This is an optimization exercise on Yosys and OpenROAD, whose aim is small area, not a production implementation. Only simulation tests tie the RTL to the original design; equivalence was not proved. Not every run is shown, and edits may drop behaviour that the tests do not exercise.

Figure 1. Port wiring (run 1).
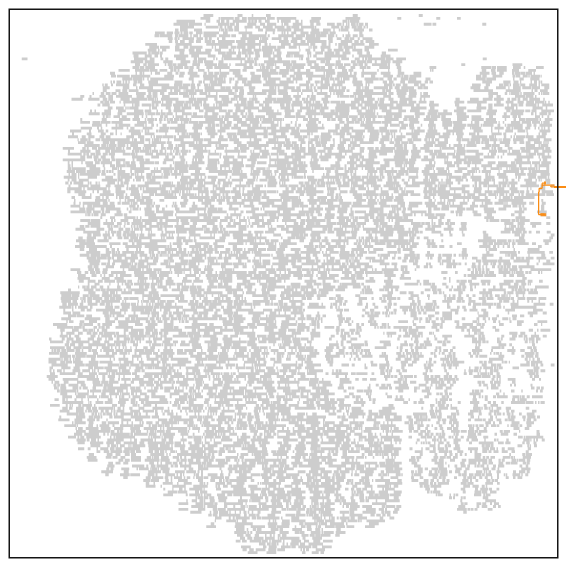
Figure 2. The worst timing path (run 1).
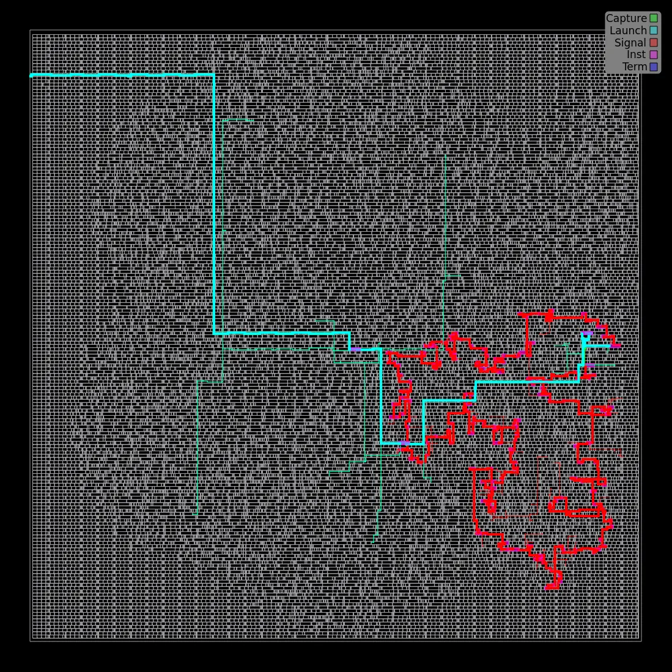
Figure 3. Power grid (run 1).
Pins as bars on the die edge. Tap cells in grey.
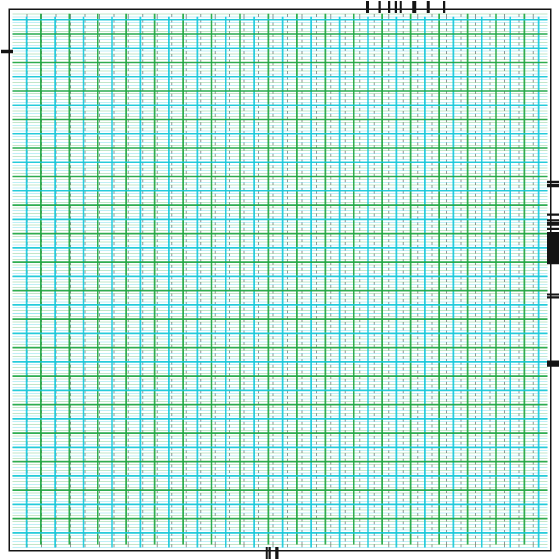
Figure 4. Metal layers overlaid (run 1).
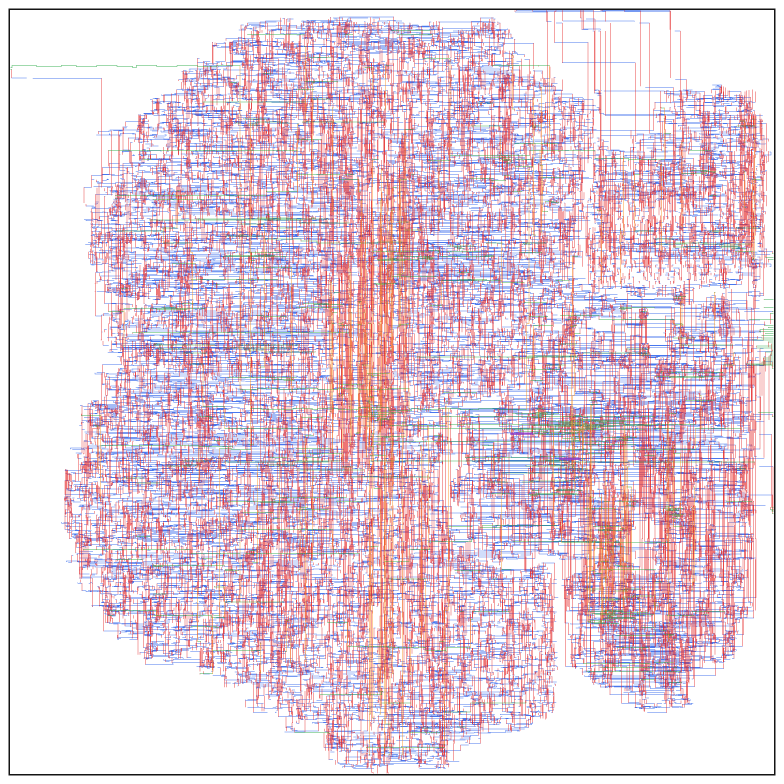
File: config.mk
export PLATFORM = sky130hd
export DESIGN_NAME = fm_demod
export DESIGN_NICKNAME = fm_demod
export VERILOG_FILES = /design/flow/design.v
export SDC_FILE = /design/flow/constraint.sdc
export NUM_CORES = 4
export LEC_CHECK = 0
export CAP_MARGIN = 20
export CORE_MARGIN = 2
export CORE_UTILIZATION = 40
export SLEW_MARGIN = 20
File: constraint.sdc
create_clock -name core_clock -period 35.0 [get_ports {clk}]
set_input_delay 7.0000 -clock core_clock [delete_from_list [all_inputs] [get_ports {clk}]]
set_output_delay 7.0000 -clock core_clock [all_outputs]
set_load 0.01 [all_outputs]
File: design.v
module filter(
    input CLK,
    input RSTn,
    input CE,
    input signed [9:0] FIR_IN,
    output reg signed [19:0] FIR_OUT
    );
reg signed [9:0] delay_pipeline1 ;
reg signed [9:0] delay_pipeline2 ;
reg signed [9:0] delay_pipeline3 ;
reg signed [9:0] delay_pipeline4 ;
reg signed [9:0] delay_pipeline5 ;
reg signed [9:0] delay_pipeline6 ;
reg signed [9:0] delay_pipeline7 ;
reg signed [9:0] delay_pipeline8 ;
reg signed [9:0] delay_pipeline9 ;
reg signed [9:0] delay_pipeline10 ;
reg signed [9:0] delay_pipeline11 ;
reg signed [9:0] delay_pipeline12 ;
reg signed [9:0] delay_pipeline13 ;
reg signed [9:0] delay_pipeline14 ;
reg signed [9:0] delay_pipeline15 ;
reg signed [9:0] delay_pipeline16 ;
reg signed [9:0] delay_pipeline17 ;
reg signed [9:0] delay_pipeline18 ;
reg signed [9:0] delay_pipeline19 ;
reg signed [9:0] delay_pipeline20 ;
reg signed [9:0] delay_pipeline21 ;
reg signed [9:0] delay_pipeline22 ;
reg signed [9:0] delay_pipeline23 ;
reg signed [9:0] delay_pipeline24 ;
reg signed [9:0] delay_pipeline25 ;
reg signed [9:0] delay_pipeline26 ;
reg signed [9:0] delay_pipeline27 ;
reg signed [9:0] delay_pipeline28 ;
reg signed [9:0] delay_pipeline29 ;
reg signed [9:0] delay_pipeline30 ;
reg signed [9:0] delay_pipeline31 ;
reg signed [9:0] delay_pipeline32 ;
reg signed [9:0] delay_pipeline33 ;
always@(posedge CLK or negedge RSTn)
      if(!RSTn)
             begin
                  delay_pipeline1 <=  10'b0 ;
                  delay_pipeline2 <=  10'b0 ;
                  delay_pipeline3 <=  10'b0 ;
                  delay_pipeline4 <=  10'b0 ;
                  delay_pipeline5 <=  10'b0 ;
                  delay_pipeline6 <=  10'b0 ;
                  delay_pipeline7 <=  10'b0 ;
                  delay_pipeline8 <=  10'b0 ;
                  delay_pipeline9 <=  10'b0 ;
                  delay_pipeline10 <= 10'b0 ;
                  delay_pipeline11 <= 10'b0 ;
                  delay_pipeline12 <= 10'b0 ;
                  delay_pipeline13 <= 10'b0 ;
                  delay_pipeline14 <= 10'b0 ;
                  delay_pipeline15 <= 10'b0 ;
                  delay_pipeline16 <= 10'b0 ;
                  delay_pipeline17 <= 10'b0 ;
                  delay_pipeline18 <= 10'b0 ;
                  delay_pipeline19 <= 10'b0 ;
                  delay_pipeline20 <= 10'b0 ;
                  delay_pipeline21 <= 10'b0 ;
                  delay_pipeline22 <= 10'b0 ;
                  delay_pipeline23 <= 10'b0 ;
                  delay_pipeline24 <= 10'b0 ;
                  delay_pipeline25 <= 10'b0 ;
                  delay_pipeline26 <= 10'b0 ;
                  delay_pipeline27 <= 10'b0 ;
                  delay_pipeline28 <= 10'b0 ;
                  delay_pipeline29 <= 10'b0 ;
                  delay_pipeline30 <= 10'b0 ;
                  delay_pipeline31 <= 10'b0 ;
                  delay_pipeline32 <= 10'b0 ;
                  delay_pipeline33 <= 10'b0 ;
             end
       else if(CE)
             begin
                  delay_pipeline1 <= FIR_IN     ;
                  delay_pipeline2 <= delay_pipeline1 ;
                  delay_pipeline3 <= delay_pipeline2 ;
                  delay_pipeline4 <= delay_pipeline3 ;
                  delay_pipeline5 <= delay_pipeline4 ;
                  delay_pipeline6 <= delay_pipeline5 ;
                  delay_pipeline7 <= delay_pipeline6 ;
                  delay_pipeline8 <= delay_pipeline7 ;
                  delay_pipeline9 <= delay_pipeline8 ;
                  delay_pipeline10 <=   delay_pipeline9;
                  delay_pipeline11 <=   delay_pipeline10 ;
                  delay_pipeline12 <=   delay_pipeline11 ;
                  delay_pipeline13 <=   delay_pipeline12 ;
                  delay_pipeline14 <=   delay_pipeline13 ;
                  delay_pipeline15 <=   delay_pipeline14 ;
                  delay_pipeline16 <=   delay_pipeline15 ;
                  delay_pipeline17 <=   delay_pipeline16 ;
                  delay_pipeline18 <=   delay_pipeline17 ;
                  delay_pipeline19 <=   delay_pipeline18 ;
                  delay_pipeline20 <=   delay_pipeline19 ;
                  delay_pipeline21 <=   delay_pipeline20 ;
                  delay_pipeline22 <=   delay_pipeline21 ;
                  delay_pipeline23 <=   delay_pipeline22 ;
                  delay_pipeline24 <=   delay_pipeline23 ;
                  delay_pipeline25 <=   delay_pipeline24 ;
                  delay_pipeline26 <=   delay_pipeline25 ;
                  delay_pipeline27 <=   delay_pipeline26 ;
                  delay_pipeline28 <=   delay_pipeline27 ;
                  delay_pipeline29 <=   delay_pipeline28 ;
                  delay_pipeline30 <=   delay_pipeline29 ;
                  delay_pipeline31 <=   delay_pipeline30 ;
                  delay_pipeline32 <=   delay_pipeline31 ;
                  delay_pipeline33 <=   delay_pipeline32 ;
             end
wire [7:0] coeff1  = 8'd110;
wire [7:0] coeff2  = 8'd55;
wire [7:0] coeff3  = 8'd68;
wire [7:0] coeff4  = 8'd82;
wire [7:0] coeff5  = 8'd96;
wire [7:0] coeff6  = 8'd110;
wire [7:0] coeff7  = 8'd125;
wire [7:0] coeff8  = 8'd139;
wire [7:0] coeff9  = 8'd153;
wire [7:0] coeff10 = 8'd167;
wire [7:0] coeff11 = 8'd179;
wire [7:0] coeff12 = 8'd190;
wire [7:0] coeff13 = 8'd199;
wire [7:0] coeff14 = 8'd206;
wire [7:0] coeff15 = 8'd212;
wire [7:0] coeff16 = 8'd215;
wire [7:0] coeff17 = 8'd216;
wire [7:0] coeff18 = 8'd215;
wire [7:0] coeff19 = 8'd212;
wire [7:0] coeff20 = 8'd206;
wire [7:0] coeff21 = 8'd199;
wire [7:0] coeff22 = 8'd190;
wire [7:0] coeff23 = 8'd179;
wire [7:0] coeff24 = 8'd167;
wire [7:0] coeff25 = 8'd153;
wire [7:0] coeff26 = 8'd139;
wire [7:0] coeff27 = 8'd125;
wire [7:0] coeff28 = 8'd110;
wire [7:0] coeff29 = 8'd96;
wire [7:0] coeff30 = 8'd82;
wire [7:0] coeff31 = 8'd68;
wire [7:0] coeff32 = 8'd55;
wire [7:0] coeff33 = 8'd110;
reg signed [19:0] multi_data1 ; 
reg signed [19:0] multi_data2 ;
reg signed [19:0] multi_data3 ;
reg signed [19:0] multi_data4 ;
reg signed [19:0] multi_data5 ;
reg signed [19:0] multi_data6 ;
reg signed [19:0] multi_data7 ;
reg signed [19:0] multi_data8 ;
reg signed [19:0] multi_data9 ;
reg signed [19:0] multi_data10 ;
reg signed [19:0] multi_data11 ; 
reg signed [19:0] multi_data12 ;
reg signed [19:0] multi_data13 ;
reg signed [19:0] multi_data14 ;
reg signed [19:0] multi_data15 ;
reg signed [19:0] multi_data16 ;
reg signed [19:0] multi_data17 ;
reg signed [19:0] multi_data18 ;
reg signed [19:0] multi_data19 ;
reg signed [19:0] multi_data20 ;
reg signed [19:0] multi_data21 ; 
reg signed [19:0] multi_data22 ;
reg signed [19:0] multi_data23 ;
reg signed [19:0] multi_data24 ;
reg signed [19:0] multi_data25 ;
reg signed [19:0] multi_data26 ;
reg signed [19:0] multi_data27 ;
reg signed [19:0] multi_data28 ;
reg signed [19:0] multi_data29 ;
reg signed [19:0] multi_data30 ;
reg signed [19:0] multi_data31 ; 
reg signed [19:0] multi_data32 ;
reg signed [19:0] multi_data33 ;
always@(posedge CLK or negedge RSTn)
      if(!RSTn)   begin                               
        multi_data1  <= 20'b0; 
        multi_data2  <= 20'b0;
        multi_data3  <= 20'b0;
        multi_data4  <= 20'b0;
        multi_data5  <= 20'b0;
        multi_data6  <= 20'b0;
        multi_data7  <= 20'b0;
        multi_data8  <= 20'b0;
        multi_data9  <= 20'b0;
        multi_data10 <= 20'b0;
        multi_data11 <= 20'b0;
        multi_data12 <= 20'b0;
        multi_data13 <= 20'b0;
        multi_data14 <= 20'b0;
        multi_data15 <= 20'b0;
        multi_data16 <= 20'b0;
        multi_data17 <= 20'b0;
        multi_data18 <= 20'b0;
        multi_data19 <= 20'b0;
        multi_data20 <= 20'b0;
        multi_data21 <= 20'b0;
        multi_data22 <= 20'b0;
        multi_data23 <= 20'b0;
        multi_data24 <= 20'b0;
        multi_data25 <= 20'b0;
        multi_data26 <= 20'b0;
        multi_data27 <= 20'b0;
        multi_data28 <= 20'b0;
        multi_data29 <= 20'b0;
        multi_data30 <= 20'b0;
        multi_data31 <= 20'b0;
        multi_data32 <= 20'b0;
        multi_data33 <= 20'b0;
        end
       else if(CE) begin
        multi_data1  <= delay_pipeline1  * coeff1  ;
        multi_data2  <= delay_pipeline2  * coeff2 ;
        multi_data3  <= delay_pipeline3  * coeff3 ;
        multi_data4  <= delay_pipeline4  * coeff4 ;
        multi_data5  <= delay_pipeline5  * coeff5 ;
        multi_data6  <= delay_pipeline6  * coeff6 ;
        multi_data7  <= delay_pipeline7  * coeff7 ;
        multi_data8  <= delay_pipeline8  * coeff8 ;
        multi_data9  <= delay_pipeline9  * coeff9 ;
        multi_data10 <= delay_pipeline10 * coeff10;
        multi_data11 <= delay_pipeline11 * coeff11;
        multi_data12 <= delay_pipeline12 * coeff12;
        multi_data13 <= delay_pipeline13 * coeff13;
        multi_data14 <= delay_pipeline14 * coeff14;
        multi_data15 <= delay_pipeline15 * coeff15;
        multi_data16 <= delay_pipeline16 * coeff16;
        multi_data17 <= delay_pipeline17 * coeff17;
        multi_data18 <= delay_pipeline18 * coeff18;
        multi_data19 <= delay_pipeline19 * coeff19;
        multi_data20 <= delay_pipeline20 * coeff20;
        multi_data21 <= delay_pipeline21 * coeff21;
        multi_data22 <= delay_pipeline22 * coeff22;
        multi_data23 <= delay_pipeline23 * coeff23;
        multi_data24 <= delay_pipeline24 * coeff24;
        multi_data25 <= delay_pipeline25 * coeff25;
        multi_data26 <= delay_pipeline26 * coeff26;
        multi_data27 <= delay_pipeline27 * coeff27;
        multi_data28 <= delay_pipeline28 * coeff28;
        multi_data29 <= delay_pipeline29 * coeff29;
        multi_data30 <= delay_pipeline30 * coeff30;
        multi_data31 <= delay_pipeline31 * coeff31;
        multi_data32 <= delay_pipeline32 * coeff32;
        multi_data33 <= delay_pipeline33 * coeff33;
       end
always@(posedge CLK or negedge RSTn)
      if(!RSTn)                                  
          FIR_OUT <= 20'b0 ;
       else if(CE)
       FIR_OUT <= multi_data1 + multi_data2 + multi_data3 + multi_data4 +multi_data5 + multi_data6 + multi_data7 + multi_data8 + multi_data9 + multi_data10+ multi_data11+ multi_data12+ multi_data13+ multi_data14+ multi_data15+ multi_data16+ multi_data17+ multi_data18+ multi_data19+ multi_data20+ multi_data21+ multi_data22+ multi_data23+ multi_data24+ multi_data25+ multi_data26+ multi_data27+ multi_data28+ multi_data29+ multi_data30+ multi_data31+ multi_data32+ multi_data33;
endmodule
module differentiator(
    input en,
    input clk,
    input rstn,
    input [2:0]channel,
    input [9:0] X,
    output wire [9:0] out,
    output wire filter_clk,
    output wire [9:0] un_filtered_out,
    output wire filter_ce_out
);
reg filter_clk_r;
reg filter_ce;
assign filter_ce_out = filter_ce;
assign filter_clk=filter_clk_r;
reg signed [9:0] XI0,XI1,XQ0,XQ1;
wire signed [19:0] temp1,temp2,temp3;
wire signed [9:0] temp4;
wire signed [19:0] filtered;
always @(posedge clk or negedge rstn) begin
    if(!rstn)begin
        XI0 <= 10'b0;
        XQ0 <= 10'b0;
        XI1 <= 10'b0;
        XQ1 <= 10'b0;
        filter_clk_r <= 1'b0;
        filter_ce <= 1'b0;
    end 
    else begin
    filter_ce <= en & ~filter_clk_r;
    if(en) begin
        filter_clk_r <= ~filter_clk_r;
        if(channel==3'b110)
        begin
            XI1 <= XI0;
            XI0 <= X - 10'd512 ;
        end
        else if(channel==3'b100)
        begin
            XQ1 <= XQ0;
            XQ0 <= X - 10'd512;
        end
    end
    end
end
assign temp1 = XI0*XQ1;
assign temp2 = XQ0*XI1;
assign temp3 = temp2 - temp1;
assign temp4 = temp3[19:10] + 10'd512;
assign out = filtered[19:10];
assign un_filtered_out=temp4;
filter filter(
    .CLK(clk),
    .RSTn(rstn),
    .CE(filter_ce),
    .FIR_IN(temp4),
    .FIR_OUT(filtered)
);
endmodule
module SNR_reader (
    input wire clk,
    input wire rstn,
    input wire ce,
    input wire [9:0] filtered,
    input wire [9:0] un_filtered,
    output wire [16:0] SNR
);
reg [7:0] counter;
reg [16:0] SNR_reg,un_filtered_sum,filtered_sum;
assign SNR = SNR_reg;
always @(posedge clk or negedge rstn) begin
    if(~rstn) begin
        counter <= 8'b0;
        SNR_reg <= 17'b0;
        un_filtered_sum <= 17'b0;
        filtered_sum <= 17'b0;
    end
    else if(ce) begin
        if(counter==8'd255) begin
            counter <= 8'b0;
            SNR_reg <= (un_filtered_sum==filtered_sum) ? 17'h1ffff : filtered_sum/(un_filtered_sum-filtered_sum);
            un_filtered_sum <= 17'b0;
            filtered_sum <= 17'b0;
        end
        else begin
            counter <= counter+1'b1;
            un_filtered_sum <= un_filtered_sum + un_filtered;
            filtered_sum <= filtered_sum + filtered;
        end
    end        
end
endmodule
module fm_demod(
    input clk,
    input rstn,
    input en,
    input [2:0] channel,
    input [9:0] X,
    output [9:0] out,
    output [9:0] un_filtered_out,
    output filter_clk,
    output [16:0] snr
);
wire filter_ce;
differentiator differentiator(
    .en(en),
    .clk(clk),
    .rstn(rstn),
    .channel(channel),
    .X(X),
    .out(out),
    .filter_clk(filter_clk),
    .un_filtered_out(un_filtered_out),
    .filter_ce_out(filter_ce)
);
SNR_reader SNR_reader(
    .clk(clk),
    .rstn(rstn),
    .ce(filter_ce),
    .filtered(out),
    .un_filtered(un_filtered_out),
    .SNR(snr)
);
endmodule
File: run.sh
#!/bin/bash
# synth_recipe.tcl (not shown) runs the flow's synth.tcl, then flattens the netlist and writes it again
# the make line also repeats each setting of config.mk as NAME=value (left out here)
make -C /OpenROAD-flow-scripts/flow DESIGN_CONFIG=/design/flow/config.mk WORK_HOME=/design/flow/orfs CLKGATE_MAP_FILE= SYNTH_SCRIPT=/design/flow/synth_recipe.tcl finish
==> summary.md, run 1 <==
| Metric | Value |
|---|---|
| Fill cell count | 24,300 |
| DR top layer | met5 |
| Met3 Usage GRT | 0.0227 |
| Crit path depth | between 150 and 200 |
| Status | timing/DRC/antenna clean |
| Post-DP Area | 0.113 mm2 |
| WP data arrival | ~34,000 ps |
| Core box area | 0.260 mm2 |
| Fin crit share | 0.941 |
| CTS Buf Count | 116 |
| Crit path max fanout | 13 |
| GR Util met1 | 0.294 |
| Max cap viols | 0 |
| Clock Path Buffers | 3 |
| Placement row count | 187 |
| Synth Area in Compound Gates | 0.0944 |
| Hold Startpoint | differentiator.filter_clk_r |
| Flop2flop setup slack | 2050 ps |
| Post-route cell area | 0.117 mm2 |
| Adder-Cell Fraction of Synth Area | 0.429 |
| Wl on met1 | between 100,000 and 150,000 um |
| Mux cell area share after synthesis | 0.0608 |
| Most used DFF post-synth | dfrtp_1 |
| Slowest CP cell | or4_1 |
| Placer Congestion | 0.932 |
| Syn Inst Count | 10,200 |
| Post-synth EDFFs | 0 |
| Most frequent cell after synthesis | inv_1 |
| Pins over their slew limit | 0 |
| Hold crit path type | reg -> reg |
Notes on Figure 1 above:
colour	port	bits	direction	edge	end cells	buffers	wire
orange	en	1	input	east	3	1	58.8 um
Top-Level Pins: 54
I/O Buffers: 53

Notes on Figure 2 above:
Final Critical Period: 32,950 ps
min setup slack post-route: 2050 ps
Finished Core Util: 0.452
Setup TNS: 0 ps
Final Non-Filler Cells: 14,300

Notes on Figure 3 above:
colour	net
cyan	VSS
green	VDD
met5 straps	37
met1 rails	188
tap cells	3,402
rows	187

Notes on Figure 4 above:
colour	layer	wire length
purple	M5	26.7 um
red	M2	134 mm
green	M3	9,770 um
blue	M1	127 mm
orange	M4	10,900 um

run 1: cell families (layout without fill, tap and decap cells):
kind of cell | count (synthesis) | count (layout)
other cells | 0 | 1
simple gates | 1425 | 1425
compound gates | 1598 | 1598
fa+ha+maj | 2823 | 2823
buf+inv | 2408 | 3017
flops | 938 | 938
xor+xnor | 488 | 488
mux | 567 | 567
run 1: layout by cell type, fill, tap and decap left out, types with 16 or more instances in the layout:
| cell | synthesis | routed |
|---|---|---|
| inv_1 | 2170 | 2169 |
| ha_1 | 1555 | 1555 |
| fa_1 | 1268 | 1268 |
| dfrtp_1 | 938 | 937 |
| buf_4 | 2 | 573 |
| mux2_2 | 545 | 545 |
| nand2_1 | 536 | 536 |
| a21oi_1 | 466 | 455 |
| o21ai_0 | 453 | 442 |
| xnor2_1 | 377 | 376 |
| nor2_1 | 361 | 354 |
| o21bai_1 | 159 | 158 |
| a21o_1 | 135 | 135 |
| clkbuf_16 | 0 | 119 |
| xor2_1 | 111 | 111 |
| nor3_1 | 94 | 85 |
| o21a_1 | 78 | 78 |
| and2_1 | 73 | 73 |
| nand3_1 | 76 | 71 |
| nor2b_1 | 54 | 54 |
| clkdlybuf4s50_1 | 0 | 52 |
| or3_1 | 39 | 38 |
| nand4_1 | 35 | 35 |
| a21boi_0 | 34 | 33 |
| a211oi_1 | 35 | 29 |
| clkbuf_8 | 0 | 27 |
| nand2b_1 | 26 | 26 |
| a31oi_1 | 28 | 26 |
| o211ai_1 | 24 | 24 |
| mux2i_1 | 22 | 22 |
| bufinv_16 | 0 | 21 |
| and3_1 | 21 | 20 |
| or2_2 | 20 | 20 |
| clkinv_2 | 1 | 20 |
| o22ai_1 | 18 | 18 |
| o31ai_1 | 18 | 16 |
| nor4_1 | 19 | 16 |
run 1: metrics by stage:
step	setup slack, ps	std cells	hold WS (ps)
detailed placement	510	14000	488
global placement	1070	14000	483
CTS	232	14300	503
floorplan	655	10200	461
finish	2050	14300	494
global route	-171	14300	518
run 1: cell type report:
cell class / count / area (um2) / area share
multi-input cells: 6901 / 72300 / 0.616
flip-flops and latches: 938 / 23500 / 0.200
inverters: 2173 / 8160 / 0.0695
repair buffers: 632 / 4930 / 0.0420
well taps: 3402 / 4260 / 0.0362
clock buffers: 154 / 3380 / 0.0288
clock inverters: 58 / 902 / 0.00768
diodes: 1 / 2.50 / 0.0000213
## Run 2: files that changed since run 1, shown whole
==> design.v <==
module filter(
    input CLK,
    input RSTn,
    input CE,
    input [9:0] FIR_IN,
    output [9:0] FIR_OUT
    );
reg phase;
reg [9:0] acc;
reg [19:0] Q;
assign FIR_OUT = acc;
reg [9:0] P1;
reg [9:0] P2;
reg [9:0] P3;
reg [9:0] P4;
reg [9:0] P5;
reg [9:0] P6;
reg [9:0] P7;
reg [9:0] P8;
reg [9:0] P9;
reg [9:0] P10;
reg [9:0] P11;
reg [9:0] P12;
reg [9:0] P13;
reg [9:0] P14;
reg [9:0] P15;
reg [9:0] P16;
reg [9:0] P17;
reg [9:0] P18;
reg [9:0] P19;
reg [9:0] P20;
reg [9:0] P21;
reg [9:0] P22;
reg [9:0] P23;
reg [9:0] P24;
reg [9:0] P25;
reg [9:0] P26;
reg [9:0] P27;
reg [9:0] P28;
reg [9:0] P29;
reg [9:0] P30;
reg [9:0] P31;
reg [9:0] P32;
reg [9:0] P33;
reg [9:0] P34;
wire [9:0] x_in = phase ? FIR_IN : {FIR_IN[4:0], FIR_IN[9:5]};
always @(posedge CLK or negedge RSTn)
  if (!RSTn) begin
    phase <= 1'b0;
    P1 <= 10'd0;
    P2 <= 10'd0;
    P3 <= 10'd0;
    P4 <= 10'd0;
    P5 <= 10'd0;
    P6 <= 10'd0;
    P7 <= 10'd0;
    P8 <= 10'd0;
    P9 <= 10'd0;
    P10 <= 10'd0;
    P11 <= 10'd0;
    P12 <= 10'd0;
    P13 <= 10'd0;
    P14 <= 10'd0;
    P15 <= 10'd0;
    P16 <= 10'd0;
    P17 <= 10'd0;
    P18 <= 10'd0;
    P19 <= 10'd0;
    P20 <= 10'd0;
    P21 <= 10'd0;
    P22 <= 10'd0;
    P23 <= 10'd0;
    P24 <= 10'd0;
    P25 <= 10'd0;
    P26 <= 10'd0;
    P27 <= 10'd0;
    P28 <= 10'd0;
    P29 <= 10'd0;
    P30 <= 10'd0;
    P31 <= 10'd0;
    P32 <= 10'd0;
    P33 <= 10'd0;
    P34 <= 10'd0;
  end else begin
    phase <= ~phase;
    if (CE) begin
      P1 <= x_in;
      P2 <= {P1[4:0], P1[9:5]};
      P3 <= {P2[4:0], P2[9:5]};
      P4 <= {P3[4:0], P3[9:5]};
      P5 <= {P4[4:0], P4[9:5]};
      P6 <= {P5[4:0], P5[9:5]};
      P7 <= {P6[4:0], P6[9:5]};
      P8 <= {P7[4:0], P7[9:5]};
      P9 <= {P8[4:0], P8[9:5]};
      P10 <= {P9[4:0], P9[9:5]};
      P11 <= {P10[4:0], P10[9:5]};
      P12 <= {P11[4:0], P11[9:5]};
      P13 <= {P12[4:0], P12[9:5]};
      P14 <= {P13[4:0], P13[9:5]};
      P15 <= {P14[4:0], P14[9:5]};
      P16 <= {P15[4:0], P15[9:5]};
      P17 <= {P16[4:0], P16[9:5]};
      P18 <= {P17[4:0], P17[9:5]};
      P19 <= {P18[4:0], P18[9:5]};
      P20 <= {P19[4:0], P19[9:5]};
      P21 <= {P20[4:0], P20[9:5]};
      P22 <= {P21[4:0], P21[9:5]};
      P23 <= {P22[4:0], P22[9:5]};
      P24 <= {P23[4:0], P23[9:5]};
      P25 <= {P24[4:0], P24[9:5]};
      P26 <= {P25[4:0], P25[9:5]};
      P27 <= {P26[4:0], P26[9:5]};
      P28 <= {P27[4:0], P27[9:5]};
      P29 <= {P28[4:0], P28[9:5]};
      P30 <= {P29[4:0], P29[9:5]};
      P31 <= {P30[4:0], P30[9:5]};
      P32 <= {P31[4:0], P31[9:5]};
      P33 <= {P32[4:0], P32[9:5]};
      P34 <= {P33[4:0], P33[9:5]};
    end else begin
      P1 <= {P1[4:0], P1[9:5]};
      P2 <= {P2[4:0], P2[9:5]};
      P3 <= {P3[4:0], P3[9:5]};
      P4 <= {P4[4:0], P4[9:5]};
      P5 <= {P5[4:0], P5[9:5]};
      P6 <= {P6[4:0], P6[9:5]};
      P7 <= {P7[4:0], P7[9:5]};
      P8 <= {P8[4:0], P8[9:5]};
      P9 <= {P9[4:0], P9[9:5]};
      P10 <= {P10[4:0], P10[9:5]};
      P11 <= {P11[4:0], P11[9:5]};
      P12 <= {P12[4:0], P12[9:5]};
      P13 <= {P13[4:0], P13[9:5]};
      P14 <= {P14[4:0], P14[9:5]};
      P15 <= {P15[4:0], P15[9:5]};
      P16 <= {P16[4:0], P16[9:5]};
      P17 <= {P17[4:0], P17[9:5]};
      P18 <= {P18[4:0], P18[9:5]};
      P19 <= {P19[4:0], P19[9:5]};
      P20 <= {P20[4:0], P20[9:5]};
      P21 <= {P21[4:0], P21[9:5]};
      P22 <= {P22[4:0], P22[9:5]};
      P23 <= {P23[4:0], P23[9:5]};
      P24 <= {P24[4:0], P24[9:5]};
      P25 <= {P25[4:0], P25[9:5]};
      P26 <= {P26[4:0], P26[9:5]};
      P27 <= {P27[4:0], P27[9:5]};
      P28 <= {P28[4:0], P28[9:5]};
      P29 <= {P29[4:0], P29[9:5]};
      P30 <= {P30[4:0], P30[9:5]};
      P31 <= {P31[4:0], P31[9:5]};
      P32 <= {P32[4:0], P32[9:5]};
      P33 <= {P33[4:0], P33[9:5]};
      P34 <= {P34[4:0], P34[9:5]};
    end
  end
wire [6:0] g1 = P2[4:0] + P7[4:0] + P29[4:0] + P34[4:0];
wire [5:0] g2 = P3[4:0] + P33[4:0];
wire [5:0] g3 = P4[4:0] + P32[4:0];
wire [5:0] g4 = P5[4:0] + P31[4:0];
wire [5:0] g5 = P6[4:0] + P30[4:0];
wire [5:0] g6 = P8[4:0] + P28[4:0];
wire [5:0] g7 = P9[4:0] + P27[4:0];
wire [5:0] g8 = P10[4:0] + P26[4:0];
wire [5:0] g9 = P11[4:0] + P25[4:0];
wire [5:0] g10 = P12[4:0] + P24[4:0];
wire [5:0] g11 = P13[4:0] + P23[4:0];
wire [5:0] g12 = P14[4:0] + P22[4:0];
wire [5:0] g13 = P15[4:0] + P21[4:0];
wire [5:0] g14 = P16[4:0] + P20[4:0];
wire [5:0] g15 = P17[4:0] + P19[4:0];
wire [4:0] g16 = P18[4:0];
wire [17:0] T = ({13'd0, g1} << 7) + ({13'd0, g2} << 6) + ({13'd0, g3} << 2) + ({13'd0, g3} << 6) + ({13'd0, g4} << 1) + ({13'd0, g4} << 4) + ({13'd0, g4} << 6) + ({13'd0, g5} << 7) + ({13'd0, g6} << 0) + ({13'd0, g6} << 7) + ({13'd0, g7} << 4) + ({13'd0, g7} << 7) + ({13'd0, g8} << 0) + ({13'd0, g8} << 5) + ({13'd0, g8} << 7) + ({13'd0, g9} << 3) + ({13'd0, g9} << 5) + ({13'd0, g9} << 7) + ({13'd0, g10} << 2) + ({13'd0, g10} << 8) + ({13'd0, g11} << 8) + ({13'd0, g12} << 3) + ({13'd0, g12} << 8) + ({13'd0, g13} << 4) + ({13'd0, g13} << 8) + ({13'd0, g14} << 2) + ({13'd0, g14} << 4) + ({13'd0, g14} << 8) + ({13'd0, g15} << 8) + ({13'd0, g16} << 8) - ({13'd0, g1} << 1) - ({13'd0, g1} << 4) - ({13'd0, g2} << 0) - ({13'd0, g2} << 3) - ({13'd0, g5} << 5) - ({13'd0, g6} << 2) - ({13'd0, g7} << 0) - ({13'd0, g7} << 2) - ({13'd0, g8} << 3) - ({13'd0, g9} << 0) - ({13'd0, g10} << 0) - ({13'd0, g10} << 4) - ({13'd0, g10} << 6) - ({13'd0, g11} << 1) - ({13'd0, g11} << 6) - ({13'd0, g12} << 0) - ({13'd0, g12} << 6) - ({13'd0, g13} << 1) - ({13'd0, g13} << 6) - ({13'd0, g14} << 6) - ({13'd0, g15} << 0) - ({13'd0, g15} << 3) - ({13'd0, g15} << 5) - ({13'd0, g16} << 3) - ({13'd0, g16} << 5);
wire [19:0] sT = phase ? {T[14:0], 5'd0} : {2'd0, T};
wire [19:0] S = Q + sT;
always @(posedge CLK or negedge RSTn)
  if (!RSTn) begin
    Q <= 20'd0;
    acc <= 10'd0;
  end else begin
    Q <= sT;
    if (CE) acc <= S[19:10];
  end
endmodule
module differentiator(
    input en,
    input clk,
    input rstn,
    input [2:0]channel,
    input [9:0] X,
    output wire [9:0] out,
    output wire filter_clk,
    output wire [9:0] un_filtered_out,
    output wire filter_ce_out
);
reg filter_clk_r;
reg filter_ce;
assign filter_ce_out = filter_ce;
assign filter_clk=filter_clk_r;
reg signed [9:0] XI0,XI1,XQ0,XQ1;
wire signed [19:0] temp1,temp2,temp3;
wire [9:0] temp4;
always @(posedge clk or negedge rstn) begin
    if(!rstn)begin
        XI0 <= 10'b0;
        XQ0 <= 10'b0;
        XI1 <= 10'b0;
        XQ1 <= 10'b0;
        filter_clk_r <= 1'b0;
        filter_ce <= 1'b0;
    end
    else begin
    filter_ce <= en & ~filter_clk_r;
    if(en) begin
        filter_clk_r <= ~filter_clk_r;
        if(channel==3'b110)
        begin
            XI1 <= XI0;
            XI0 <= X - 10'd512 ;
        end
        else if(channel==3'b100)
        begin
            XQ1 <= XQ0;
            XQ0 <= X - 10'd512;
        end
    end
    end
end
assign temp1 = XI0*XQ1;
assign temp2 = XQ0*XI1;
assign temp3 = temp2 - temp1;
assign temp4 = temp3[19:10] + 10'd512;
assign un_filtered_out=temp4;
filter filter(
    .CLK(clk),
    .RSTn(rstn),
    .CE(filter_ce),
    .FIR_IN(temp4),
    .FIR_OUT(out)
);
endmodule
module SNR_reader (
    input wire clk,
    input wire rstn,
    input wire ce,
    input wire [9:0] filtered,
    input wire [9:0] un_filtered,
    output wire [16:0] SNR
);
reg [7:0] counter;
reg [3:0] qx;
reg pa;
reg [16:0] SNR_reg, D, F;
assign SNR = SNR_reg;
wire [16:0] ra [17:5];
wire [16:0] qa;
assign ra[17] = F;
genvar j;
generate for (j = 16; j >= 5; j = j - 1) begin : sa
    wire [16-j:0] a = ra[j+1][16:j];
    wire [16-j:0] b = D[16-j:0];
    wire [17-j:0] dif = {1'b0, a} - {1'b0, b};
    wire ok = (j == 0) ? 1'b1 : ~|(D >> (17-j));
    assign qa[j] = ok & ~dif[17-j];
    if (j > 0)
        assign ra[j] = {qa[j] ? dif[16-j:0] : a, ra[j+1][j-1:0]};
    else
        assign ra[j] = qa[j] ? dif[16-j:0] : a;
end endgenerate
wire [16:0] rb [5:0];
wire [4:0] qb;
assign rb[5] = F;
generate for (j = 4; j >= 0; j = j - 1) begin : sb
    wire [16-j:0] a = rb[j+1][16:j];
    wire [16-j:0] b = D[16-j:0];
    wire [17-j:0] dif = {1'b0, a} - {1'b0, b};
    wire ok = (j == 0) ? 1'b1 : ~|(D >> (17-j));
    assign qb[j] = ok & ~dif[17-j];
    if (j > 0)
        assign rb[j] = {qb[j] ? dif[16-j:0] : a, rb[j+1][j-1:0]};
    else
        assign rb[j] = qb[j] ? dif[16-j:0] : a;
end endgenerate
always @(posedge clk or negedge rstn) begin
    if(~rstn) begin
        counter <= 8'b0;
        qx <= 4'b0;
        pa <= 1'b0;
        SNR_reg <= 17'b0;
        D <= 17'b0;
        F <= 17'b0;
    end
    else if(ce) begin
        if(pa) begin
            pa <= 1'b0;
            counter <= 8'b0;
            SNR_reg <= {qx, counter, qb};
            D <= 17'b0;
            F <= 17'b0;
        end
        else begin
            counter <= counter+1'b1;
            D <= D + un_filtered - filtered;
            F <= F + filtered;
        end
    end
    else if(counter == 8'd255 && !pa) begin
        pa <= 1'b1;
        {qx, counter} <= qa[16:5];
        F <= ra[5];
    end
end
endmodule
module fm_demod(
    input clk,
    input rstn,
    input en,
    input [2:0] channel,
    input [9:0] X,
    output [9:0] out,
    output [9:0] un_filtered_out,
    output filter_clk,
    output [16:0] snr
);
wire filter_ce;
differentiator differentiator(
    .en(en),
    .clk(clk),
    .rstn(rstn),
    .channel(channel),
    .X(X),
    .out(out),
    .filter_clk(filter_clk),
    .un_filtered_out(un_filtered_out),
    .filter_ce_out(filter_ce)
);
SNR_reader SNR_reader(
    .clk(clk),
    .rstn(rstn),
    .ce(filter_ce),
    .filtered(out),
    .un_filtered(un_filtered_out),
    .SNR(snr)
);
endmodule
==> run 2 against run 1 <==
Compared with the run above:
- still clean
- maximum frequency grew 54%
- area after synthesis down 55%
- wire length decreased by 57%
- final cell count shrank 58%
- utilization shrank 1.1 points
- worst setup slack gained 12000 ps
- register-to-register slack improved by 12000 ps
- non-clock buffer count shrank 534
- count of clock-buffer cells in the layout is 79 lower
- worst hold slack lost 49 ps
- largest cell class unchanged
==> summary.md, run 2 <==
| Metric | Value |
|---|---|
| Tapcell Cnt | 1,536 |
| Leading cell types in the layout, fill and taps excluded | inv_1, fa_1, ha_1, dfrtp_1, mux2_2 |
| Fin crit share | 0.611 |
| Post-synth EDFFs | 0 |
| Critical path class | reg -> reg |
| Multi-input combinational gate total | roughly 3,100 |
| Core box area | approximately 0.12 mm2 |
| DR vias/cell | 5.21 |
| Pins over their slew limit | 0 |
| Max cap viols | 0 |
| Slowest CP cell | o31ai_1 |
| Slew HR | 0.198 |
| Placement row count | approximately 130 |
| Non-clock buffers | 98 |
| # clk buffers | 75 |
| Commonest non-fill, non-tap cell in the layout | inv_1 |
| Commonest cells in the netlist | inv_1, fa_1, ha_1 |
| I/O Buffers | 53 |
| Final Non-Filler Cells | 6,022 |
| Multi-input logic area | 0.0325 mm2 |
| Fill cell count | 11,100 |
| Flop2flop setup slack | 13,620 ps |
| Setup TNS | 0 ps |
| Status | timing/DRC/antenna clean |
| Sequential cell count | roughly 480 |
| Placer Congestion | roughly 0.91 |
| Non-clk buf share | 0.0174 |
| Most used DFF post-synth | dfrtp_1 |
| Syn Inst Count | 4,398 |
| ANT cells | 0 |
| CTS Buf Count | 58 |
| Logic inverters | a little under 700 |
| Hold crit path type | reg -> reg |
| Dominant kind of cell | multi-input combinational cells |
| Reg area | 0.0119 mm2 |
run 2: cell types whose count changed in the layout (fill, tap and decap cells not counted), moves of 240 or more:
| cell | change |
|---|---|
| a21oi_1 | -302 |
| buf_4 | -530 |
| dfrtp_1 | -461 |
| fa_1 | -699 |
| ha_1 | -1049 |
| inv_1 | -1478 |
| nand2_1 | -295 |
| o21ai_0 | -312 |
| xnor2_1 | -240 |
run 2: path summary, 6_finish.rpt:
check | depth (start not counted) | to | start
min in group asynchronous | 1 | differentiator.filter.P13[0] | rstn
max in group asynchronous | 6 | differentiator.XI1[0] | rstn
setup reg to reg | 81 | SNR_reader.F[11] | SNR_reader.D[16]
hold reg to reg | 1 | differentiator.filter.P1[9] | differentiator.filter.P1[4]
setup / recovery | 81 | SNR_reader.F[11] | SNR_reader.D[16]
hold / removal | 1 | differentiator.filter.P1[9] | differentiator.filter.P1[4]
run 2: logic make-up after synthesis:
group,count (synthesis),share of synthesized area
adders and majority gates,1075,0.373
buffers and inverters,813,0.0646
and+or+nand+nor,731,0.0752
AOI/OAI and AO/OA,637,0.0890
DFF,477,0.251
muxes,464,0.109
xor gates and xnor gates,201,0.0374
run 2: metrics by stage:
stage | setup WS, ps | hold WS, ps | instance area [um2] | utilization
floorplan | 16390 | 446 | 47500 | -
global placement | 14180 | 463 | 49800 | 0.423
detailed placement | 13900 | 463 | 49800 | 0.423
CTS | 13830 | 458 | 51900 | 0.440
global route | 11980 | 479 | 52000 | 0.441
finish | 13620 | 445 | 52000 | 0.441
run 2: worst max-delay path, delay by kind of cell, from the launching register on:
| kind | cells | cell delay [ps] |
|---|---|---|
| buffers and inverters | 7 | 1170 |
| DFF | 1 | 430 |
| muxes | 2 | 710 |
| adders and majority gates | 12 | 4120 |
| and+or+nand+nor | 18 | 3810 |
| AOI/OAI and AO/OA | 42 | 11010 |
run 2: metal layers:
metal,wire (um),track usage
met1,54900,0.284
met2,57500,0.339
met3,5590,0.0274
met4,3060,0.0515
met5,8,0
Figure 5. The worst timing path (run 2).
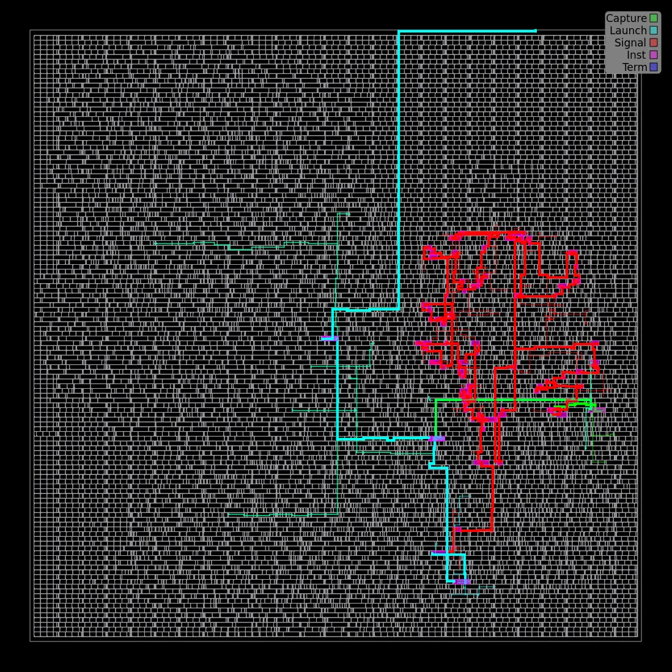
Final Critical Period: 21,380 ps
Finished Core Util: 0.441
min setup slack post-route: 13,620 ps

Figure 6. Port wiring (run 2).
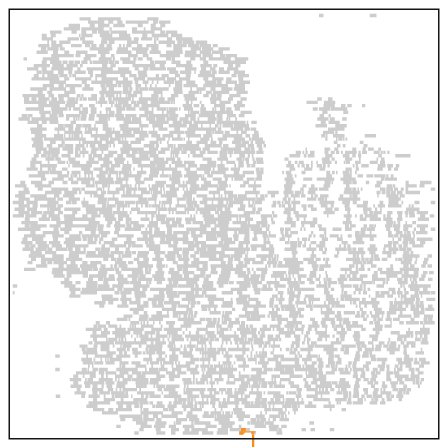
colour	port	bits	direction	edge	end cells	buffers	wire
orange	en	1	input	south	3	1	22.6 um

Figure 7. Power grid (run 2).
Pins as bars on the die edge. Tap cells in grey.
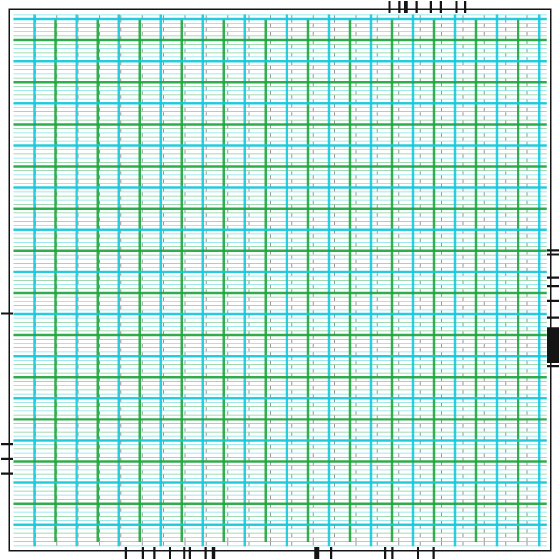
colour	net
green	VDD
cyan	VSS
rows	126
met4 straps	25
met1 rails	127
tap cells	1,536

## Run 3: large edit since run 2, in outline
design.v: 346 -> 2490 lines; modules unchanged: 1
  filter: edited, 185 -> 1103 lines
  fa_cell: new, 4 lines
  differentiator: edited, 57 -> 471 lines
  SNR_reader: edited, 72 -> 880 lines
==> module fa_cell as of run 3 <==
module fa_cell(input a, input b, input c, output s, output co);
assign s = a ^ b ^ c;
assign co = (a & b) | (a & c) | (b & c);
endmodule
--- a/config.mk
+++ b/config.mk
@@ -10,2 +10,3 @@
 export CORE_UTILIZATION = 40
 export SLEW_MARGIN = 20
+export SYNTH_HIERARCHICAL = 1
==> run 3 against run 2 <==
Compared with the run above:
- still clean
- register-to-register slack got worse by 12000 ps
- sequential cell count is the same
- synthesized cell count shrank 41%
- area after synthesis down 19%
- critical endpoint unchanged
==> summary.md, run 3 <==
| Metric | Value |
|---|---|
| Commonest non-fill, non-tap cell in the layout | fa_1 |
| Worst Reg-to-Reg Cells | 107 |
| Critical path class | reg -> reg |
| Leading cell types in the layout, fill and taps excluded | fa_1, dfrtp_1, mux2_2, and2_1, inv_1 |
| Post-DP Area | roughly 0.040 mm2 |
| Synth Area in Compound Gates | 0.0305 |
| Final Critical Period | ~34,000 ps |
| Buf/Inv on CP | 2 |
| Setup TNS | 0 ps |
| Setup Slack @ Placement | 673 ps |
| WHS Path Cells | 1 |
| Wire length on met2 | 44,100 um |
| RR Startpoint | SNR_reader.Dn[13] |
| Top-Level Pins | 54 |
| Post-synth EDFFs | 0 |
| I/O Buffers | between 50 and 60 |
| Crit path max fanout | 11 |
| Status | timing/DRC/antenna clean |
| Fill cell count | 8,451 |
| Synth Area in Simple Gates | 0.0632 |
| Min setup slack post-route | 1250 ps |
| Pins over their slew limit | 0 |
| Slew HR | 0.179 |
| Wl on met1 | 41,400 um |
| Adder-Cell Fraction of Synth Area | 0.414 |
## run 3: cell types whose count changed after synthesis, moves of 83 or more
cell,delta
ha_1,-457
and2_1,+110
o21ai_0,-83
inv_1,-593
xnor2_1,-128
a21o_1,-84
nand2_1,-182
a21oi_1,-106
nor2_1,-86
fa_1,+192
## run 3: repair_timing
action                                  4_1_cts  5_1_grt
endpoints found under the setup margin        0       13
resized for setup                             0       23
setup buffers                                 0        5
## run 3: cell families after synthesis
family | count (synthesis)
XOR/XNOR | 12
adder cells (fa/ha/maj) | 810
AND/OR/NAND/NOR | 420
flip-flops | 477
AO/OA/AOI/OAI | 175
multiplexers | 487
buffers and inverters | 227
## run 3: per-module statistics from Yosys (local to each module, per instance), excerpt
module | copies in the design | flops+latches | cells inside
SNR_reader | 1 | 64 | 620
differentiator | 1 | 42 | 362
fa_cell | 761 | 0 | 1
filter | 1 | 371 | 865
## run 3: final cells by class
class | count | share of cell area
Clock buffer | 82 | 0.0393
Clock inverter | 21 | 0.00646
Timing Repair Buffer | 103 | 0.0223
Multi-Input combinational cell | 1904 | 0.601
Sequential cell | 477 | 0.285
Tap cell | 1265 | 0.0377
Antenna cell | 1 | 0.0000596
Inverter | 98 | 0.00876
## run 3: path summary, 6_finish.rpt
kind / end / slack (ps)
min in group asynchronous: differentiator.filter.P9[5] / 6440
max reg2reg: SNR_reader.F[11] / 1250
min reg2reg: differentiator.filter.P34[2] / 470
max in group asynchronous: differentiator.filter_ce / 26200
min: differentiator.filter.P34[2] / 470
max: SNR_reader.F[11] / 1250
## run 3: stage by stage
step | instances | util
6_report | 3951 | 0.442
5_1_grt | 3950 | 0.442
4_1_cts | 3945 | 0.441
3_5_place_dp | 3842 | 0.421
3_3_place_gp | 3842 | 0.421
2_1_floorplan | 2608 | -
## run 3: layer usage
metal / up-vias / GRT usage
li1: 8719 / -
met1: 11500 / 0.283
met2: 515 / 0.315
met3: 137 / 0.0365
met4: 0 / 0.0505
met5: - / 0
Figure 8. Logic cells by family (run 3).
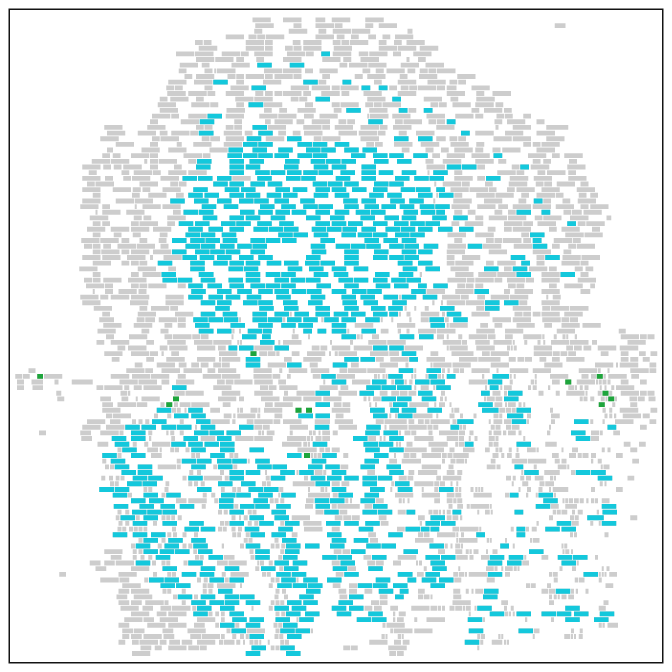
colour	family	cells	most used
green	xor and xnor cells	12	xnor2_1
cyan	fa/ha/maj cells	810	fa_1

Figure 9. Power grid (run 3).
Pins as bars on the die edge. Tap cells in grey.
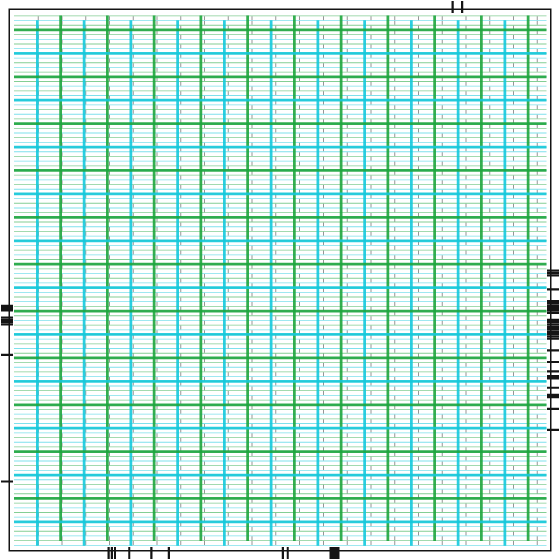
colour	net
cyan	VSS
green	VDD
met4 straps	22
tap cells	1,265
signal pins	54
met5 straps	22

Figure 10. Metal layers overlaid (run 3).
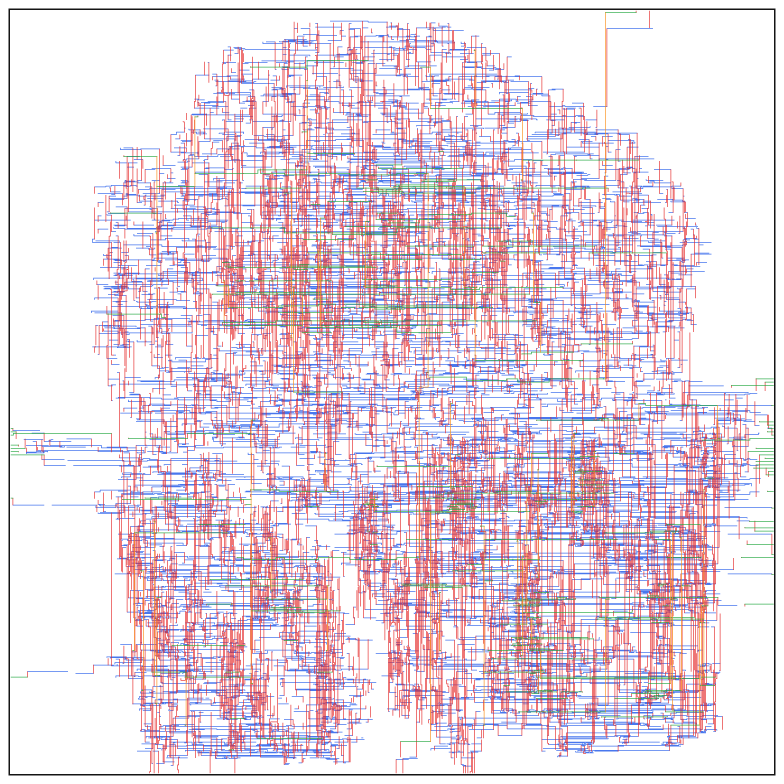
colour	layer	wire length
orange	M4	2,240 um
green	M3	4,970 um
blue	M1	41.4 mm
red	M2	44.1 mm

## Run 4: large edit since run 3, in outline
design.v: 2490 -> 2430 lines; modules unchanged: 3
  filter: edited, 1103 -> 1043 lines
  differentiator: edited, 471 -> 471 lines
--- a/config.mk
+++ b/config.mk
@@ -8,5 +8,6 @@
 export CAP_MARGIN = 20
 export CORE_MARGIN = 2
-export CORE_UTILIZATION = 40
+export CORE_UTILIZATION = 65
+export CTS_BUF_LIST = sky130_fd_sc_hd__clkbuf_4 sky130_fd_sc_hd__clkbuf_8
 export SLEW_MARGIN = 20
 export SYNTH_HIERARCHICAL = 1
==> run 4 against run 3 <==
Compared with the run above:
- first-iteration DRC count increased by 17%
- critical path type unchanged
- highest routed layer unchanged
- clock skew increased by 9.1 ps
- critical endpoint is now SNR_reader.F[15]
- worst hold slack got worse by 60 ps
==> summary.md, run 4 <==
| Metric | Value |
|---|---|
| Status | timing/DRC/antenna clean |
| Crit path launch | SNR_reader.Dn[10] |
| CP delay by family, top | adder cells |
| Max cap viols | 0 |
| I/O Buffers | 53 |
| CTS Buf Count | 84 |
| Placement row count | 85 |
| Wl on met1 | 36,400 um |
| Buf/Inv on CP | 4 |
| Crit path capture | SNR_reader.F[15] |
| Placer Congestion | around 0.93 |
| Slew HR | 0.279 |
| Syn Inst Count | 2,586 |
| Wire length on met2 | 37,400 um |
| Hold Path Sink | differentiator.filter.P34[2] |
| Slowest CP cell | dfstp_4 |
| Top-Level Pins | 54 |
| Post-synth EDFFs | 0 |
| Leading cell types in the layout, fill and taps excluded | fa_1, dfrtp_1, mux2i_1, nand2_1, inv_1 |
| Most used DFF post-synth | dfrtp_1 |
| Crit path depth | between 100 and 150 |
| DR top layer | met4 |
| Hold crit path type | reg -> reg |
| Worst Reg-to-Reg Cells | 111 |
| Fill cell count | 3,693 |
| RR Startpoint | SNR_reader.Dn[10] |
| Reg2reg end | SNR_reader.F[15] |
| Pins over their slew limit | 0 |
| Commonest cells in the netlist | fa_1, dfrtp_1, mux2i_1 |
| Fin crit share | 0.963 |
| WP data arrival | 34,260 ps |
| Clock Path Buffers | 3 |
| WHS Path Cells | 1 |
| DR vias/cell | 6.10 |
| Hold Startpoint | differentiator.filter.P34[7] |
| Setup TNS | 0 ps |
[run 4: cell count changes in the layout (fill, tap and decap cells not counted), moves of 12 or more]
cell       previous run  this run
and2_1              205         7
clkbuf_16            56         0
clkbuf_4              0        27
clkbuf_8             15       100
fa_1                756       670
ha_1                 49        73
inv_1                97       109
mux2_2              425        97
mux2_4               39        20
mux2i_1              20       349
nand2_1              60       280
nor2_1               60        75
o21ai_1               2        14
[run 4: kinds of logic (layout without fill, tap and decap cells)]
family,after synthesis,in the layout,share of synthesized area
mux,474,474,0.140
simple gates,453,453,0.0550
fa+ha+maj,746,746,0.403
buf+inv,246,368,0.0324
other cells,0,2,0
flops,477,477,0.335
xor+xnor,13,13,0.00358
compound gates,177,177,0.0310
[run 4: metal layers]
layer  global-route usage  up-vias
met5                    0        -
met4               0.0875        0
met3               0.0714      131
met2                0.456      680
met1                0.481    11300
li1                     -     8697
[run 4: metrics by stage]
stage	std cells	setup WS, ps	cell area [um2]	hold slack [ps]
final	3406	1280	38700	413
after global routing	3405	32.0	38700	432
after CTS	3375	90.4	38400	414
after detailed placement	3231	107	36600	413
after global placement	3231	947	36600	402
after floorplan	2586	2040	35700	398
[run 4: worst register-to-register path, delay by kind of cell (launching register included)]
| family | cells | cell delay (ps) |
|---|---|---|
| adder cells (fa/ha/maj) | 66 | 26230 |
| AND/OR/NAND/NOR | 28 | 4180 |
| AO/OA/AOI/OAI | 10 | 1450 |
| flip-flops | 1 | 670 |
| multiplexers | 3 | 560 |
| buffers and inverters | 4 | 540 |
[run 4: Yosys stat by module, one instance, submodules excluded, excerpt]
module / flops+latches / copies in the design / area [um2] / cells
filter: 371 / 1 / 14200 / 906
differentiator: 42 / 1 / 2750 / 362
fa_cell: 0 / 672 / 20.0 / 1
SNR_reader: 64 / 1 / 5280 / 646
[run 4: what timing repair did]
| action | in CTS | in global routing |
|---|---|---|
| resized for setup | 0 | 20 |
| setup endpoints to repair | 0 | 13 |
| buffers inserted | 0 | 27 |
[run 4: cell type report]
type / count / area, um2 / share of cell area
tap: 696 / 871 / 0.0225
clock inverter: 17 / 250 / 0.00646
multi-input combinational: 1863 / 22600 / 0.584
clock buffer: 127 / 1580 / 0.0408
inverter: 110 / 413 / 0.0107
antenna: 2 / 5.00 / 0.000129
timing repair buffer: 114 / 1030 / 0.0267
sequential: 477 / 12000 / 0.309
Figure 11. The worst timing path (run 4).
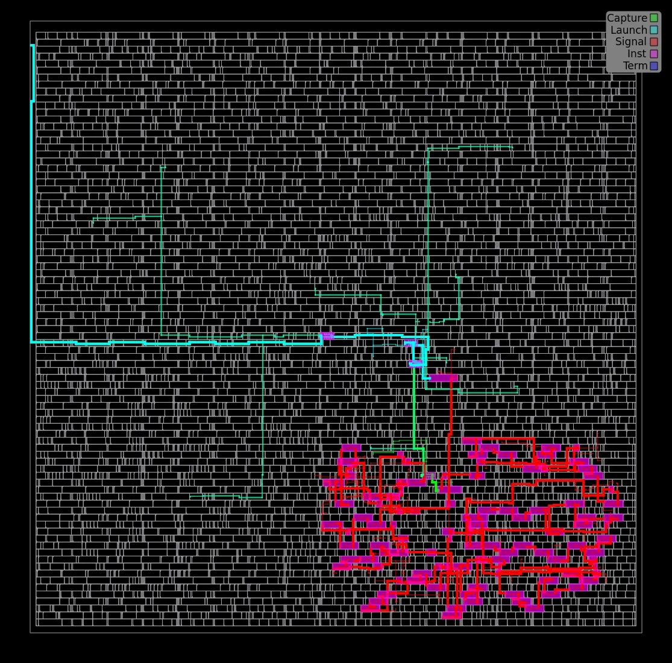
Finished Core Util: 0.717
Final Critical Period: 33,720 ps
min setup slack post-route: 1280 ps

Figure 12. Power grid (run 4).
Pins as bars on the die edge. Tap cells in grey.
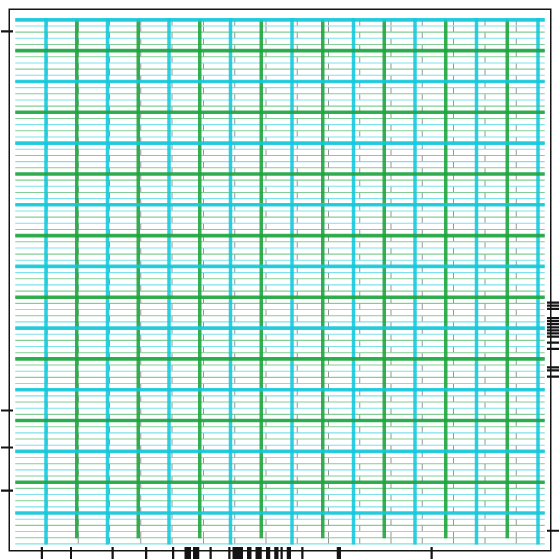
colour	net
cyan	VSS
green	VDD
met1 rails	86
met4 straps	17
rows	85

Figure 13. Logic cells by family (run 4).
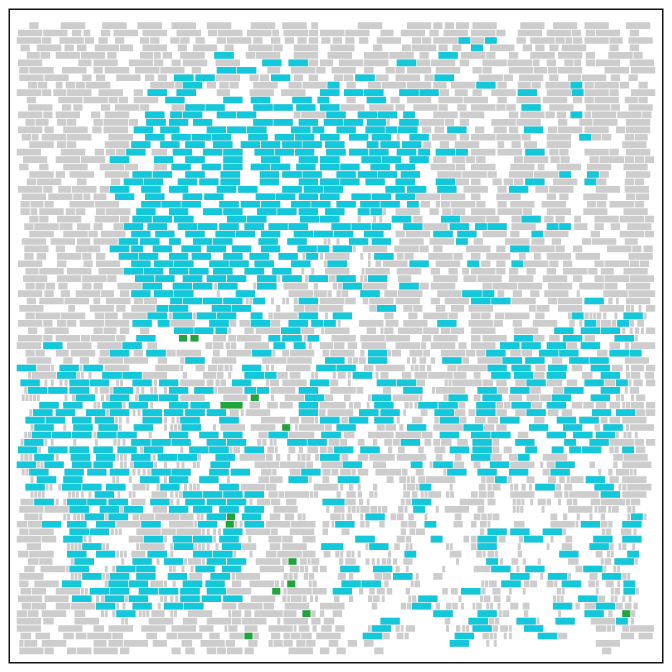
colour	family	cells	most used
cyan	fa/ha/maj cells	746	fa_1
green	xor and xnor cells	13	xnor2_1

--- run 5 (diff from run 4) ---
--- a/config.mk
+++ b/config.mk
@@ -11,2 +11,4 @@
 export CTS_BUF_LIST = sky130_fd_sc_hd__clkbuf_4 sky130_fd_sc_hd__clkbuf_8
+export CTS_CLUSTER_DIAMETER = 60
+export CTS_CLUSTER_SIZE = 20
 export SLEW_MARGIN = 20
==> run 5 against run 4 <==
Compared with the run above:
- sequential cell count did not move
- via count shrank 1.6%
- utilization down 1.7 points
- die area unchanged
- critical path type unchanged
- critical endpoint is now SNR_reader.F[14]
==> summary.md, run 5 <==
| Metric | Value |
|---|---|
| Crit path capture | SNR_reader.F[14] |
| Hold Path Sink | differentiator.filter.P34[2] |
| Hold crit path type | reg -> reg |
| Placement row count | 85 |
| Reg2reg end | SNR_reader.F[14] |
| Fin crit share | 0.965 |
| DR vias/cell | slightly above 6 |
| Worst Reg-to-Reg Cells | 110 |
| Hold Startpoint | differentiator.filter.P34[7] |
| Status | timing/DRC/antenna clean |
| Top-Level Pins | 54 |
| Setup TNS | 0 ps |
| Crit path max fanout | 12 |
| CTS Buf Count | 41 |
| Clock Path Buffers | 3 |
| Syn Inst Count | 2,586 |
| Max cap viols | 0 |
| Multi-input logic area | 0.0226 mm2 |
| Flop2flop setup slack | 1230 ps |
| Slowest CP cell | dfstp_4 |
| RR Startpoint | SNR_reader.Dn[10] |
| Most used DFF post-synth | dfrtp_1 |
| Reg area | 0.0120 mm2 |
| I/O Buffers | 53 |
run 5: cell count changes in the layout (fill, tap and decap cells not counted), sizes merged:
cell,previous run,this run
bufinv,4,1
clkbuf,127,45
clkinv,6,9
clkinvlp,4,3
diode,2,1
inv,113,122
run 5: critical path, delay by kind of cell (launching register included):
family | cells | cell delay, ps
adder cells (fa/ha/maj) | 66 | 26200
AO/OA/AOI/OAI | 9 | 1420
AND/OR/NAND/NOR | 28 | 4160
buffers and inverters | 4 | 550
flip-flops | 1 | 690
multiplexers | 3 | 560
run 5: layer usage:
layer / global-route usage / vias to the layer above / share of wire
met5: 0 / - / 0
li1: - / 8567 / -
met3: 0.0646 / 106 / 0.075
met2: 0.452 / 655 / 0.46
met4: 0.0708 / 0 / 0.022
met1: 0.480 / 11100 / 0.45
run 5: kinds of logic after synthesis:
kind of cell	after synthesis	share of synthesized area
compound gates	177	0.0310
buf+inv	246	0.0324
xor+xnor	13	0.00358
simple gates	453	0.0550
fa+ha+maj	746	0.403
flops	477	0.335
mux	474	0.140
run 5: Yosys stat by module, one instance, submodules excluded, excerpt:
| module | area [um2] | cells inside | flip-flops and latches |
|---|---|---|---|
| SNR_reader | 5280 | 646 | 64 |
| filter | 14200 | 906 | 371 |
| differentiator | 2750 | 362 | 42 |
| fa_cell | 20.0 | 1 | 0 |
run 5: layout make-up:
| class | count | share of cell area |
|---|---|---|
| timing repair buffer | 114 | 0.0273 |
| clock inverter | 25 | 0.00843 |
| sequential | 477 | 0.317 |
| antenna | 1 | 0.0000661 |
| clock buffer | 45 | 0.0162 |
| inverter | 110 | 0.0109 |
| multi-input combinational | 1863 | 0.598 |
| tap | 696 | 0.0230 |
run 5: timing repair:
item,CTS,global route
gates resized for setup,0,20
setup endpoints to repair,0,13
hold buffers,0,0
setup buffers,0,27
run 5: through the flow:
stage                     area [um2]  std cells  worst slack (ps)
final                          37800       3331              1230
after floorplan                35700       2586              2040
after CTS                      37500       3301              57.4
after global routing           37800       3331             -9.16
after detailed placement       36600       3231               107
after global placement         36600       3231               947
Figure 14. Logic cells by family (run 5).
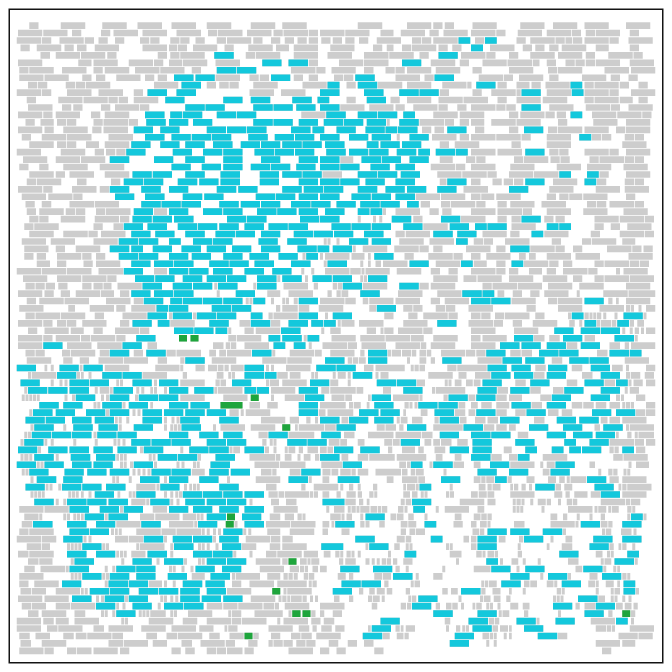
colour	family	cells	most used
cyan	fa/ha/maj cells	746	fa_1
green	xor and xnor cells	13	xnor2_1

Figure 15. Port wiring (run 5).
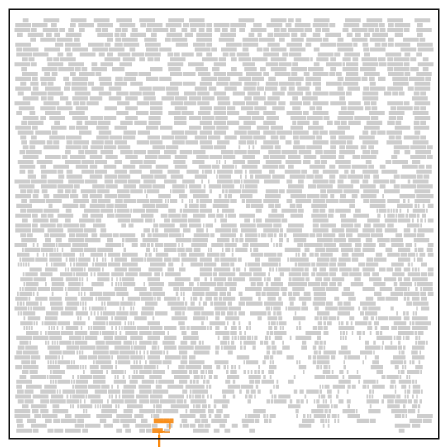
colour	port	bits	direction	edge	end cells	buffers	wire
orange	en	1	input	south	4	1	23.3 um

Figure 16. The worst timing path (run 5).
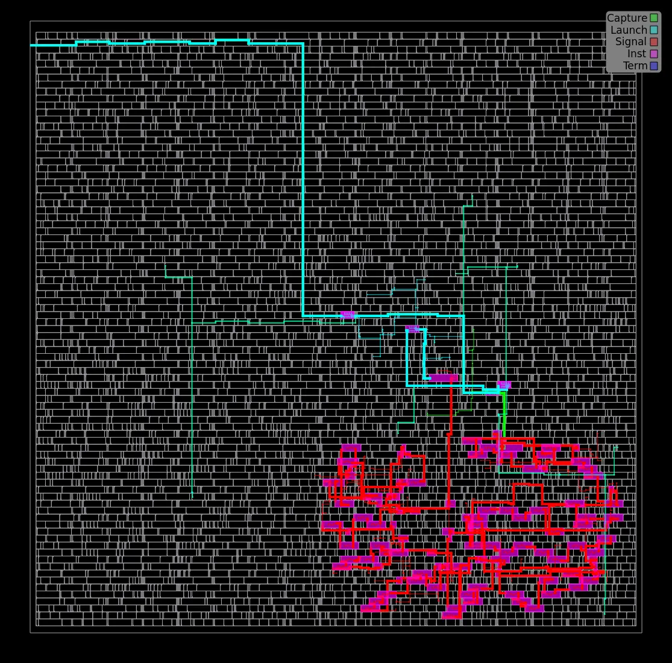
Finished Core Util: 0.700
Final Non-Filler Cells: 3,331

--- run 6 (diff from run 5) ---
--- a/config.mk
+++ b/config.mk
@@ -9,6 +9,3 @@
 export CORE_MARGIN = 2
-export CORE_UTILIZATION = 65
-export CTS_BUF_LIST = sky130_fd_sc_hd__clkbuf_4 sky130_fd_sc_hd__clkbuf_8
-export CTS_CLUSTER_DIAMETER = 60
-export CTS_CLUSTER_SIZE = 20
+export CORE_UTILIZATION = 40
 export SLEW_MARGIN = 20
==> run 6 against run 5 <==
Compared with the run above:
- still clean
- synthesized cell count unchanged
- clock skew increased by 11 ps
- first-iteration DRC count decreased by 11%
- design area increased by 4.6%
- final cell count increased by 15%
- global-route usage decreased by 11 points
- worst hold slack got worse by 24 ps
- die area increased by 61%
- critical path type unchanged
- highest routed layer is now met5
==> summary.md, run 6 <==
| Metric | Value |
|---|---|
| Core box area | 0.0884 mm2 |
| Fill cell count | 7,853 |
| Slowest CP cell | dfstp_4 |
| Leading cell types in the layout, fill and taps excluded | fa_1, dfrtp_1, mux2i_1, nand2_1, inv_1 |
| Post-synthesis xor/xnor area fraction | 0.00358 |
| Reg area | roughly 0.012 mm2 |
| Most frequent cell after synthesis | fa_1 |
| Worst hold slack | 401 ps |
| Status | timing/DRC/antenna clean |
| Placement row count | 109 |
| Mux cell area share after synthesis | 0.139 |
| CTS Buf Count | 56 |
| Hold crit path type | reg -> reg |
| Synth Area in Simple Gates | 0.0550 |
| DR vias/cell | 5.30 |
| Critical path class | reg -> reg |
| Flop2flop setup slack | approximately 1500 ps |
| Final Critical Period | 33,460 ps |
| Placer Congestion | 0.888 |
| Clock Path Buffers | 3 |
| Crit path max fanout | 11 |
| Setup TNS | 0 ps |
| Most used DFF post-synth | dfrtp_1 |
| Hold Startpoint | differentiator.filter.P34[6] |
| WHS Path Cells | 1 |
| # placed instances | around 3,700 |
| Adder-Cell Fraction of Synth Area | 0.403 |
| Worst Reg-to-Reg Cells | 110 |
| Commonest non-fill, non-tap cell in the layout | fa_1 |
| Syn Inst Count | about 2,600 |
| Reg2reg end | SNR_reader.F[11] |
| Setup Slack @ Placement | 382 ps |
| Max cap viols | 0 |
| Hold Path Sink | differentiator.filter.P34[1] |
| Commonest cells in the netlist | fa_1, dfrtp_1, mux2i_1 |
| Post-synth EDFFs | 0 |
| ANT cells | 0 |
| Post-DP Area | about 0.037 mm2 |
| Top-Level Pins | 54 |
run 6: cell counts after synthesis:
Identical to the previous run, type by type.
run 6: what timing repair did:
action,4_1_cts,5_1_grt
buffers inserted,0,24
gates resized for setup,0,17
endpoints found under the setup margin,0,13
run 6: layout make-up:
cell class | count | area share
inverter | 110 | 0.0104
timing repair buffer | 114 | 0.0263
clock inverter | 31 | 0.0126
clock buffer | 75 | 0.0402
tap | 1165 | 0.0368
sequential | 477 | 0.302
multi-input combinational | 1863 | 0.571
run 6: worst max path at each step:
| stage | startpoint | endpoint | slack, ps | cells after the start |
|---|---|---|---|---|
| final | SNR_reader.Dn[10] | SNR_reader.F[11] | 1540 | 110 |
| after global routing | SNR_reader.Dn[10] | SNR_reader.F[16] | 40 | 110 |
| after CTS | SNR_reader.Dn[9] | SNR_reader.F[15] | 330 | 109 |
| after detailed placement | SNR_reader.Dn[9] | SNR_reader.F[15] | 380 | 109 |
| after global placement | SNR_reader.Dn[9] | SNR_reader.F[15] | 1020 | 109 |
| after floorplan | SNR_reader.Dn[4] | SNR_reader.F[11] | 2040 | 113 |
run 6: per-module statistics from Yosys, one instance, submodules excluded, a selection:
| module | copies in the design | flip-flops and latches | cells |
|---|---|---|---|
| SNR_reader | 1 | 64 | 646 |
| differentiator | 1 | 42 | 362 |
| filter | 1 | 371 | 906 |
| fa_cell | 672 | 0 | 1 |
run 6: cell families (layout without fill, tap and decap cells):
family	count (synthesis)	in the layout
compound gates	177	177
xor+xnor	13	13
fa+ha+maj	746	746
buf+inv	246	330
flops	477	477
mux	474	474
simple gates	453	453
run 6: layer usage:
layer	up-vias	track usage	routed length, um
met1	11100	0.269	37100
met3	141	0.0322	3850
met2	453	0.334	43200
met5	-	0	15
met4	2	0.0552	2430
li1	8647	-	-
run 6: worst max-delay path: cells and delay by family (launching register included):
kind	cells	cell delay [ps]
compound gates	10	1530
flops	1	690
buf+inv	3	350
fa+ha+maj	66	26170
simple gates	28	4000
mux	3	560
Figure 17. Power grid (run 6).
Pins as bars on the die edge. Tap cells in grey.
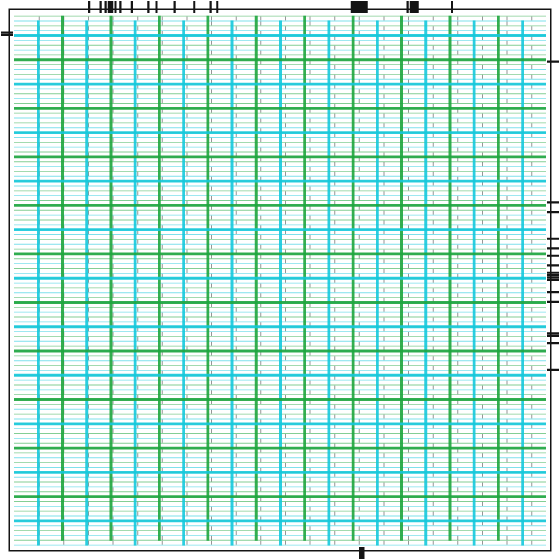
colour	net
green	VDD
cyan	VSS
met4 straps	21
met1 rails	110
signal pins	54
rows	109

Figure 18. The worst timing path (run 6).
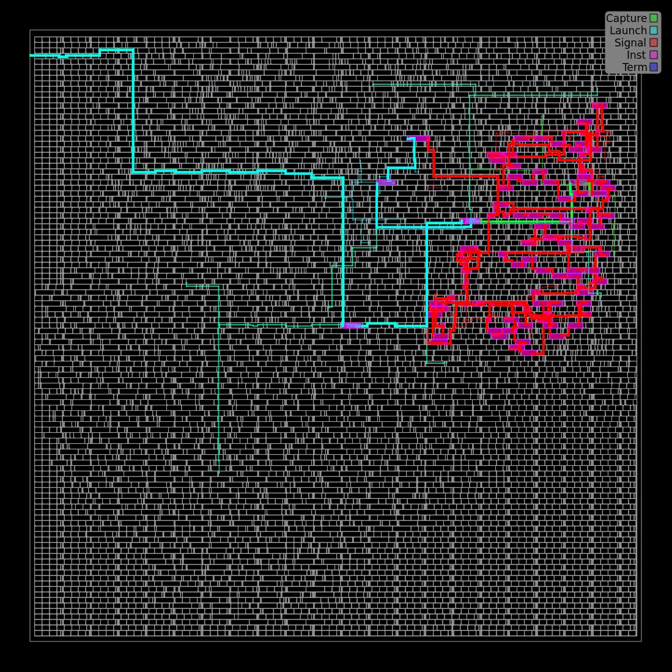
Finished Core Util: 0.448
Final Non-Filler Cells: 3,835
min setup slack post-route: 1540 ps

Figure 19. Port wiring (run 6).
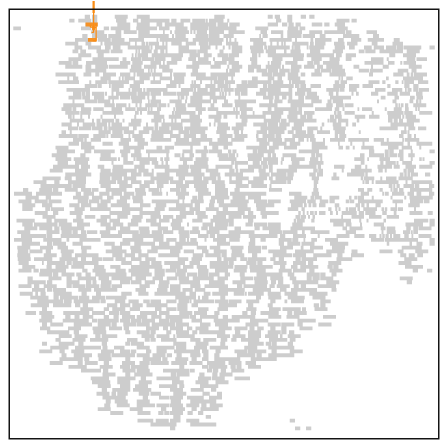
colour	port	bits	direction	edge	end cells	buffers	wire
orange	en	1	input	north	4	1	37.4 um

--- run 7 (diff from run 6) ---
--- a/config.mk
+++ b/config.mk
@@ -9,3 +9,6 @@
 export CORE_MARGIN = 2
-export CORE_UTILIZATION = 40
+export CORE_UTILIZATION = 65
+export CTS_BUF_LIST = sky130_fd_sc_hd__clkbuf_8 sky130_fd_sc_hd__clkbuf_16
+export CTS_CLUSTER_DIAMETER = 100
+export CTS_CLUSTER_SIZE = 30
 export SLEW_MARGIN = 20
==> run 7 against run 6 <==
Compared with the run above:
- still clean on timing, DRC and antenna
- worst setup slack worse by 270 ps
- sequential cell count did not move
- maximum frequency shrank 0.80%
- worst hold slack better by 21 ps
- sequential share of layout area up 1.5 points
- non-clock buffer count decreased by 1
- register-to-register slack worse by 270 ps
- wire length fell by 6.7%
- global-route usage increased by 11 points
==> summary.md, run 7 <==
| Metric | Value |
|---|---|
| Status | timing/DRC/antenna clean |
| Fill cell count | 3,788 |
| Top-Level Pins | 54 |
| Worst Reg-to-Reg Cells | between 100 and 150 |
| Multi-input logic area | between 0.02 and 0.025 mm2 |
| Placement row count | 85 |
| Leading cell types in the layout, fill and taps excluded | fa_1, dfrtp_1, mux2i_1, nand2_1, inv_1 |
| Max cap viols | 0 |
| Crit path depth | 111 |
| Syn Inst Count | 2,586 |
| WHS Path Cells | 1 |
| Reg area | between 0.01 and 0.015 mm2 |
| Post-DP Area | 0.0366 mm2 |
| Buf/Inv on CP | 4 |
| Setup Slack @ Placement | ~110 ps |
| Hold crit path type | reg -> reg |
| Crit path max fanout | 12 |
| CP delay by family, top | adder cells |
| Commonest cells in the netlist | fa_1, dfrtp_1, mux2i_1 |
| Core box area | about 0.054 mm2 |
| Slowest CP cell | dfstp_4 |
| ANT cells | 0 |
| WP data arrival | 34,210 ps |
| Final Critical Period | 33,730 ps |
## run 7: routing by layer
layer  up-vias  global-route usage  part of all wire
met4         0              0.0604             0.020
met2       643               0.450              0.45
li1       8543                   -                 -
met5         -                   0                 0
met1     11100               0.483              0.45
met3        91              0.0573             0.076
## run 7: layout make-up
cell class,count,share of cell area
multi-input cells,1863,0.599
well taps,696,0.0231
clock buffers,25,0.0166
repair buffers,113,0.0272
inverters,110,0.0109
flip-flops and latches,477,0.317
clock inverters,14,0.00669
## run 7: per-stage QoR
| step | hold slack [ps] | setup TNS (ps) | instances |
|---|---|---|---|
| CTS | 423 | 0 | 3270 |
| finish | 422 | 0 | 3298 |
| global route | 437 | -35.6 | 3298 |
| floorplan | 398 | 0 | 2586 |
| detailed placement | 413 | 0 | 3231 |
| global placement | 402 | 0 | 3231 |
## run 7: kinds of logic (layout without fill, tap and decap cells)
group                    count (synthesis)  count (layout)  share of synthesized area
multiplexers                           474             474                      0.140
AND/OR/NAND/NOR                        453             453                     0.0550
buffers and inverters                  246             262                     0.0324
flip-flops                             477             477                      0.335
XOR/XNOR                                13              13                    0.00358
AO/OA/AOI/OAI                          177             177                     0.0310
adder cells (fa/ha/maj)                746             746                      0.403
## run 7: worst paths after layout
path / slack [ps] / startpoint / to
max: 1270 / SNR_reader.Dn[10] / SNR_reader.F[15]
max in group asynchronous: 26020 / rstn / differentiator.filter.P20[2]
min reg2reg: 420 / differentiator.filter.P34[7] / differentiator.filter.P34[2]
min: 420 / differentiator.filter.P34[7] / differentiator.filter.P34[2]
max reg2reg: 1270 / SNR_reader.Dn[10] / SNR_reader.F[15]
min in group asynchronous: 6400 / rstn / SNR_reader.SNR_reg[2]
## run 7: modules after synthesis, one instance, submodules excluded, a selection
module | cells | flops+latches | times used
filter | 906 | 371 | 1
SNR_reader | 646 | 64 | 1
fa_cell | 1 | 0 | 672
differentiator | 362 | 42 | 1
## run 7: repair_timing
action / in CTS / in global routing
buffers inserted: 0 / 26
endpoints found under the setup margin: 0 / 13
hold buffers: 0 / 0
resized for setup: 0 / 20
Figure 20. The worst timing path (run 7).
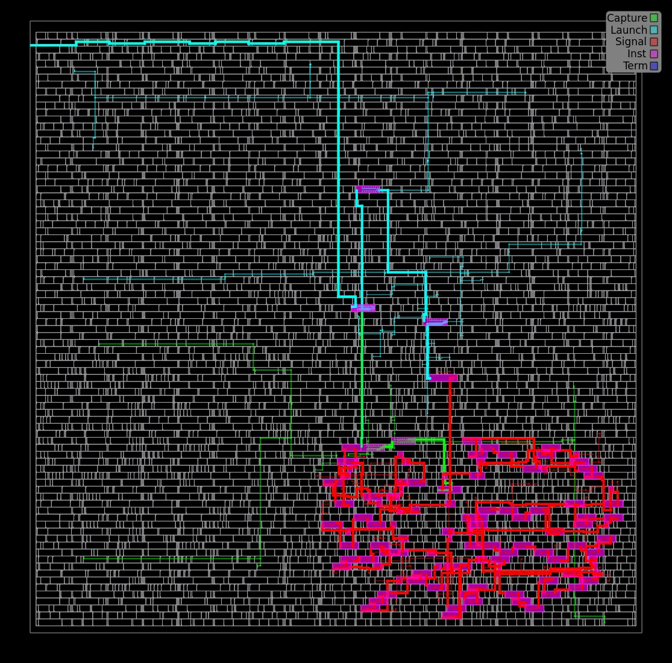
Final Non-Filler Cells: 3,298
Finished Core Util: 0.699

Figure 21. Logic cells by family (run 7).
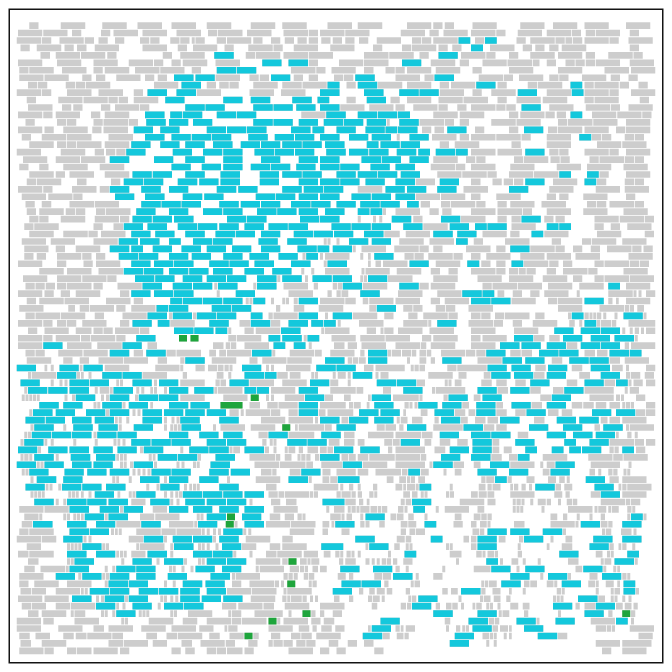
colour	family	cells	most used
cyan	fa/ha/maj cells	746	fa_1
green	xor and xnor cells	13	xnor2_1

Figure 22. Port wiring (run 7).
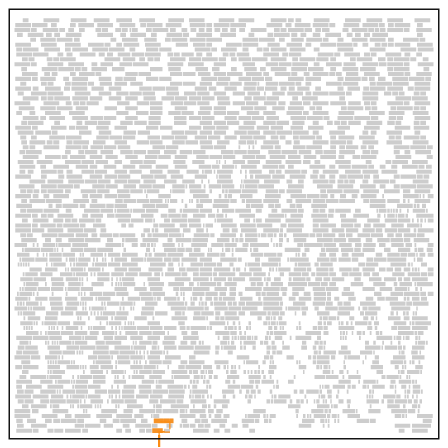
colour	port	bits	direction	edge	end cells	buffers	wire
orange	en	1	input	south	4	1	23.3 um

--- run 8: outline of the changes from run 7 ---
design.v: 2430 -> 2441 lines; modules unchanged: 4
  filter: edited, 1043 -> 1054 lines
--- a/config.mk
+++ b/config.mk
@@ -12,4 +12,6 @@
 export CTS_CLUSTER_DIAMETER = 100
 export CTS_CLUSTER_SIZE = 30
+export GPL_ROUTABILITY_DRIVEN = 0
+export GPL_TIMING_DRIVEN = 0
 export SLEW_MARGIN = 20
 export SYNTH_HIERARCHICAL = 1
==> run 8 against run 7 <==
Compared with the run above:
- clock skew is 18 ps lower
- global-route usage increased by 0.92 points
- still clean
- count of clock-buffer cells in the layout unchanged
- sequential share of layout area fell by 0.75 points
==> summary.md, run 8 <==
| Metric | Value |
|---|---|
| Finished Core Util | 0.713 |
| Hold Startpoint | differentiator.filter.P34[6] |
| Most used DFF post-synth | dfrtp_1 |
| RR Startpoint | SNR_reader.Dn[11] |
| Placement row count | 85 |
| Leading cell types in the layout, fill and taps excluded | fa_1, dfrtp_1, mux2i_1, nand2_1, inv_1 |
| Crit path depth | approximately 110 |
| Commonest non-fill, non-tap cell in the layout | fa_1 |
| Commonest cells in the netlist | fa_1, dfrtp_1, mux2i_1 |
| Critical path class | reg -> reg |
| Crit path launch | SNR_reader.Dn[11] |
| Post-route cell area | about 0.038 mm2 |
| Hold Path Sink | differentiator.filter.P34[1] |
| ANT cells | 0 |
| Max cap viols | 0 |
| Fin crit share | 0.971 |
| Fill cell count | ~3,700 |
| I/O Buffers | 53 |
| Clock Path Buffers | 3 |
| Status | timing/DRC/antenna clean |
| Worst Reg-to-Reg Cells | 108 |
| Crit path capture | SNR_reader.F[15] |
| WP data arrival | 34,520 ps |
| Core box area | 0.0539 mm2 |
| Most frequent cell after synthesis | fa_1 |
| Slew HR | 0.452 |
| Reg2reg end | SNR_reader.F[15] |
| Hold crit path type | reg -> reg |
| Slowest CP cell | dfstp_4 |
| Top-Level Pins | 54 |
| WHS Path Cells | 1 |
| Pins over their slew limit | 0 |
| Crit path max fanout | 10 |
-- run 8: cell types whose count changed after synthesis, moves of 2 or more --
cell / previous run / this run
dfxtp_1: 0 / 20
mux2_1: 8 / 0
nand2_1: 281 / 279
ha_1: 73 / 82
o21ai_0: 46 / 56
dfrtp_1: 460 / 440
mux2_2: 97 / 106
inv_1: 109 / 114
o21ai_1: 13 / 1
fa_1: 673 / 664
-- run 8: through the flow --
| stage | TNS [ps] | hold slack, ps | instances | setup WS (ps) |
|---|---|---|---|---|
| 2_1_floorplan | 0 | 398 | 2588 | 2040 |
| 3_3_place_gp | -16640 | 407 | 3337 | -1520 |
| 3_5_place_dp | -21500 | 409 | 3341 | -1900 |
| 4_1_cts | 0 | 432 | 3396 | 15.4 |
| 5_1_grt | -154 | 440 | 3430 | -74.4 |
| 6_report | 0 | 429 | 3430 | 1010 |
-- run 8: timing repair --
| item | 4_1_cts | 5_1_grt |
|---|---|---|
| setup buffers | 11 | 36 |
| setup endpoints to repair | 13 | 13 |
| resized for setup | 22 | 25 |
| pin swaps | 1 | 4 |
-- run 8: cell families after synthesis --
group,Yosys count,synth area share
flip-flops,477,0.334
multiplexers,476,0.141
AND/OR/NAND/NOR,451,0.0550
adder cells (fa/ha/maj),746,0.403
AO/OA/AOI/OAI,175,0.0308
buffers and inverters,250,0.0330
XOR/XNOR,13,0.00359
-- run 8: area by class of cell --
cell class | instances | area (um2) | share of cell area
clock inverters | 19 | 236 | 0.00615
plain buffers | 133 | 743 | 0.0193
well taps | 696 | 871 | 0.0227
inverters | 115 | 435 | 0.0113
flip-flops and latches | 477 | 11900 | 0.310
multi-input cells | 1861 | 22600 | 0.589
clock buffers | 25 | 626 | 0.0163
repair buffers | 104 | 1000 | 0.0260
-- run 8: per-layer routing --
metal | track usage | up-vias | share of wire
met5 | 0 | - | 0
met4 | 0.0637 | 0 | 0.023
met3 | 0.0710 | 131 | 0.075
met2 | 0.483 | 739 | 0.47
met1 | 0.469 | 11400 | 0.43
li1 | - | 8776 | -
Figure 23. The worst timing path (run 8).
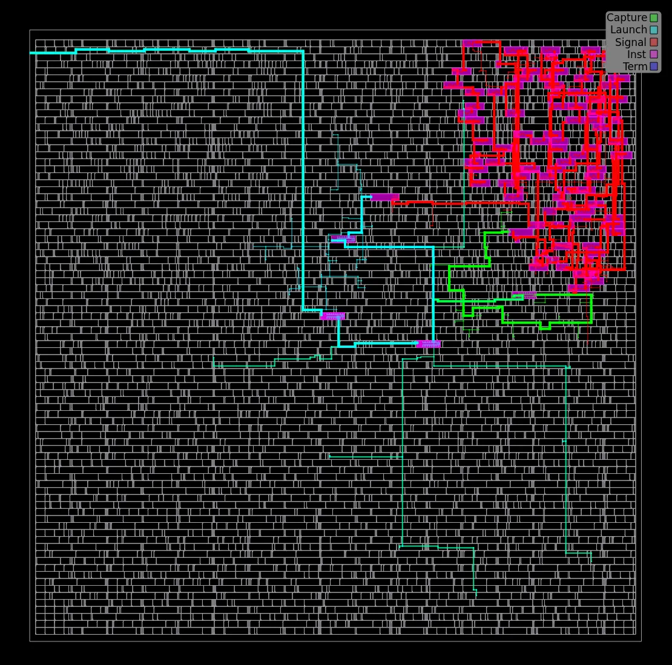
Final Non-Filler Cells: 3,430
Final Critical Period: 33,990 ps
min setup slack post-route: 1010 ps

Figure 24. Port wiring (run 8).
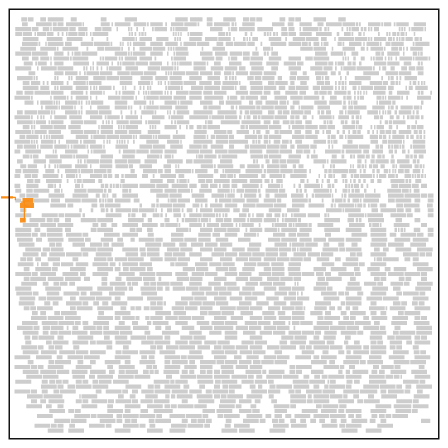
colour	port	bits	direction	edge	end cells	buffers	wire
orange	en	1	input	west	4	1	23.9 um

Figure 25. Power grid (run 8).
Pins as bars on the die edge. Tap cells in grey.
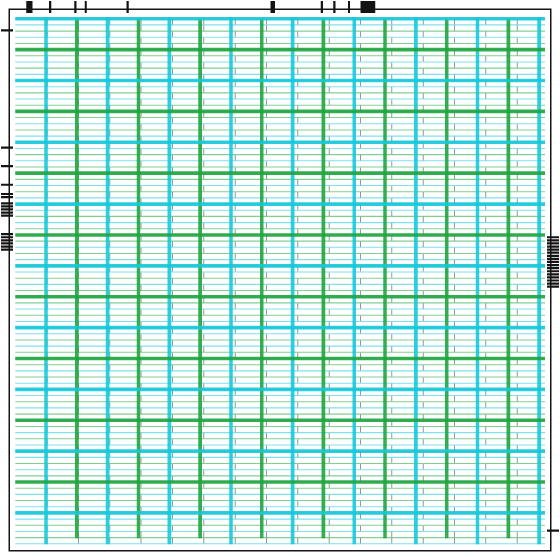
colour	net
green	VDD
cyan	VSS
rows	85
met5 straps	17
met1 rails	86
Die Span Y: 238 um
Die W: 238 um

--- run 9 (diff from run 8) ---
--- a/config.mk
+++ b/config.mk
@@ -13,4 +13,2 @@
 export CTS_CLUSTER_SIZE = 30
-export GPL_ROUTABILITY_DRIVEN = 0
-export GPL_TIMING_DRIVEN = 0
 export SLEW_MARGIN = 20
==> run 9 against run 8 <==
Compared with the run above:
- critical endpoint is now SNR_reader.F[11]
- synthesized cell count unchanged
- worst hold slack worse by 5.6 ps
- count of clock-buffer cells in the layout fell by 2
==> summary.md, run 9 <==
| Metric | Value |
|---|---|
| Hold crit path type | reg -> reg |
| Post-DP Area | 0.0365 mm2 |
| I/O Buffers | 53 |
| Pins over their slew limit | 0 |
| Hold Buf Count CTS | 0 |
| Top-Level Pins | 54 |
| Commonest non-fill, non-tap cell in the layout | fa_1 |
| Die Span Y | 238 um |
| Commonest cells in the netlist | fa_1, dfrtp_1, mux2i_1 |
| Clock Path Buffers | 3 |
| Most used DFF post-synth | dfrtp_1 |
| DR vias/cell | 6.11 |
| Worst hold slack | approximately 420 ps |
| Multi-input logic area | 0.0226 mm2 |
| Most frequent cell after synthesis | fa_1 |
| Placement row count | between 80 and 90 |
| Die W | around 240 um |
| Critical path class | reg -> reg |
| Status | timing/DRC/antenna clean |
| Slowest CP cell | dfstp_2 |
| Setup TNS | 0 ps |
| Fill cell count | 3,852 |
| WP data arrival | 34,170 ps |
| Flop2flop setup slack | between 1000 and 1500 ps |
| Crit path max fanout | 16 |
| Placer Congestion | 0.961 |
| Leading cell types in the layout, fill and taps excluded | fa_1, dfrtp_1, mux2i_1, nand2_1, inv_1 |
| Root Driver | clkbuf_16 |
| Syn Inst Count | 2,588 |
| Setup Slack @ Placement | approximately 150 ps |
| Slew HR | 0.317 |
| Post-route cell area | between 0.03 and 0.04 mm2 |
| Fin crit share | 0.963 |
| Reg area | 0.0119 mm2 |
| Core box area | 0.0539 mm2 |
| ANT cells | 0 |
## run 9: layout make-up
cell class,instances,share of cell area
multi-input combinational,1861,0.603
sequential,477,0.317
timing repair buffer,109,0.0259
tap,696,0.0232
clock buffer,23,0.0154
inverter,115,0.0115
clock inverter,17,0.00454
## run 9: cell families (layout without fill, tap and decap cells)
group	Yosys count	after routing	synth area share
AND/OR/NAND/NOR	451	451	0.0550
XOR/XNOR	13	13	0.00359
buffers and inverters	250	264	0.0330
multiplexers	476	476	0.141
AO/OA/AOI/OAI	175	175	0.0308
flip-flops	477	477	0.334
adder cells (fa/ha/maj)	746	746	0.403
## run 9: critical path, delay by kind of cell, from the launching register on
family | cells | cell delay, ps
AO/OA/AOI/OAI | 10 | 1410
adder cells (fa/ha/maj) | 66 | 26290
buffers and inverters | 5 | 710
flip-flops | 1 | 620
multiplexers | 3 | 580
AND/OR/NAND/NOR | 28 | 3960
## run 9: path summary, 6_finish.rpt
check | cells after the start | start | end
worst max-delay path | 112 | SNR_reader.Dn[16] | SNR_reader.F[11]
worst max register to register | 112 | SNR_reader.Dn[16] | SNR_reader.F[11]
max in group asynchronous | 4 | rstn | differentiator.filter_ce
min in group asynchronous | 1 | rstn | differentiator.filter.P14[0]
worst min-delay path | 1 | differentiator.filter.P34[5] | differentiator.filter.P34[0]
worst min register to register | 1 | differentiator.filter.P34[5] | differentiator.filter.P34[0]
## run 9: layer usage
layer  part of all wire  wire, um  global-route usage  vias to the layer above
met5                  0         0                   0                        -
met4              0.020      1630              0.0589                        0
met3              0.068      5410              0.0525                       97
met2               0.46     36600               0.457                      643
met1               0.45     36000               0.476                    10900
li1                   -         -                   -                     8537
## run 9: per-stage QoR
step	utilization	instances
5_1_grt	0.695	3298
6_report	0.695	3298
2_1_floorplan	-	2588
3_3_place_gp	0.676	3234
3_5_place_dp	0.676	3234
4_1_cts	0.690	3274
## run 9: Yosys stat by module, one instance, submodules excluded, excerpt
| module | cell area, um2 | cells inside |
|---|---|---|
| filter | 14200 | 916 |
| SNR_reader | 5280 | 646 |
| differentiator | 2750 | 362 |
| fa_cell | 20.0 | 1 |
Figure 26. The worst timing path (run 9).
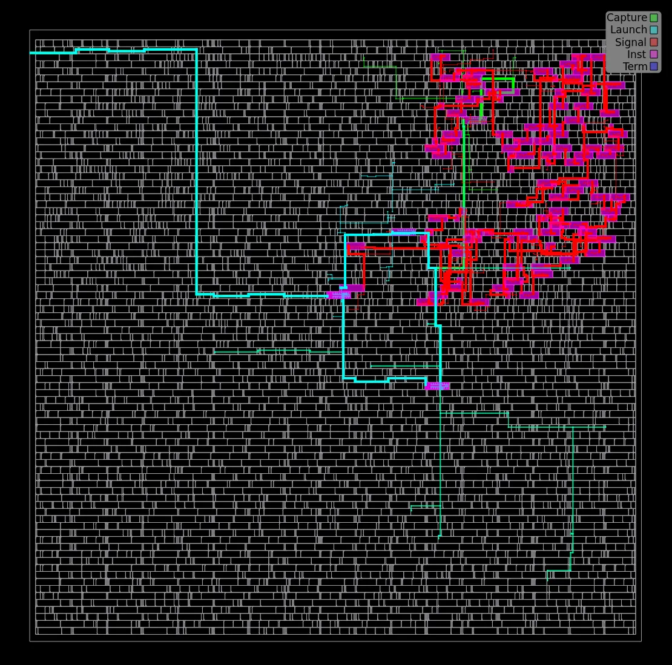
min setup slack post-route: 1300 ps
Final Critical Period: 33,700 ps
Finished Core Util: 0.695
Final Non-Filler Cells: 3,298

Figure 27. Metal layers overlaid (run 9).
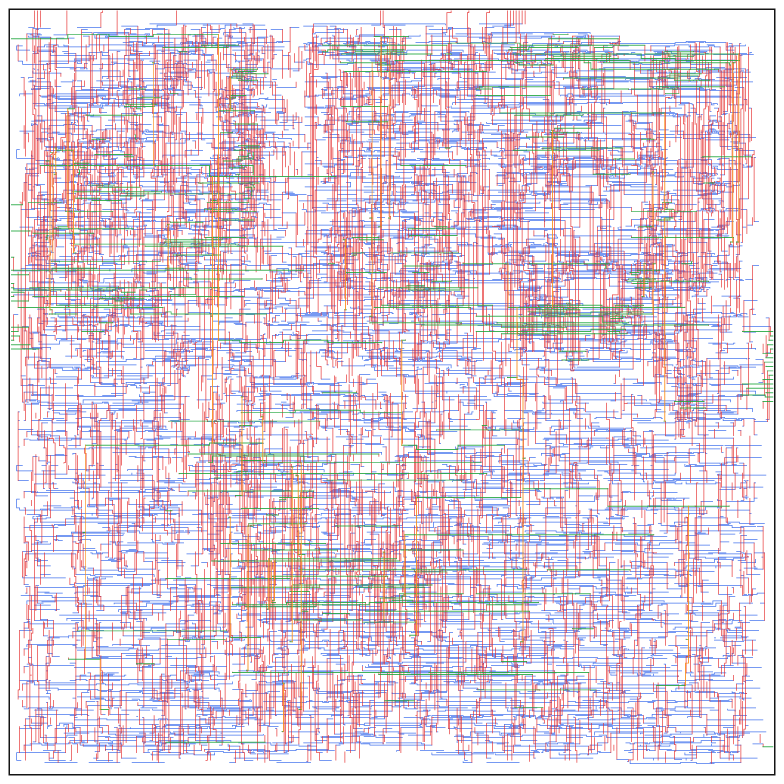
colour	layer	wire length
green	M3	5,410 um
red	M2	36.6 mm
orange	M4	1,630 um
blue	M1	36.0 mm

Figure 28. Port wiring (run 9).
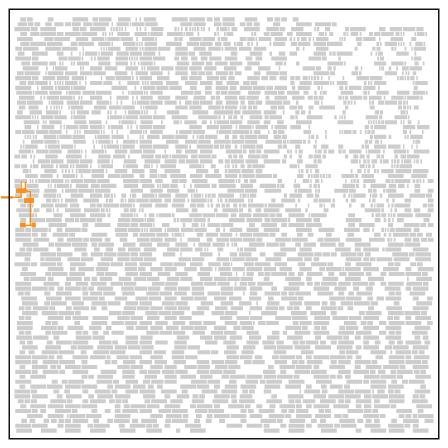
colour	port	bits	direction	edge	end cells	buffers	wire
orange	en	1	input	west	4	1	49.8 um

--- run 10 (diff from run 9) ---
--- a/config.mk
+++ b/config.mk
@@ -9,3 +9,3 @@
 export CORE_MARGIN = 2
-export CORE_UTILIZATION = 65
+export CORE_UTILIZATION = 55
 export CTS_BUF_LIST = sky130_fd_sc_hd__clkbuf_8 sky130_fd_sc_hd__clkbuf_16
==> run 10 against run 9 <==
Compared with the run above:
- still clean
- via count about the same
- critical path depth increased by 1
- worst setup slack improved by 290 ps
- worst hold slack improved by 3.3 ps
- count of clock-buffer cells in the layout increased by 5
- register-to-register slack improved by 290 ps
- utilization decreased by 10 points
- non-clock buffer count increased by 1
- die area increased by 18%
- area after synthesis unchanged
- clock skew increased by 20 ps
- critical path type unchanged
- critical endpoint is now SNR_reader.F[16]
==> summary.md, run 10 <==
| Metric | Value |
|---|---|
| Slew HR | 0.179 |
| Status | timing/DRC/antenna clean |
| Post-route cell area | 0.0379 mm2 |
| Syn Inst Count | ~2,600 |
| Setup TNS | 0 ps |
| CTS Buf Count | 26 |
| Routed Antenna Nets | 0 |
| Root Driver | clkbuf_16 |
| Placement row count | 93 |
| Clock Path Buffers | 3 |
| Multi-input logic area | 0.0226 mm2 |
| Pins over their slew limit | 0 |
| Core box area | 0.0641 mm2 |
| Top reg by flops | differentiator.filter.Q |
| Fill cell count | 5,165 |
| Hold crit path type | reg -> reg |
| Slowest CP cell | dfstp_4 |
| Post-synth EDFFs | 0 |
| Setup Slack @ Placement | 139 ps |
| Syn avg cell area | 13.7 um2 |
| Buf/Inv on CP | 6 |
| WP data arrival | roughly 34,000 ps |
| Hold Buf Count CTS | 0 |
| Layout Area Growth over Synthesis | 6.83% |
| Most frequent cell after synthesis | fa_1 |
| Most used DFF post-synth | dfrtp_1 |
| Die Span Y | 258 um |
| Crit path max fanout | 16 |
| Die W | around 260 um |
| Critical path class | reg -> reg |
| CP delay by family, top | adder cells |
| ANT cells | 0 |
| Leading cell types in the layout, fill and taps excluded | fa_1, dfrtp_1, mux2i_1, nand2_1, inv_1 |
| Post-DP Area | about 0.037 mm2 |
| Commonest non-fill, non-tap cell in the layout | fa_1 |
| Fin crit share | 0.955 |
| I/O Buffers | 53 |
| Max cap viols | 0 |
| DR vias/cell | a little under 6 |
| # placed instances | 3,392 |
| Top-Level Pins | 54 |
==> run 10: cell counts after synthesis <==
Identical to the previous run, type by type.
==> run 10: modules after synthesis, one instance, submodules excluded, a selection <==
| module | cell area (um2) | cells | flops+latches | copies in the design |
|---|---|---|---|---|
| filter | 14200 | 916 | 371 | 1 |
| differentiator | 2750 | 362 | 42 | 1 |
| fa_cell | 20.0 | 1 | 0 | 664 |
| SNR_reader | 5280 | 646 | 64 | 1 |
==> run 10: path summary, 6_finish.rpt <==
check	start	endpoint	slack, ps	cells after the start
worst min-delay path	differentiator.filter.P5[6]	differentiator.filter.P5[1]	430	1
max in group asynchronous	rstn	differentiator.filter_ce	26320	3
min in group asynchronous	rstn	differentiator.filter.P20[0]	6440	1
worst max register to register	SNR_reader.Dn[12]	SNR_reader.F[16]	1580	113
worst min register to register	differentiator.filter.P5[6]	differentiator.filter.P5[1]	430	1
worst max-delay path	SNR_reader.Dn[12]	SNR_reader.F[16]	1580	113
==> run 10: layer usage <==
layer,track usage,up-vias,part of all wire
li1,-,8574,-
met1,0.420,11000,0.47
met2,0.405,520,0.46
met3,0.0413,61,0.054
met4,0.0381,0,0.015
met5,0,-,0
==> run 10: layout make-up <==
type                       instances  share of cell area
clock buffer                      28              0.0182
sequential                       477               0.313
timing repair buffer             110              0.0264
clock inverter                    17             0.00778
tap                              855              0.0282
inverter                         115              0.0114
multi-input combinational       1861               0.595
==> run 10: cell families after synthesis <==
kind of cell,after synthesis,synth area share
xor gates and xnor gates,13,0.00359
and+or+nand+nor,451,0.0550
buffers and inverters,250,0.0330
AOI/OAI and AO/OA,175,0.0308
DFF,477,0.334
adders and majority gates,746,0.403
muxes,476,0.141
==> run 10: what timing repair did <==
item / in CTS / in global routing
endpoints found under the setup margin: 0 / 13
setup buffers: 0 / 26
hold endpoints to repair: 0 / 0
resized for setup: 0 / 26
==> run 10: per-stage QoR <==
stage,hold slack (ps),util
6_report,427,0.592
5_1_grt,430,0.592
4_1_cts,432,0.587
3_5_place_dp,417,0.572
3_3_place_gp,412,0.572
2_1_floorplan,398,-
Figure 29. Power grid (run 10).
Pins as bars on the die edge. Tap cells in grey.
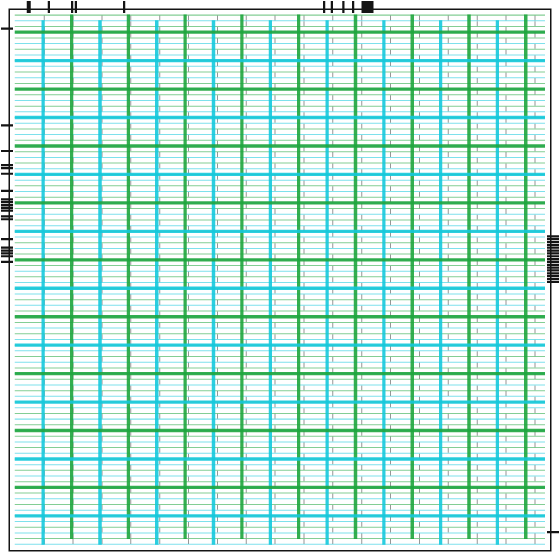
colour	net
green	VDD
cyan	VSS
rows	93
signal pins	54

Figure 30. The worst timing path (run 10).
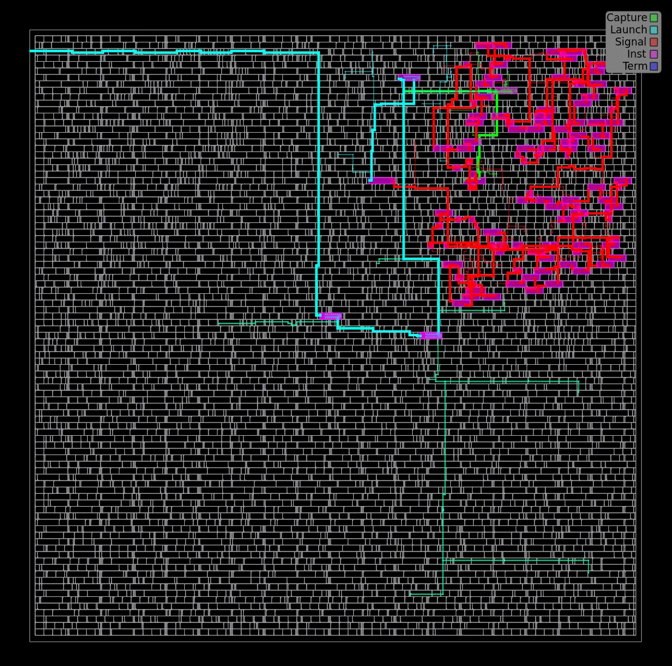
Final Critical Period: 33,420 ps
min setup slack post-route: 1580 ps
Final Non-Filler Cells: 3,463

Figure 31. Metal layers overlaid (run 10).
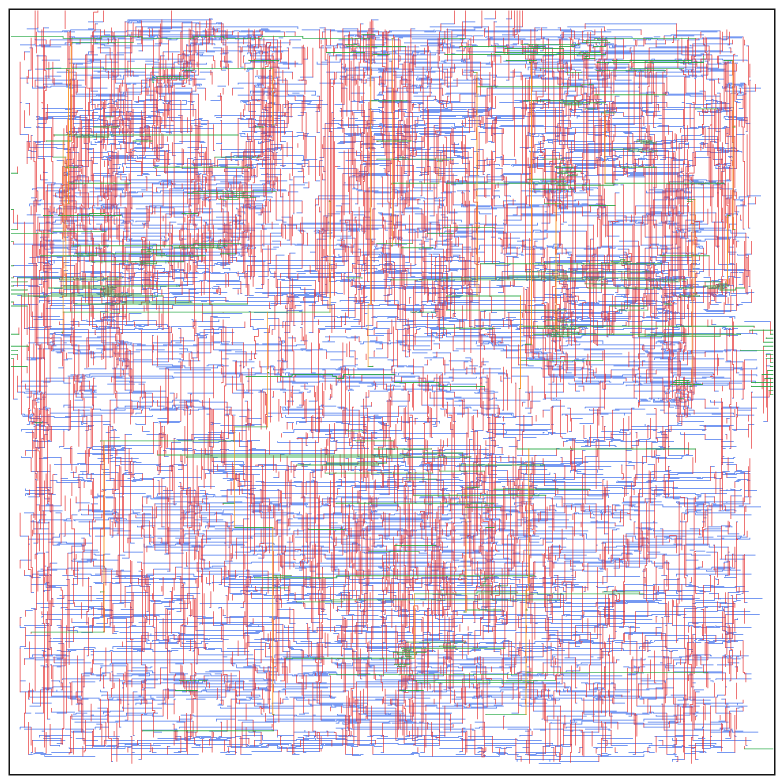
colour	layer	wire length
blue	M1	39.3 mm
green	M3	4,470 um
red	M2	38.1 mm
orange	M4	1,230 um

--- run 11 (diff from run 10) ---
--- a/design.v
+++ b/design.v
@@ -998,20 +998,15 @@
 wire s_64;
-assign s_0 = Q[0] ^ sT[0];
 assign s_1 = Q[0] & sT[0];
-fa_cell s_fa4 (.a(Q[1]), .b(sT[1]), .c(s_1), .s(s_2), .co(s_3));
-fa_cell s_fa6 (.a(Q[2]), .b(sT[2]), .c(s_3), .s(s_4), .co(s_5));
-fa_cell s_fa8 (.a(Q[3]), .b(sT[3]), .c(s_5), .s(s_6), .co(s_7));
-fa_cell s_fa10 (.a(Q[4]), .b(sT[4]), .c(s_7), .s(s_8), .co(s_9));
+assign s_3 = (Q[1] & sT[1]) | (Q[1] & s_1) | (sT[1] & s_1);
+assign s_5 = (Q[2] & sT[2]) | (Q[2] & s_3) | (sT[2] & s_3);
+assign s_7 = (Q[3] & sT[3]) | (Q[3] & s_5) | (sT[3] & s_5);
+assign s_9 = (Q[4] & sT[4]) | (Q[4] & s_7) | (sT[4] & s_7);
 fa_cell s_fa12 (.a(Q[5]), .b(sT[5]), .c(s_9), .s(s_10), .co(s_11));
 fa_cell s_fa14 (.a(Q[6]), .b(sT[6]), .c(s_11), .s(s_12), .co(s_13));
-assign s_14 = s_10 ^ s_12;
 assign s_15 = s_10 & s_12;
 fa_cell s_fa18 (.a(Q[7]), .b(sT[7]), .c(s_13), .s(s_16), .co(s_17));
-assign s_18 = s_15 ^ s_16;
 assign s_19 = s_15 | s_16;
 fa_cell s_fa22 (.a(Q[8]), .b(sT[8]), .c(s_17), .s(s_20), .co(s_21));
-assign s_22 = s_19 ^ s_20;
 assign s_23 = s_19 & s_20;
 fa_cell s_fa26 (.a(Q[9]), .b(sT[9]), .c(s_21), .s(s_24), .co(s_25));
-assign s_26 = s_23 ^ s_24;
 assign s_27 = s_23 & s_24;
@@ -1309,3 +1304,2 @@
 wire d_396;
-assign d_0 = ~(XQ0[0] & XI1[0]) ^ ~(XI0[0] & XQ1[0]);
 assign d_1 = ~~(XQ0[0] & XI1[0]) | ~(XI0[0] & XQ1[0]);
@@ -2338,38 +2332,20 @@
 assign n_517 = qb1 ? n_499 : n_468;
-assign n_518 = F[0] ^ Dn[0];
 assign n_519 = F[0] | Dn[0];
-fa_cell n_fa522 (.a(Dn[1]), .b(n_519), .c(n_502), .s(n_520), .co(n_521));
-fa_cell n_fa524 (.a(Dn[2]), .b(n_503), .c(n_521), .s(n_522), .co(n_523));
-fa_cell n_fa526 (.a(Dn[3]), .b(n_504), .c(n_523), .s(n_524), .co(n_525));
-fa_cell n_fa528 (.a(Dn[4]), .b(n_505), .c(n_525), .s(n_526), .co(n_527));
-fa_cell n_fa530 (.a(Dn[5]), .b(n_506), .c(n_527), .s(n_528), .co(n_529));
-fa_cell n_fa532 (.a(Dn[6]), .b(n_507), .c(n_529), .s(n_530), .co(n_531));
-fa_cell n_fa534 (.a(Dn[7]), .b(n_508), .c(n_531), .s(n_532), .co(n_533));
-fa_cell n_fa536 (.a(Dn[8]), .b(n_509), .c(n_533), .s(n_534), .co(n_535));
-fa_cell n_fa538 (.a(Dn[9]), .b(n_510), .c(n_535), .s(n_536), .co(n_537));
-fa_cell n_fa540 (.a(Dn[10]), .b(n_511), .c(n_537), .s(n_538), .co(n_539));
-fa_cell n_fa542 (.a(Dn[11]), .b(n_512), .c(n_539), .s(n_540), .co(n_541));
-fa_cell n_fa544 (.a(Dn[12]), .b(n_513), .c(n_541), .s(n_542), .co(n_543));
-fa_cell n_fa546 (.a(Dn[13]), .b(n_514), .c(n_543), .s(n_544), .co(n_545));
-fa_cell n_fa548 (.a(Dn[14]), .b(n_515), .c(n_545), .s(n_546), .co(n_547));
-fa_cell n_fa550 (.a(Dn[15]), .b(n_516), .c(n_547), .s(n_548), .co(n_549));
-fa_cell n_fa552 (.a(Dn[16]), .b(n_517), .c(n_549), .s(n_550), .co(n_551));
+assign n_521 = (Dn[1] & n_519) | (Dn[1] & n_502) | (n_519 & n_502);
+assign n_523 = (Dn[2] & n_503) | (Dn[2] & n_521) | (n_503 & n_521);
+assign n_525 = (Dn[3] & n_504) | (Dn[3] & n_523) | (n_504 & n_523);
+assign n_527 = (Dn[4] & n_505) | (Dn[4] & n_525) | (n_505 & n_525);
+assign n_529 = (Dn[5] & n_506) | (Dn[5] & n_527) | (n_506 & n_527);
+assign n_531 = (Dn[6] & n_507) | (Dn[6] & n_529) | (n_507 & n_529);
+assign n_533 = (Dn[7] & n_508) | (Dn[7] & n_531) | (n_508 & n_531);
+assign n_535 = (Dn[8] & n_509) | (Dn[8] & n_533) | (n_509 & n_533);
+assign n_537 = (Dn[9] & n_510) | (Dn[9] & n_535) | (n_510 & n_535);
+assign n_539 = (Dn[10] & n_511) | (Dn[10] & n_537) | (n_511 & n_537);
+assign n_541 = (Dn[11] & n_512) | (Dn[11] & n_539) | (n_512 & n_539);
+assign n_543 = (Dn[12] & n_513) | (Dn[12] & n_541) | (n_513 & n_541);
+assign n_545 = (Dn[13] & n_514) | (Dn[13] & n_543) | (n_514 & n_543);
+assign n_547 = (Dn[14] & n_515) | (Dn[14] & n_545) | (n_515 & n_545);
+assign n_549 = (Dn[15] & n_516) | (Dn[15] & n_547) | (n_516 & n_547);
+assign n_551 = (Dn[16] & n_517) | (Dn[16] & n_549) | (n_517 & n_549);
 assign qb0 = n_551;
-assign n_552 = qb0 ? ~n_518 : F[0];
-assign n_553 = qb0 ? n_520 : n_502;
-assign n_554 = qb0 ? n_522 : n_503;
-assign n_555 = qb0 ? n_524 : n_504;
-assign n_556 = qb0 ? n_526 : n_505;
-assign n_557 = qb0 ? n_528 : n_506;
-assign n_558 = qb0 ? n_530 : n_507;
-assign n_559 = qb0 ? n_532 : n_508;
-assign n_560 = qb0 ? n_534 : n_509;
-assign n_561 = qb0 ? n_536 : n_510;
-assign n_562 = qb0 ? n_538 : n_511;
-assign n_563 = qb0 ? n_540 : n_512;
-assign n_564 = qb0 ? n_542 : n_513;
-assign n_565 = qb0 ? n_544 : n_514;
-assign n_566 = qb0 ? n_546 : n_515;
-assign n_567 = qb0 ? n_548 : n_516;
-assign n_568 = qb0 ? n_550 : n_517;
 wire [16:0] F_add = {n_32, n_30, n_28, n_26, n_24, n_22, n_20, n_18, n_16, n_14, n_12, n_10, n_8, n_6, n_4, n_2, n_0};
==> flow/run.sh (new file) <==
#!/bin/bash
# Standard layout, with two changes: ports are buffered with the smallest
# buffer, and clock tree synthesis inserts no dummy loads.
set -e
export BUFFER_PORTS_ARGS="-buffer_cell sky130_fd_sc_hd__buf_1"
export CTS_ARGS="-sink_clustering_enable -repair_clock_nets -sink_clustering_size 30 -sink_clustering_max_diameter 100 -buf_list {sky130_fd_sc_hd__clkbuf_8 sky130_fd_sc_hd__clkbuf_16} -dont_use_dummy_load"
bash standard.sh > standard.log 2>&1
==> standard.sh (new file) <==
#!/bin/bash
# synth_recipe.tcl (not shown) runs the flow's synth.tcl, then flattens the netlist and writes it again
# the make line also repeats each setting of config.mk as NAME=value (left out here)
make -C /OpenROAD-flow-scripts/flow DESIGN_CONFIG=/design/flow/config.mk WORK_HOME=/design/flow/orfs CLKGATE_MAP_FILE= SYNTH_SCRIPT=/design/flow/synth_recipe.tcl "${@:-finish}"
--- a/config.mk
+++ b/config.mk
@@ -9,3 +9,3 @@
 export CORE_MARGIN = 2
-export CORE_UTILIZATION = 55
+export CORE_UTILIZATION = 65
 export CTS_BUF_LIST = sky130_fd_sc_hd__clkbuf_8 sky130_fd_sc_hd__clkbuf_16
removed: run.sh
==> run 11 against run 10 <==
Compared with the run above:
- sequential share of layout area is 1.0 points higher
- utilization increased by 8.8 points
- largest cell class unchanged
==> summary.md, run 11 <==
| Metric | Value |
|---|---|
| Commonest cells in the netlist | fa_1, dfrtp_1, mux2i_1 |
| WHS Path Cells | 1 |
| Post-CTS resize count | 0 |
| Syn Inst Count | 2,675 |
| RR Startpoint | SNR_reader.Dn[16] |
| Most used DFF post-synth | dfrtp_1 |
| Slowest CP cell | dfstp_2 |
| Reg area | 0.0119 mm2 |
| Post-DP Area | 0.0360 mm2 |
| Top-Level Pins | 54 |
| Hold Startpoint | differentiator.filter.P14[9] |
| Layout Area Growth over Synthesis | 3.28% |
| Slew HR | 0.305 |
| Post-route cell area | around 0.037 mm2 |
| Worst Reg-to-Reg Cells | 101 |
| Pins over their slew limit | 0 |
| Reg2reg end | SNR_reader.F[16] |
| Root Driver | clkbuf_16 |
| Hold Buf Count CTS | 0 |
| Crit path depth | 101 |
| Placer Congestion | 0.915 |
| Fill cell count | roughly 3,900 |
| Multi-input logic area | 0.0224 mm2 |
| CP delay by family, top | adder cells |
| Routed Antenna Nets | 0 |
| Crit path max fanout | 19 |
| ANT cells | 0 |
| Top reg by flops | differentiator.filter.Q |
| Post-CTS Setup Repair Bufs | 0 |
| Status | timing/DRC/antenna clean |
| Placement row count | between 80 and 90 |
| Post-synth EDFFs | 0 |
| Clock Path Buffers | 3 |
| Hold Path Sink | differentiator.filter.P14[4] |
| Max cap viols | 0 |
==> run 11: cell types whose count changed after synthesis, moves of 7 or more <==
cell	delta
nand2_1	+21
a21oi_1	+11
a31oi_1	+14
nor3_1	-7
and3_1	+8
o21ai_0	+12
inv_1	+13
fa_1	-20
mux2_2	-45
nor2_1	+29
==> run 11: worst max path at each step <==
stage / startpoint / to
final: SNR_reader.Dn[16] / SNR_reader.F[16]
after global placement: SNR_reader.Dn[16] / SNR_reader.F[16]
after floorplan: SNR_reader.Dn[8] / SNR_reader.F[15]
after detailed placement: SNR_reader.Dn[16] / SNR_reader.F[16]
after global routing: SNR_reader.Dn[15] / SNR_reader.F[16]
after CTS: SNR_reader.Dn[16] / SNR_reader.F[16]
==> run 11: layout make-up <==
type / count / share of cell area
multi-input combinational: 1931 / 0.611
sequential: 477 / 0.323
tap: 696 / 0.0237
clock buffer: 26 / 0.0177
inverter: 128 / 0.0131
timing repair buffer: 78 / 0.0108
==> run 11: logic make-up (layout without fill, tap and decap cells) <==
kind of cell,after synthesis,after routing,share of synthesized area
multiplexers,436,436,0.128
adder cells (fa/ha/maj),728,728,0.392
AO/OA/AOI/OAI,244,244,0.0448
AND/OR/NAND/NOR,509,510,0.0619
buffers and inverters,268,232,0.0353
XOR/XNOR,13,13,0.00359
flip-flops,477,477,0.334
==> run 11: modules after synthesis, one instance, submodules excluded, excerpt <==
module | copies in the design | flip-flops and latches | cell area (um2) | cells inside
differentiator | 1 | 42 | 2760 | 362
SNR_reader | 1 | 64 | 5610 | 743
filter | 1 | 371 | 14300 | 926
fa_cell | 644 | 0 | 20.0 | 1
==> run 11: through the flow <==
step / setup slack [ps] / std cells / hold slack (ps)
after floorplan: 3250 / 2675 / 398
after global placement: 1710 / 3309 / 408
after detailed placement: 1100 / 3309 / 409
after CTS: 1090 / 3335 / 385
after global routing: 42.6 / 3336 / 391
final: 1380 / 3336 / 385
==> run 11: routing by layer <==
layer	routed length, um	up-vias	part of all wire	track usage
met2	38600	769	0.47	0.482
met4	1850	0	0.022	0.0608
met3	5700	117	0.069	0.0483
met5	0	-	0	0
met1	36400	11200	0.44	0.492
li1	-	8775	-	-
Figure 32. Power grid (run 11).
Pins as bars on the die edge. Tap cells in grey.
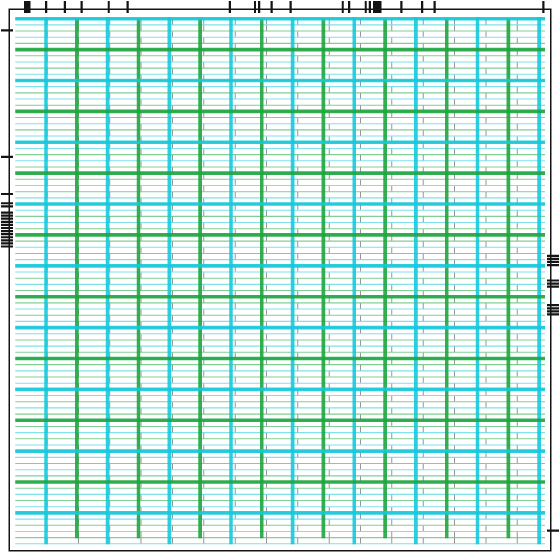
colour	net
green	VDD
cyan	VSS
met1 rails	86
signal pins	54
Die W: 238 um
core box area: 0.0539 mm2

Figure 33. The worst timing path (run 11).
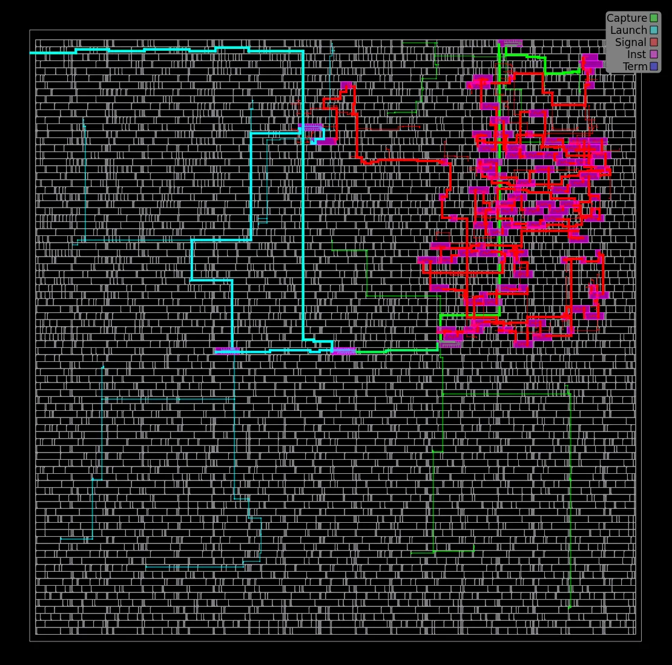
Final Non-Filler Cells: 3,336
Finished Core Util: 0.680
Final Critical Period: 33,620 ps
min setup slack post-route: 1380 ps

Figure 34. Logic cells by family (run 11).
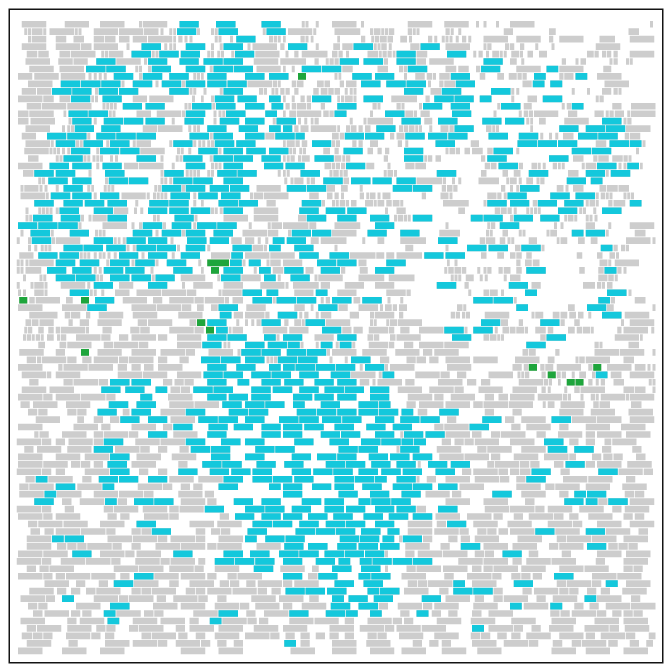
colour	family	cells	most used
green	xor and xnor cells	13	xnor2_1
cyan	fa/ha/maj cells	728	fa_1
fraction of area in multi-input gates: 0.611
commonest non-fill, non-tap cell in the layout: fa_1

--- run 12 (diff from run 11) ---
--- a/config.mk
+++ b/config.mk
@@ -7,3 +7,3 @@
 export LEC_CHECK = 0
-export CAP_MARGIN = 20
+export CAP_MARGIN = 5
 export CORE_MARGIN = 2
@@ -13,3 +13,3 @@
 export CTS_CLUSTER_SIZE = 30
-export SLEW_MARGIN = 20
+export SLEW_MARGIN = 5
 export SYNTH_HIERARCHICAL = 1
==> run 12 against run 11 <==
Compared with the run above:
- via count about the same
- still clean
- critical path type unchanged
- wire length increased by 0.15%
- final cell count unchanged
- area after synthesis unchanged
- utilization about the same
- first-iteration DRC count decreased by 0.88%
- non-clock buffer count unchanged
- synthesized cell count unchanged
- critical endpoint unchanged
- design area about the same
==> summary.md, run 12 <==
| Metric | Value |
|---|---|
| Status | timing/DRC/antenna clean |
| Commonest non-fill, non-tap cell in the layout | fa_1 |
| Synth Area in Simple Gates | 0.0619 |
| Leading cell types in the layout, fill and taps excluded | fa_1, dfrtp_1, mux2i_1, nand2_1, inv_1 |
| Pins over their slew limit | 0 |
| Synth Area in Compound Gates | 0.0448 |
| Most frequent cell after synthesis | fa_1 |
| Die W | ~240 um |
| Critical path class | reg -> reg |
| Placement row count | 85 |
| Worst hold slack | 387 ps |
| Max cap viols | 0 |
| Commonest cells in the netlist | fa_1, dfrtp_1, mux2i_1 |
| Post-synthesis xor/xnor area fraction | 0.00359 |
| Most used DFF post-synth | dfrtp_1 |
| Crit path launch | SNR_reader.Dn[16] |
| Buf/Inv on CP | 3 |
| CTS Buf Count | 26 |
| Setup Slack @ Placement | 1100 ps |
| Final Non-Filler Cells | 3,336 |
| Layout Area Growth over Synthesis | 3.26% |
| Post-CTS Setup Repair Bufs | 0 |
| Fill cell count | 3,911 |
| WP data arrival | about 34,000 ps |
| Post-DP Area | 0.0360 mm2 |
| Die Span Y | 238 um |
| CP delay by family, top | adder cells |
| Syn Inst Count | approximately 2,700 |
| Placer Congestion | between 0.9 and 1 |
| Slew HR | 0.242 |
| I/O Buffers | 53 |
| Post-synth EDFFs | 0 |
## run 12: path summary, 6_finish.rpt
| kind | depth (start not counted) | slack (ps) | endpoint |
|---|---|---|---|
| setup / recovery | 101 | 1350 | SNR_reader.F[16] |
| hold / removal | 1 | 390 | differentiator.filter.P14[4] |
| setup reg to reg | 101 | 1350 | SNR_reader.F[16] |
| hold reg to reg | 1 | 390 | differentiator.filter.P14[4] |
| max in group asynchronous | 3 | 26120 | differentiator.filter_ce |
| min in group asynchronous | 1 | 6510 | differentiator.filter.P16[5] |
## run 12: cell families (layout without fill, tap and decap cells)
kind of cell    after synthesis  count (layout)
fa+ha+maj                   728             728
buf+inv                     268             232
compound gates              244             244
simple gates                509             510
xor+xnor                     13              13
flops                       477             477
mux                         436             436
## run 12: metal layers
metal	wire length (um)	up-vias	track usage
li1	-	8780	-
met1	36800	11200	0.492
met2	38700	771	0.482
met3	5470	119	0.0483
met4	1840	0	0.0608
met5	0	-	0
## run 12: final cells by class
class	instances	area, um2	share of cell area
well taps	696	871	0.0237
multi-input cells	1931	22400	0.611
repair buffers	78	390	0.0106
inverters	128	480	0.0131
flip-flops and latches	477	11900	0.323
clock buffers	26	651	0.0177
## run 12: timing repair
item	in CTS	in global routing
gates resized for setup	0	2
setup endpoints to repair	0	12
hold buffers	0	0
Figure 35. Logic cells by family (run 12).
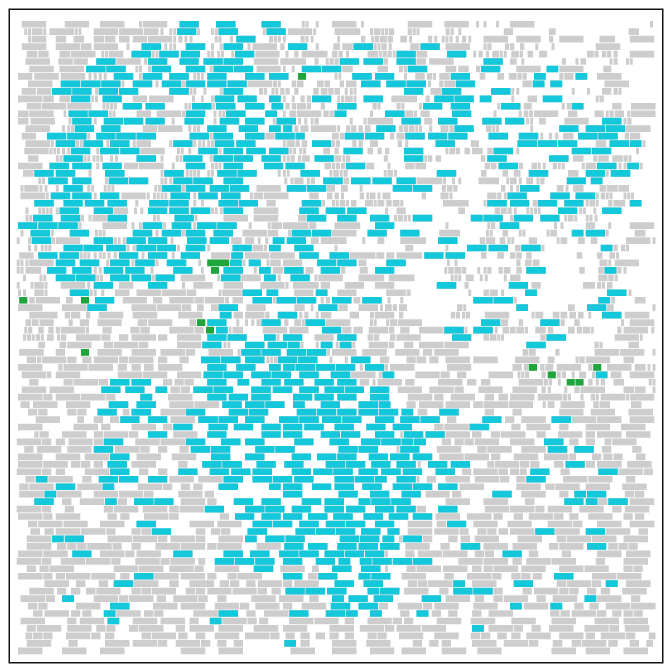
colour	family	cells	most used
cyan	fa/ha/maj cells	728	fa_1
green	xor and xnor cells	13	xnor2_1
fraction of area in multi-input gates: 0.611

Figure 36. Metal layers overlaid (run 12).
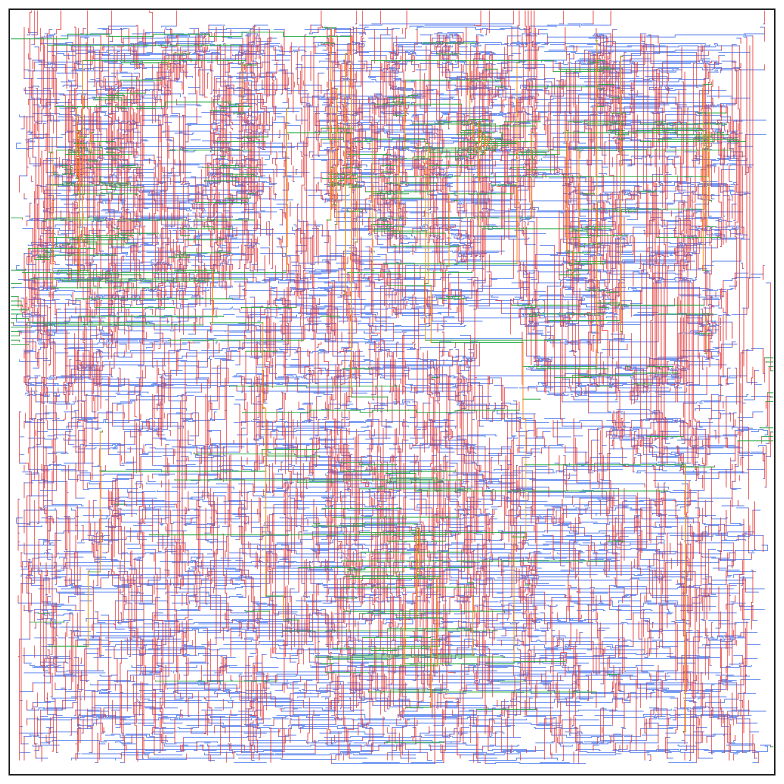
colour	layer	wire length
blue	M1	36.8 mm
red	M2	38.7 mm
orange	M4	1,840 um
green	M3	5,470 um
routed len/inst: 24.8 um
Routed WL: 82,800 um
GR Util All Layers: 0.315
DR vias: 20,900

Figure 37. The worst timing path (run 12).
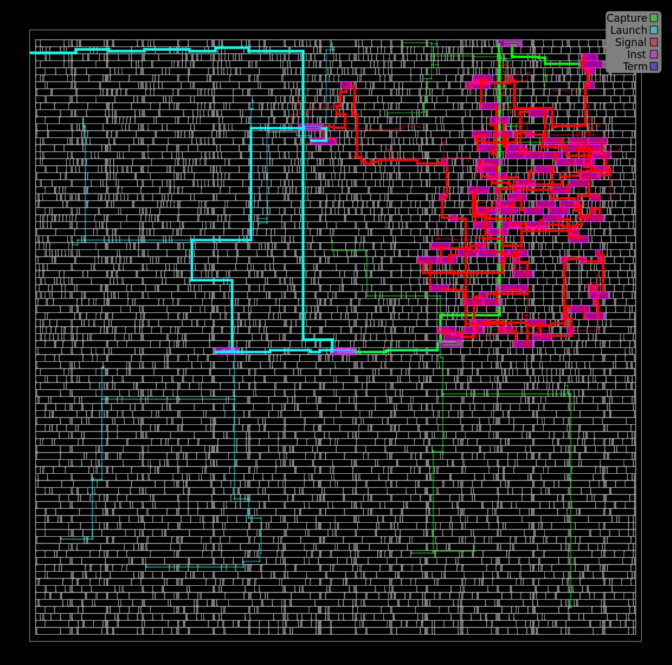
min setup slack post-route: 1350 ps
Finished Core Util: 0.680
Final Critical Period: 33,650 ps

[afterwards: timing with drivers on the ports]
The results above use ideal ports. As a check the final layouts listed here were re-extracted and re-timed, cells and wires unchanged. Step 1 assumes that a clkbuf_16 drives the clock port and a buf_2 every other input. Step 2 times the ports against the registers' clock, not the clock port: input delays grow and output delays shrink by t, the midpoint of the rising clock arrivals with the driver on. Slacks: ideal / step 1 / step 2; pairs: ideal / step 1.
run | shift t [ns] | setup WS [ns] | pins driven straight from the clock port
run 1 | 0.875 | 2.048 / 2.048 / 2.048 | 1
run 2 | 0.733 | 13.625 / 13.625 / 13.625 | 1
run 3 | 0.692 | 1.246 / 1.246 / 1.246 | 1
run 4 | 0.730 | 1.281 / 1.281 / 1.281 | 1
run 5 | 0.705 | 1.233 / 1.233 / 1.233 | 1
run 6 | 0.705 | 1.541 / 1.541 / 1.541 | 1
run 7 | 0.657 | 1.273 / 1.273 / 1.273 | 1
run 8 | 0.651 | 1.009 / 1.009 / 1.009 | 1
run 9 | 0.647 | 1.299 / 1.299 / 1.299 | 1
run 10 | 0.658 | 1.584 / 1.584 / 1.584 | 1
run 11 | 0.640 | 1.379 / 1.379 / 1.379 | 1
run 12 | 0.639 | 1.351 / 1.351 / 1.351 | 1
After both steps setup and hold are still met in every run listed.
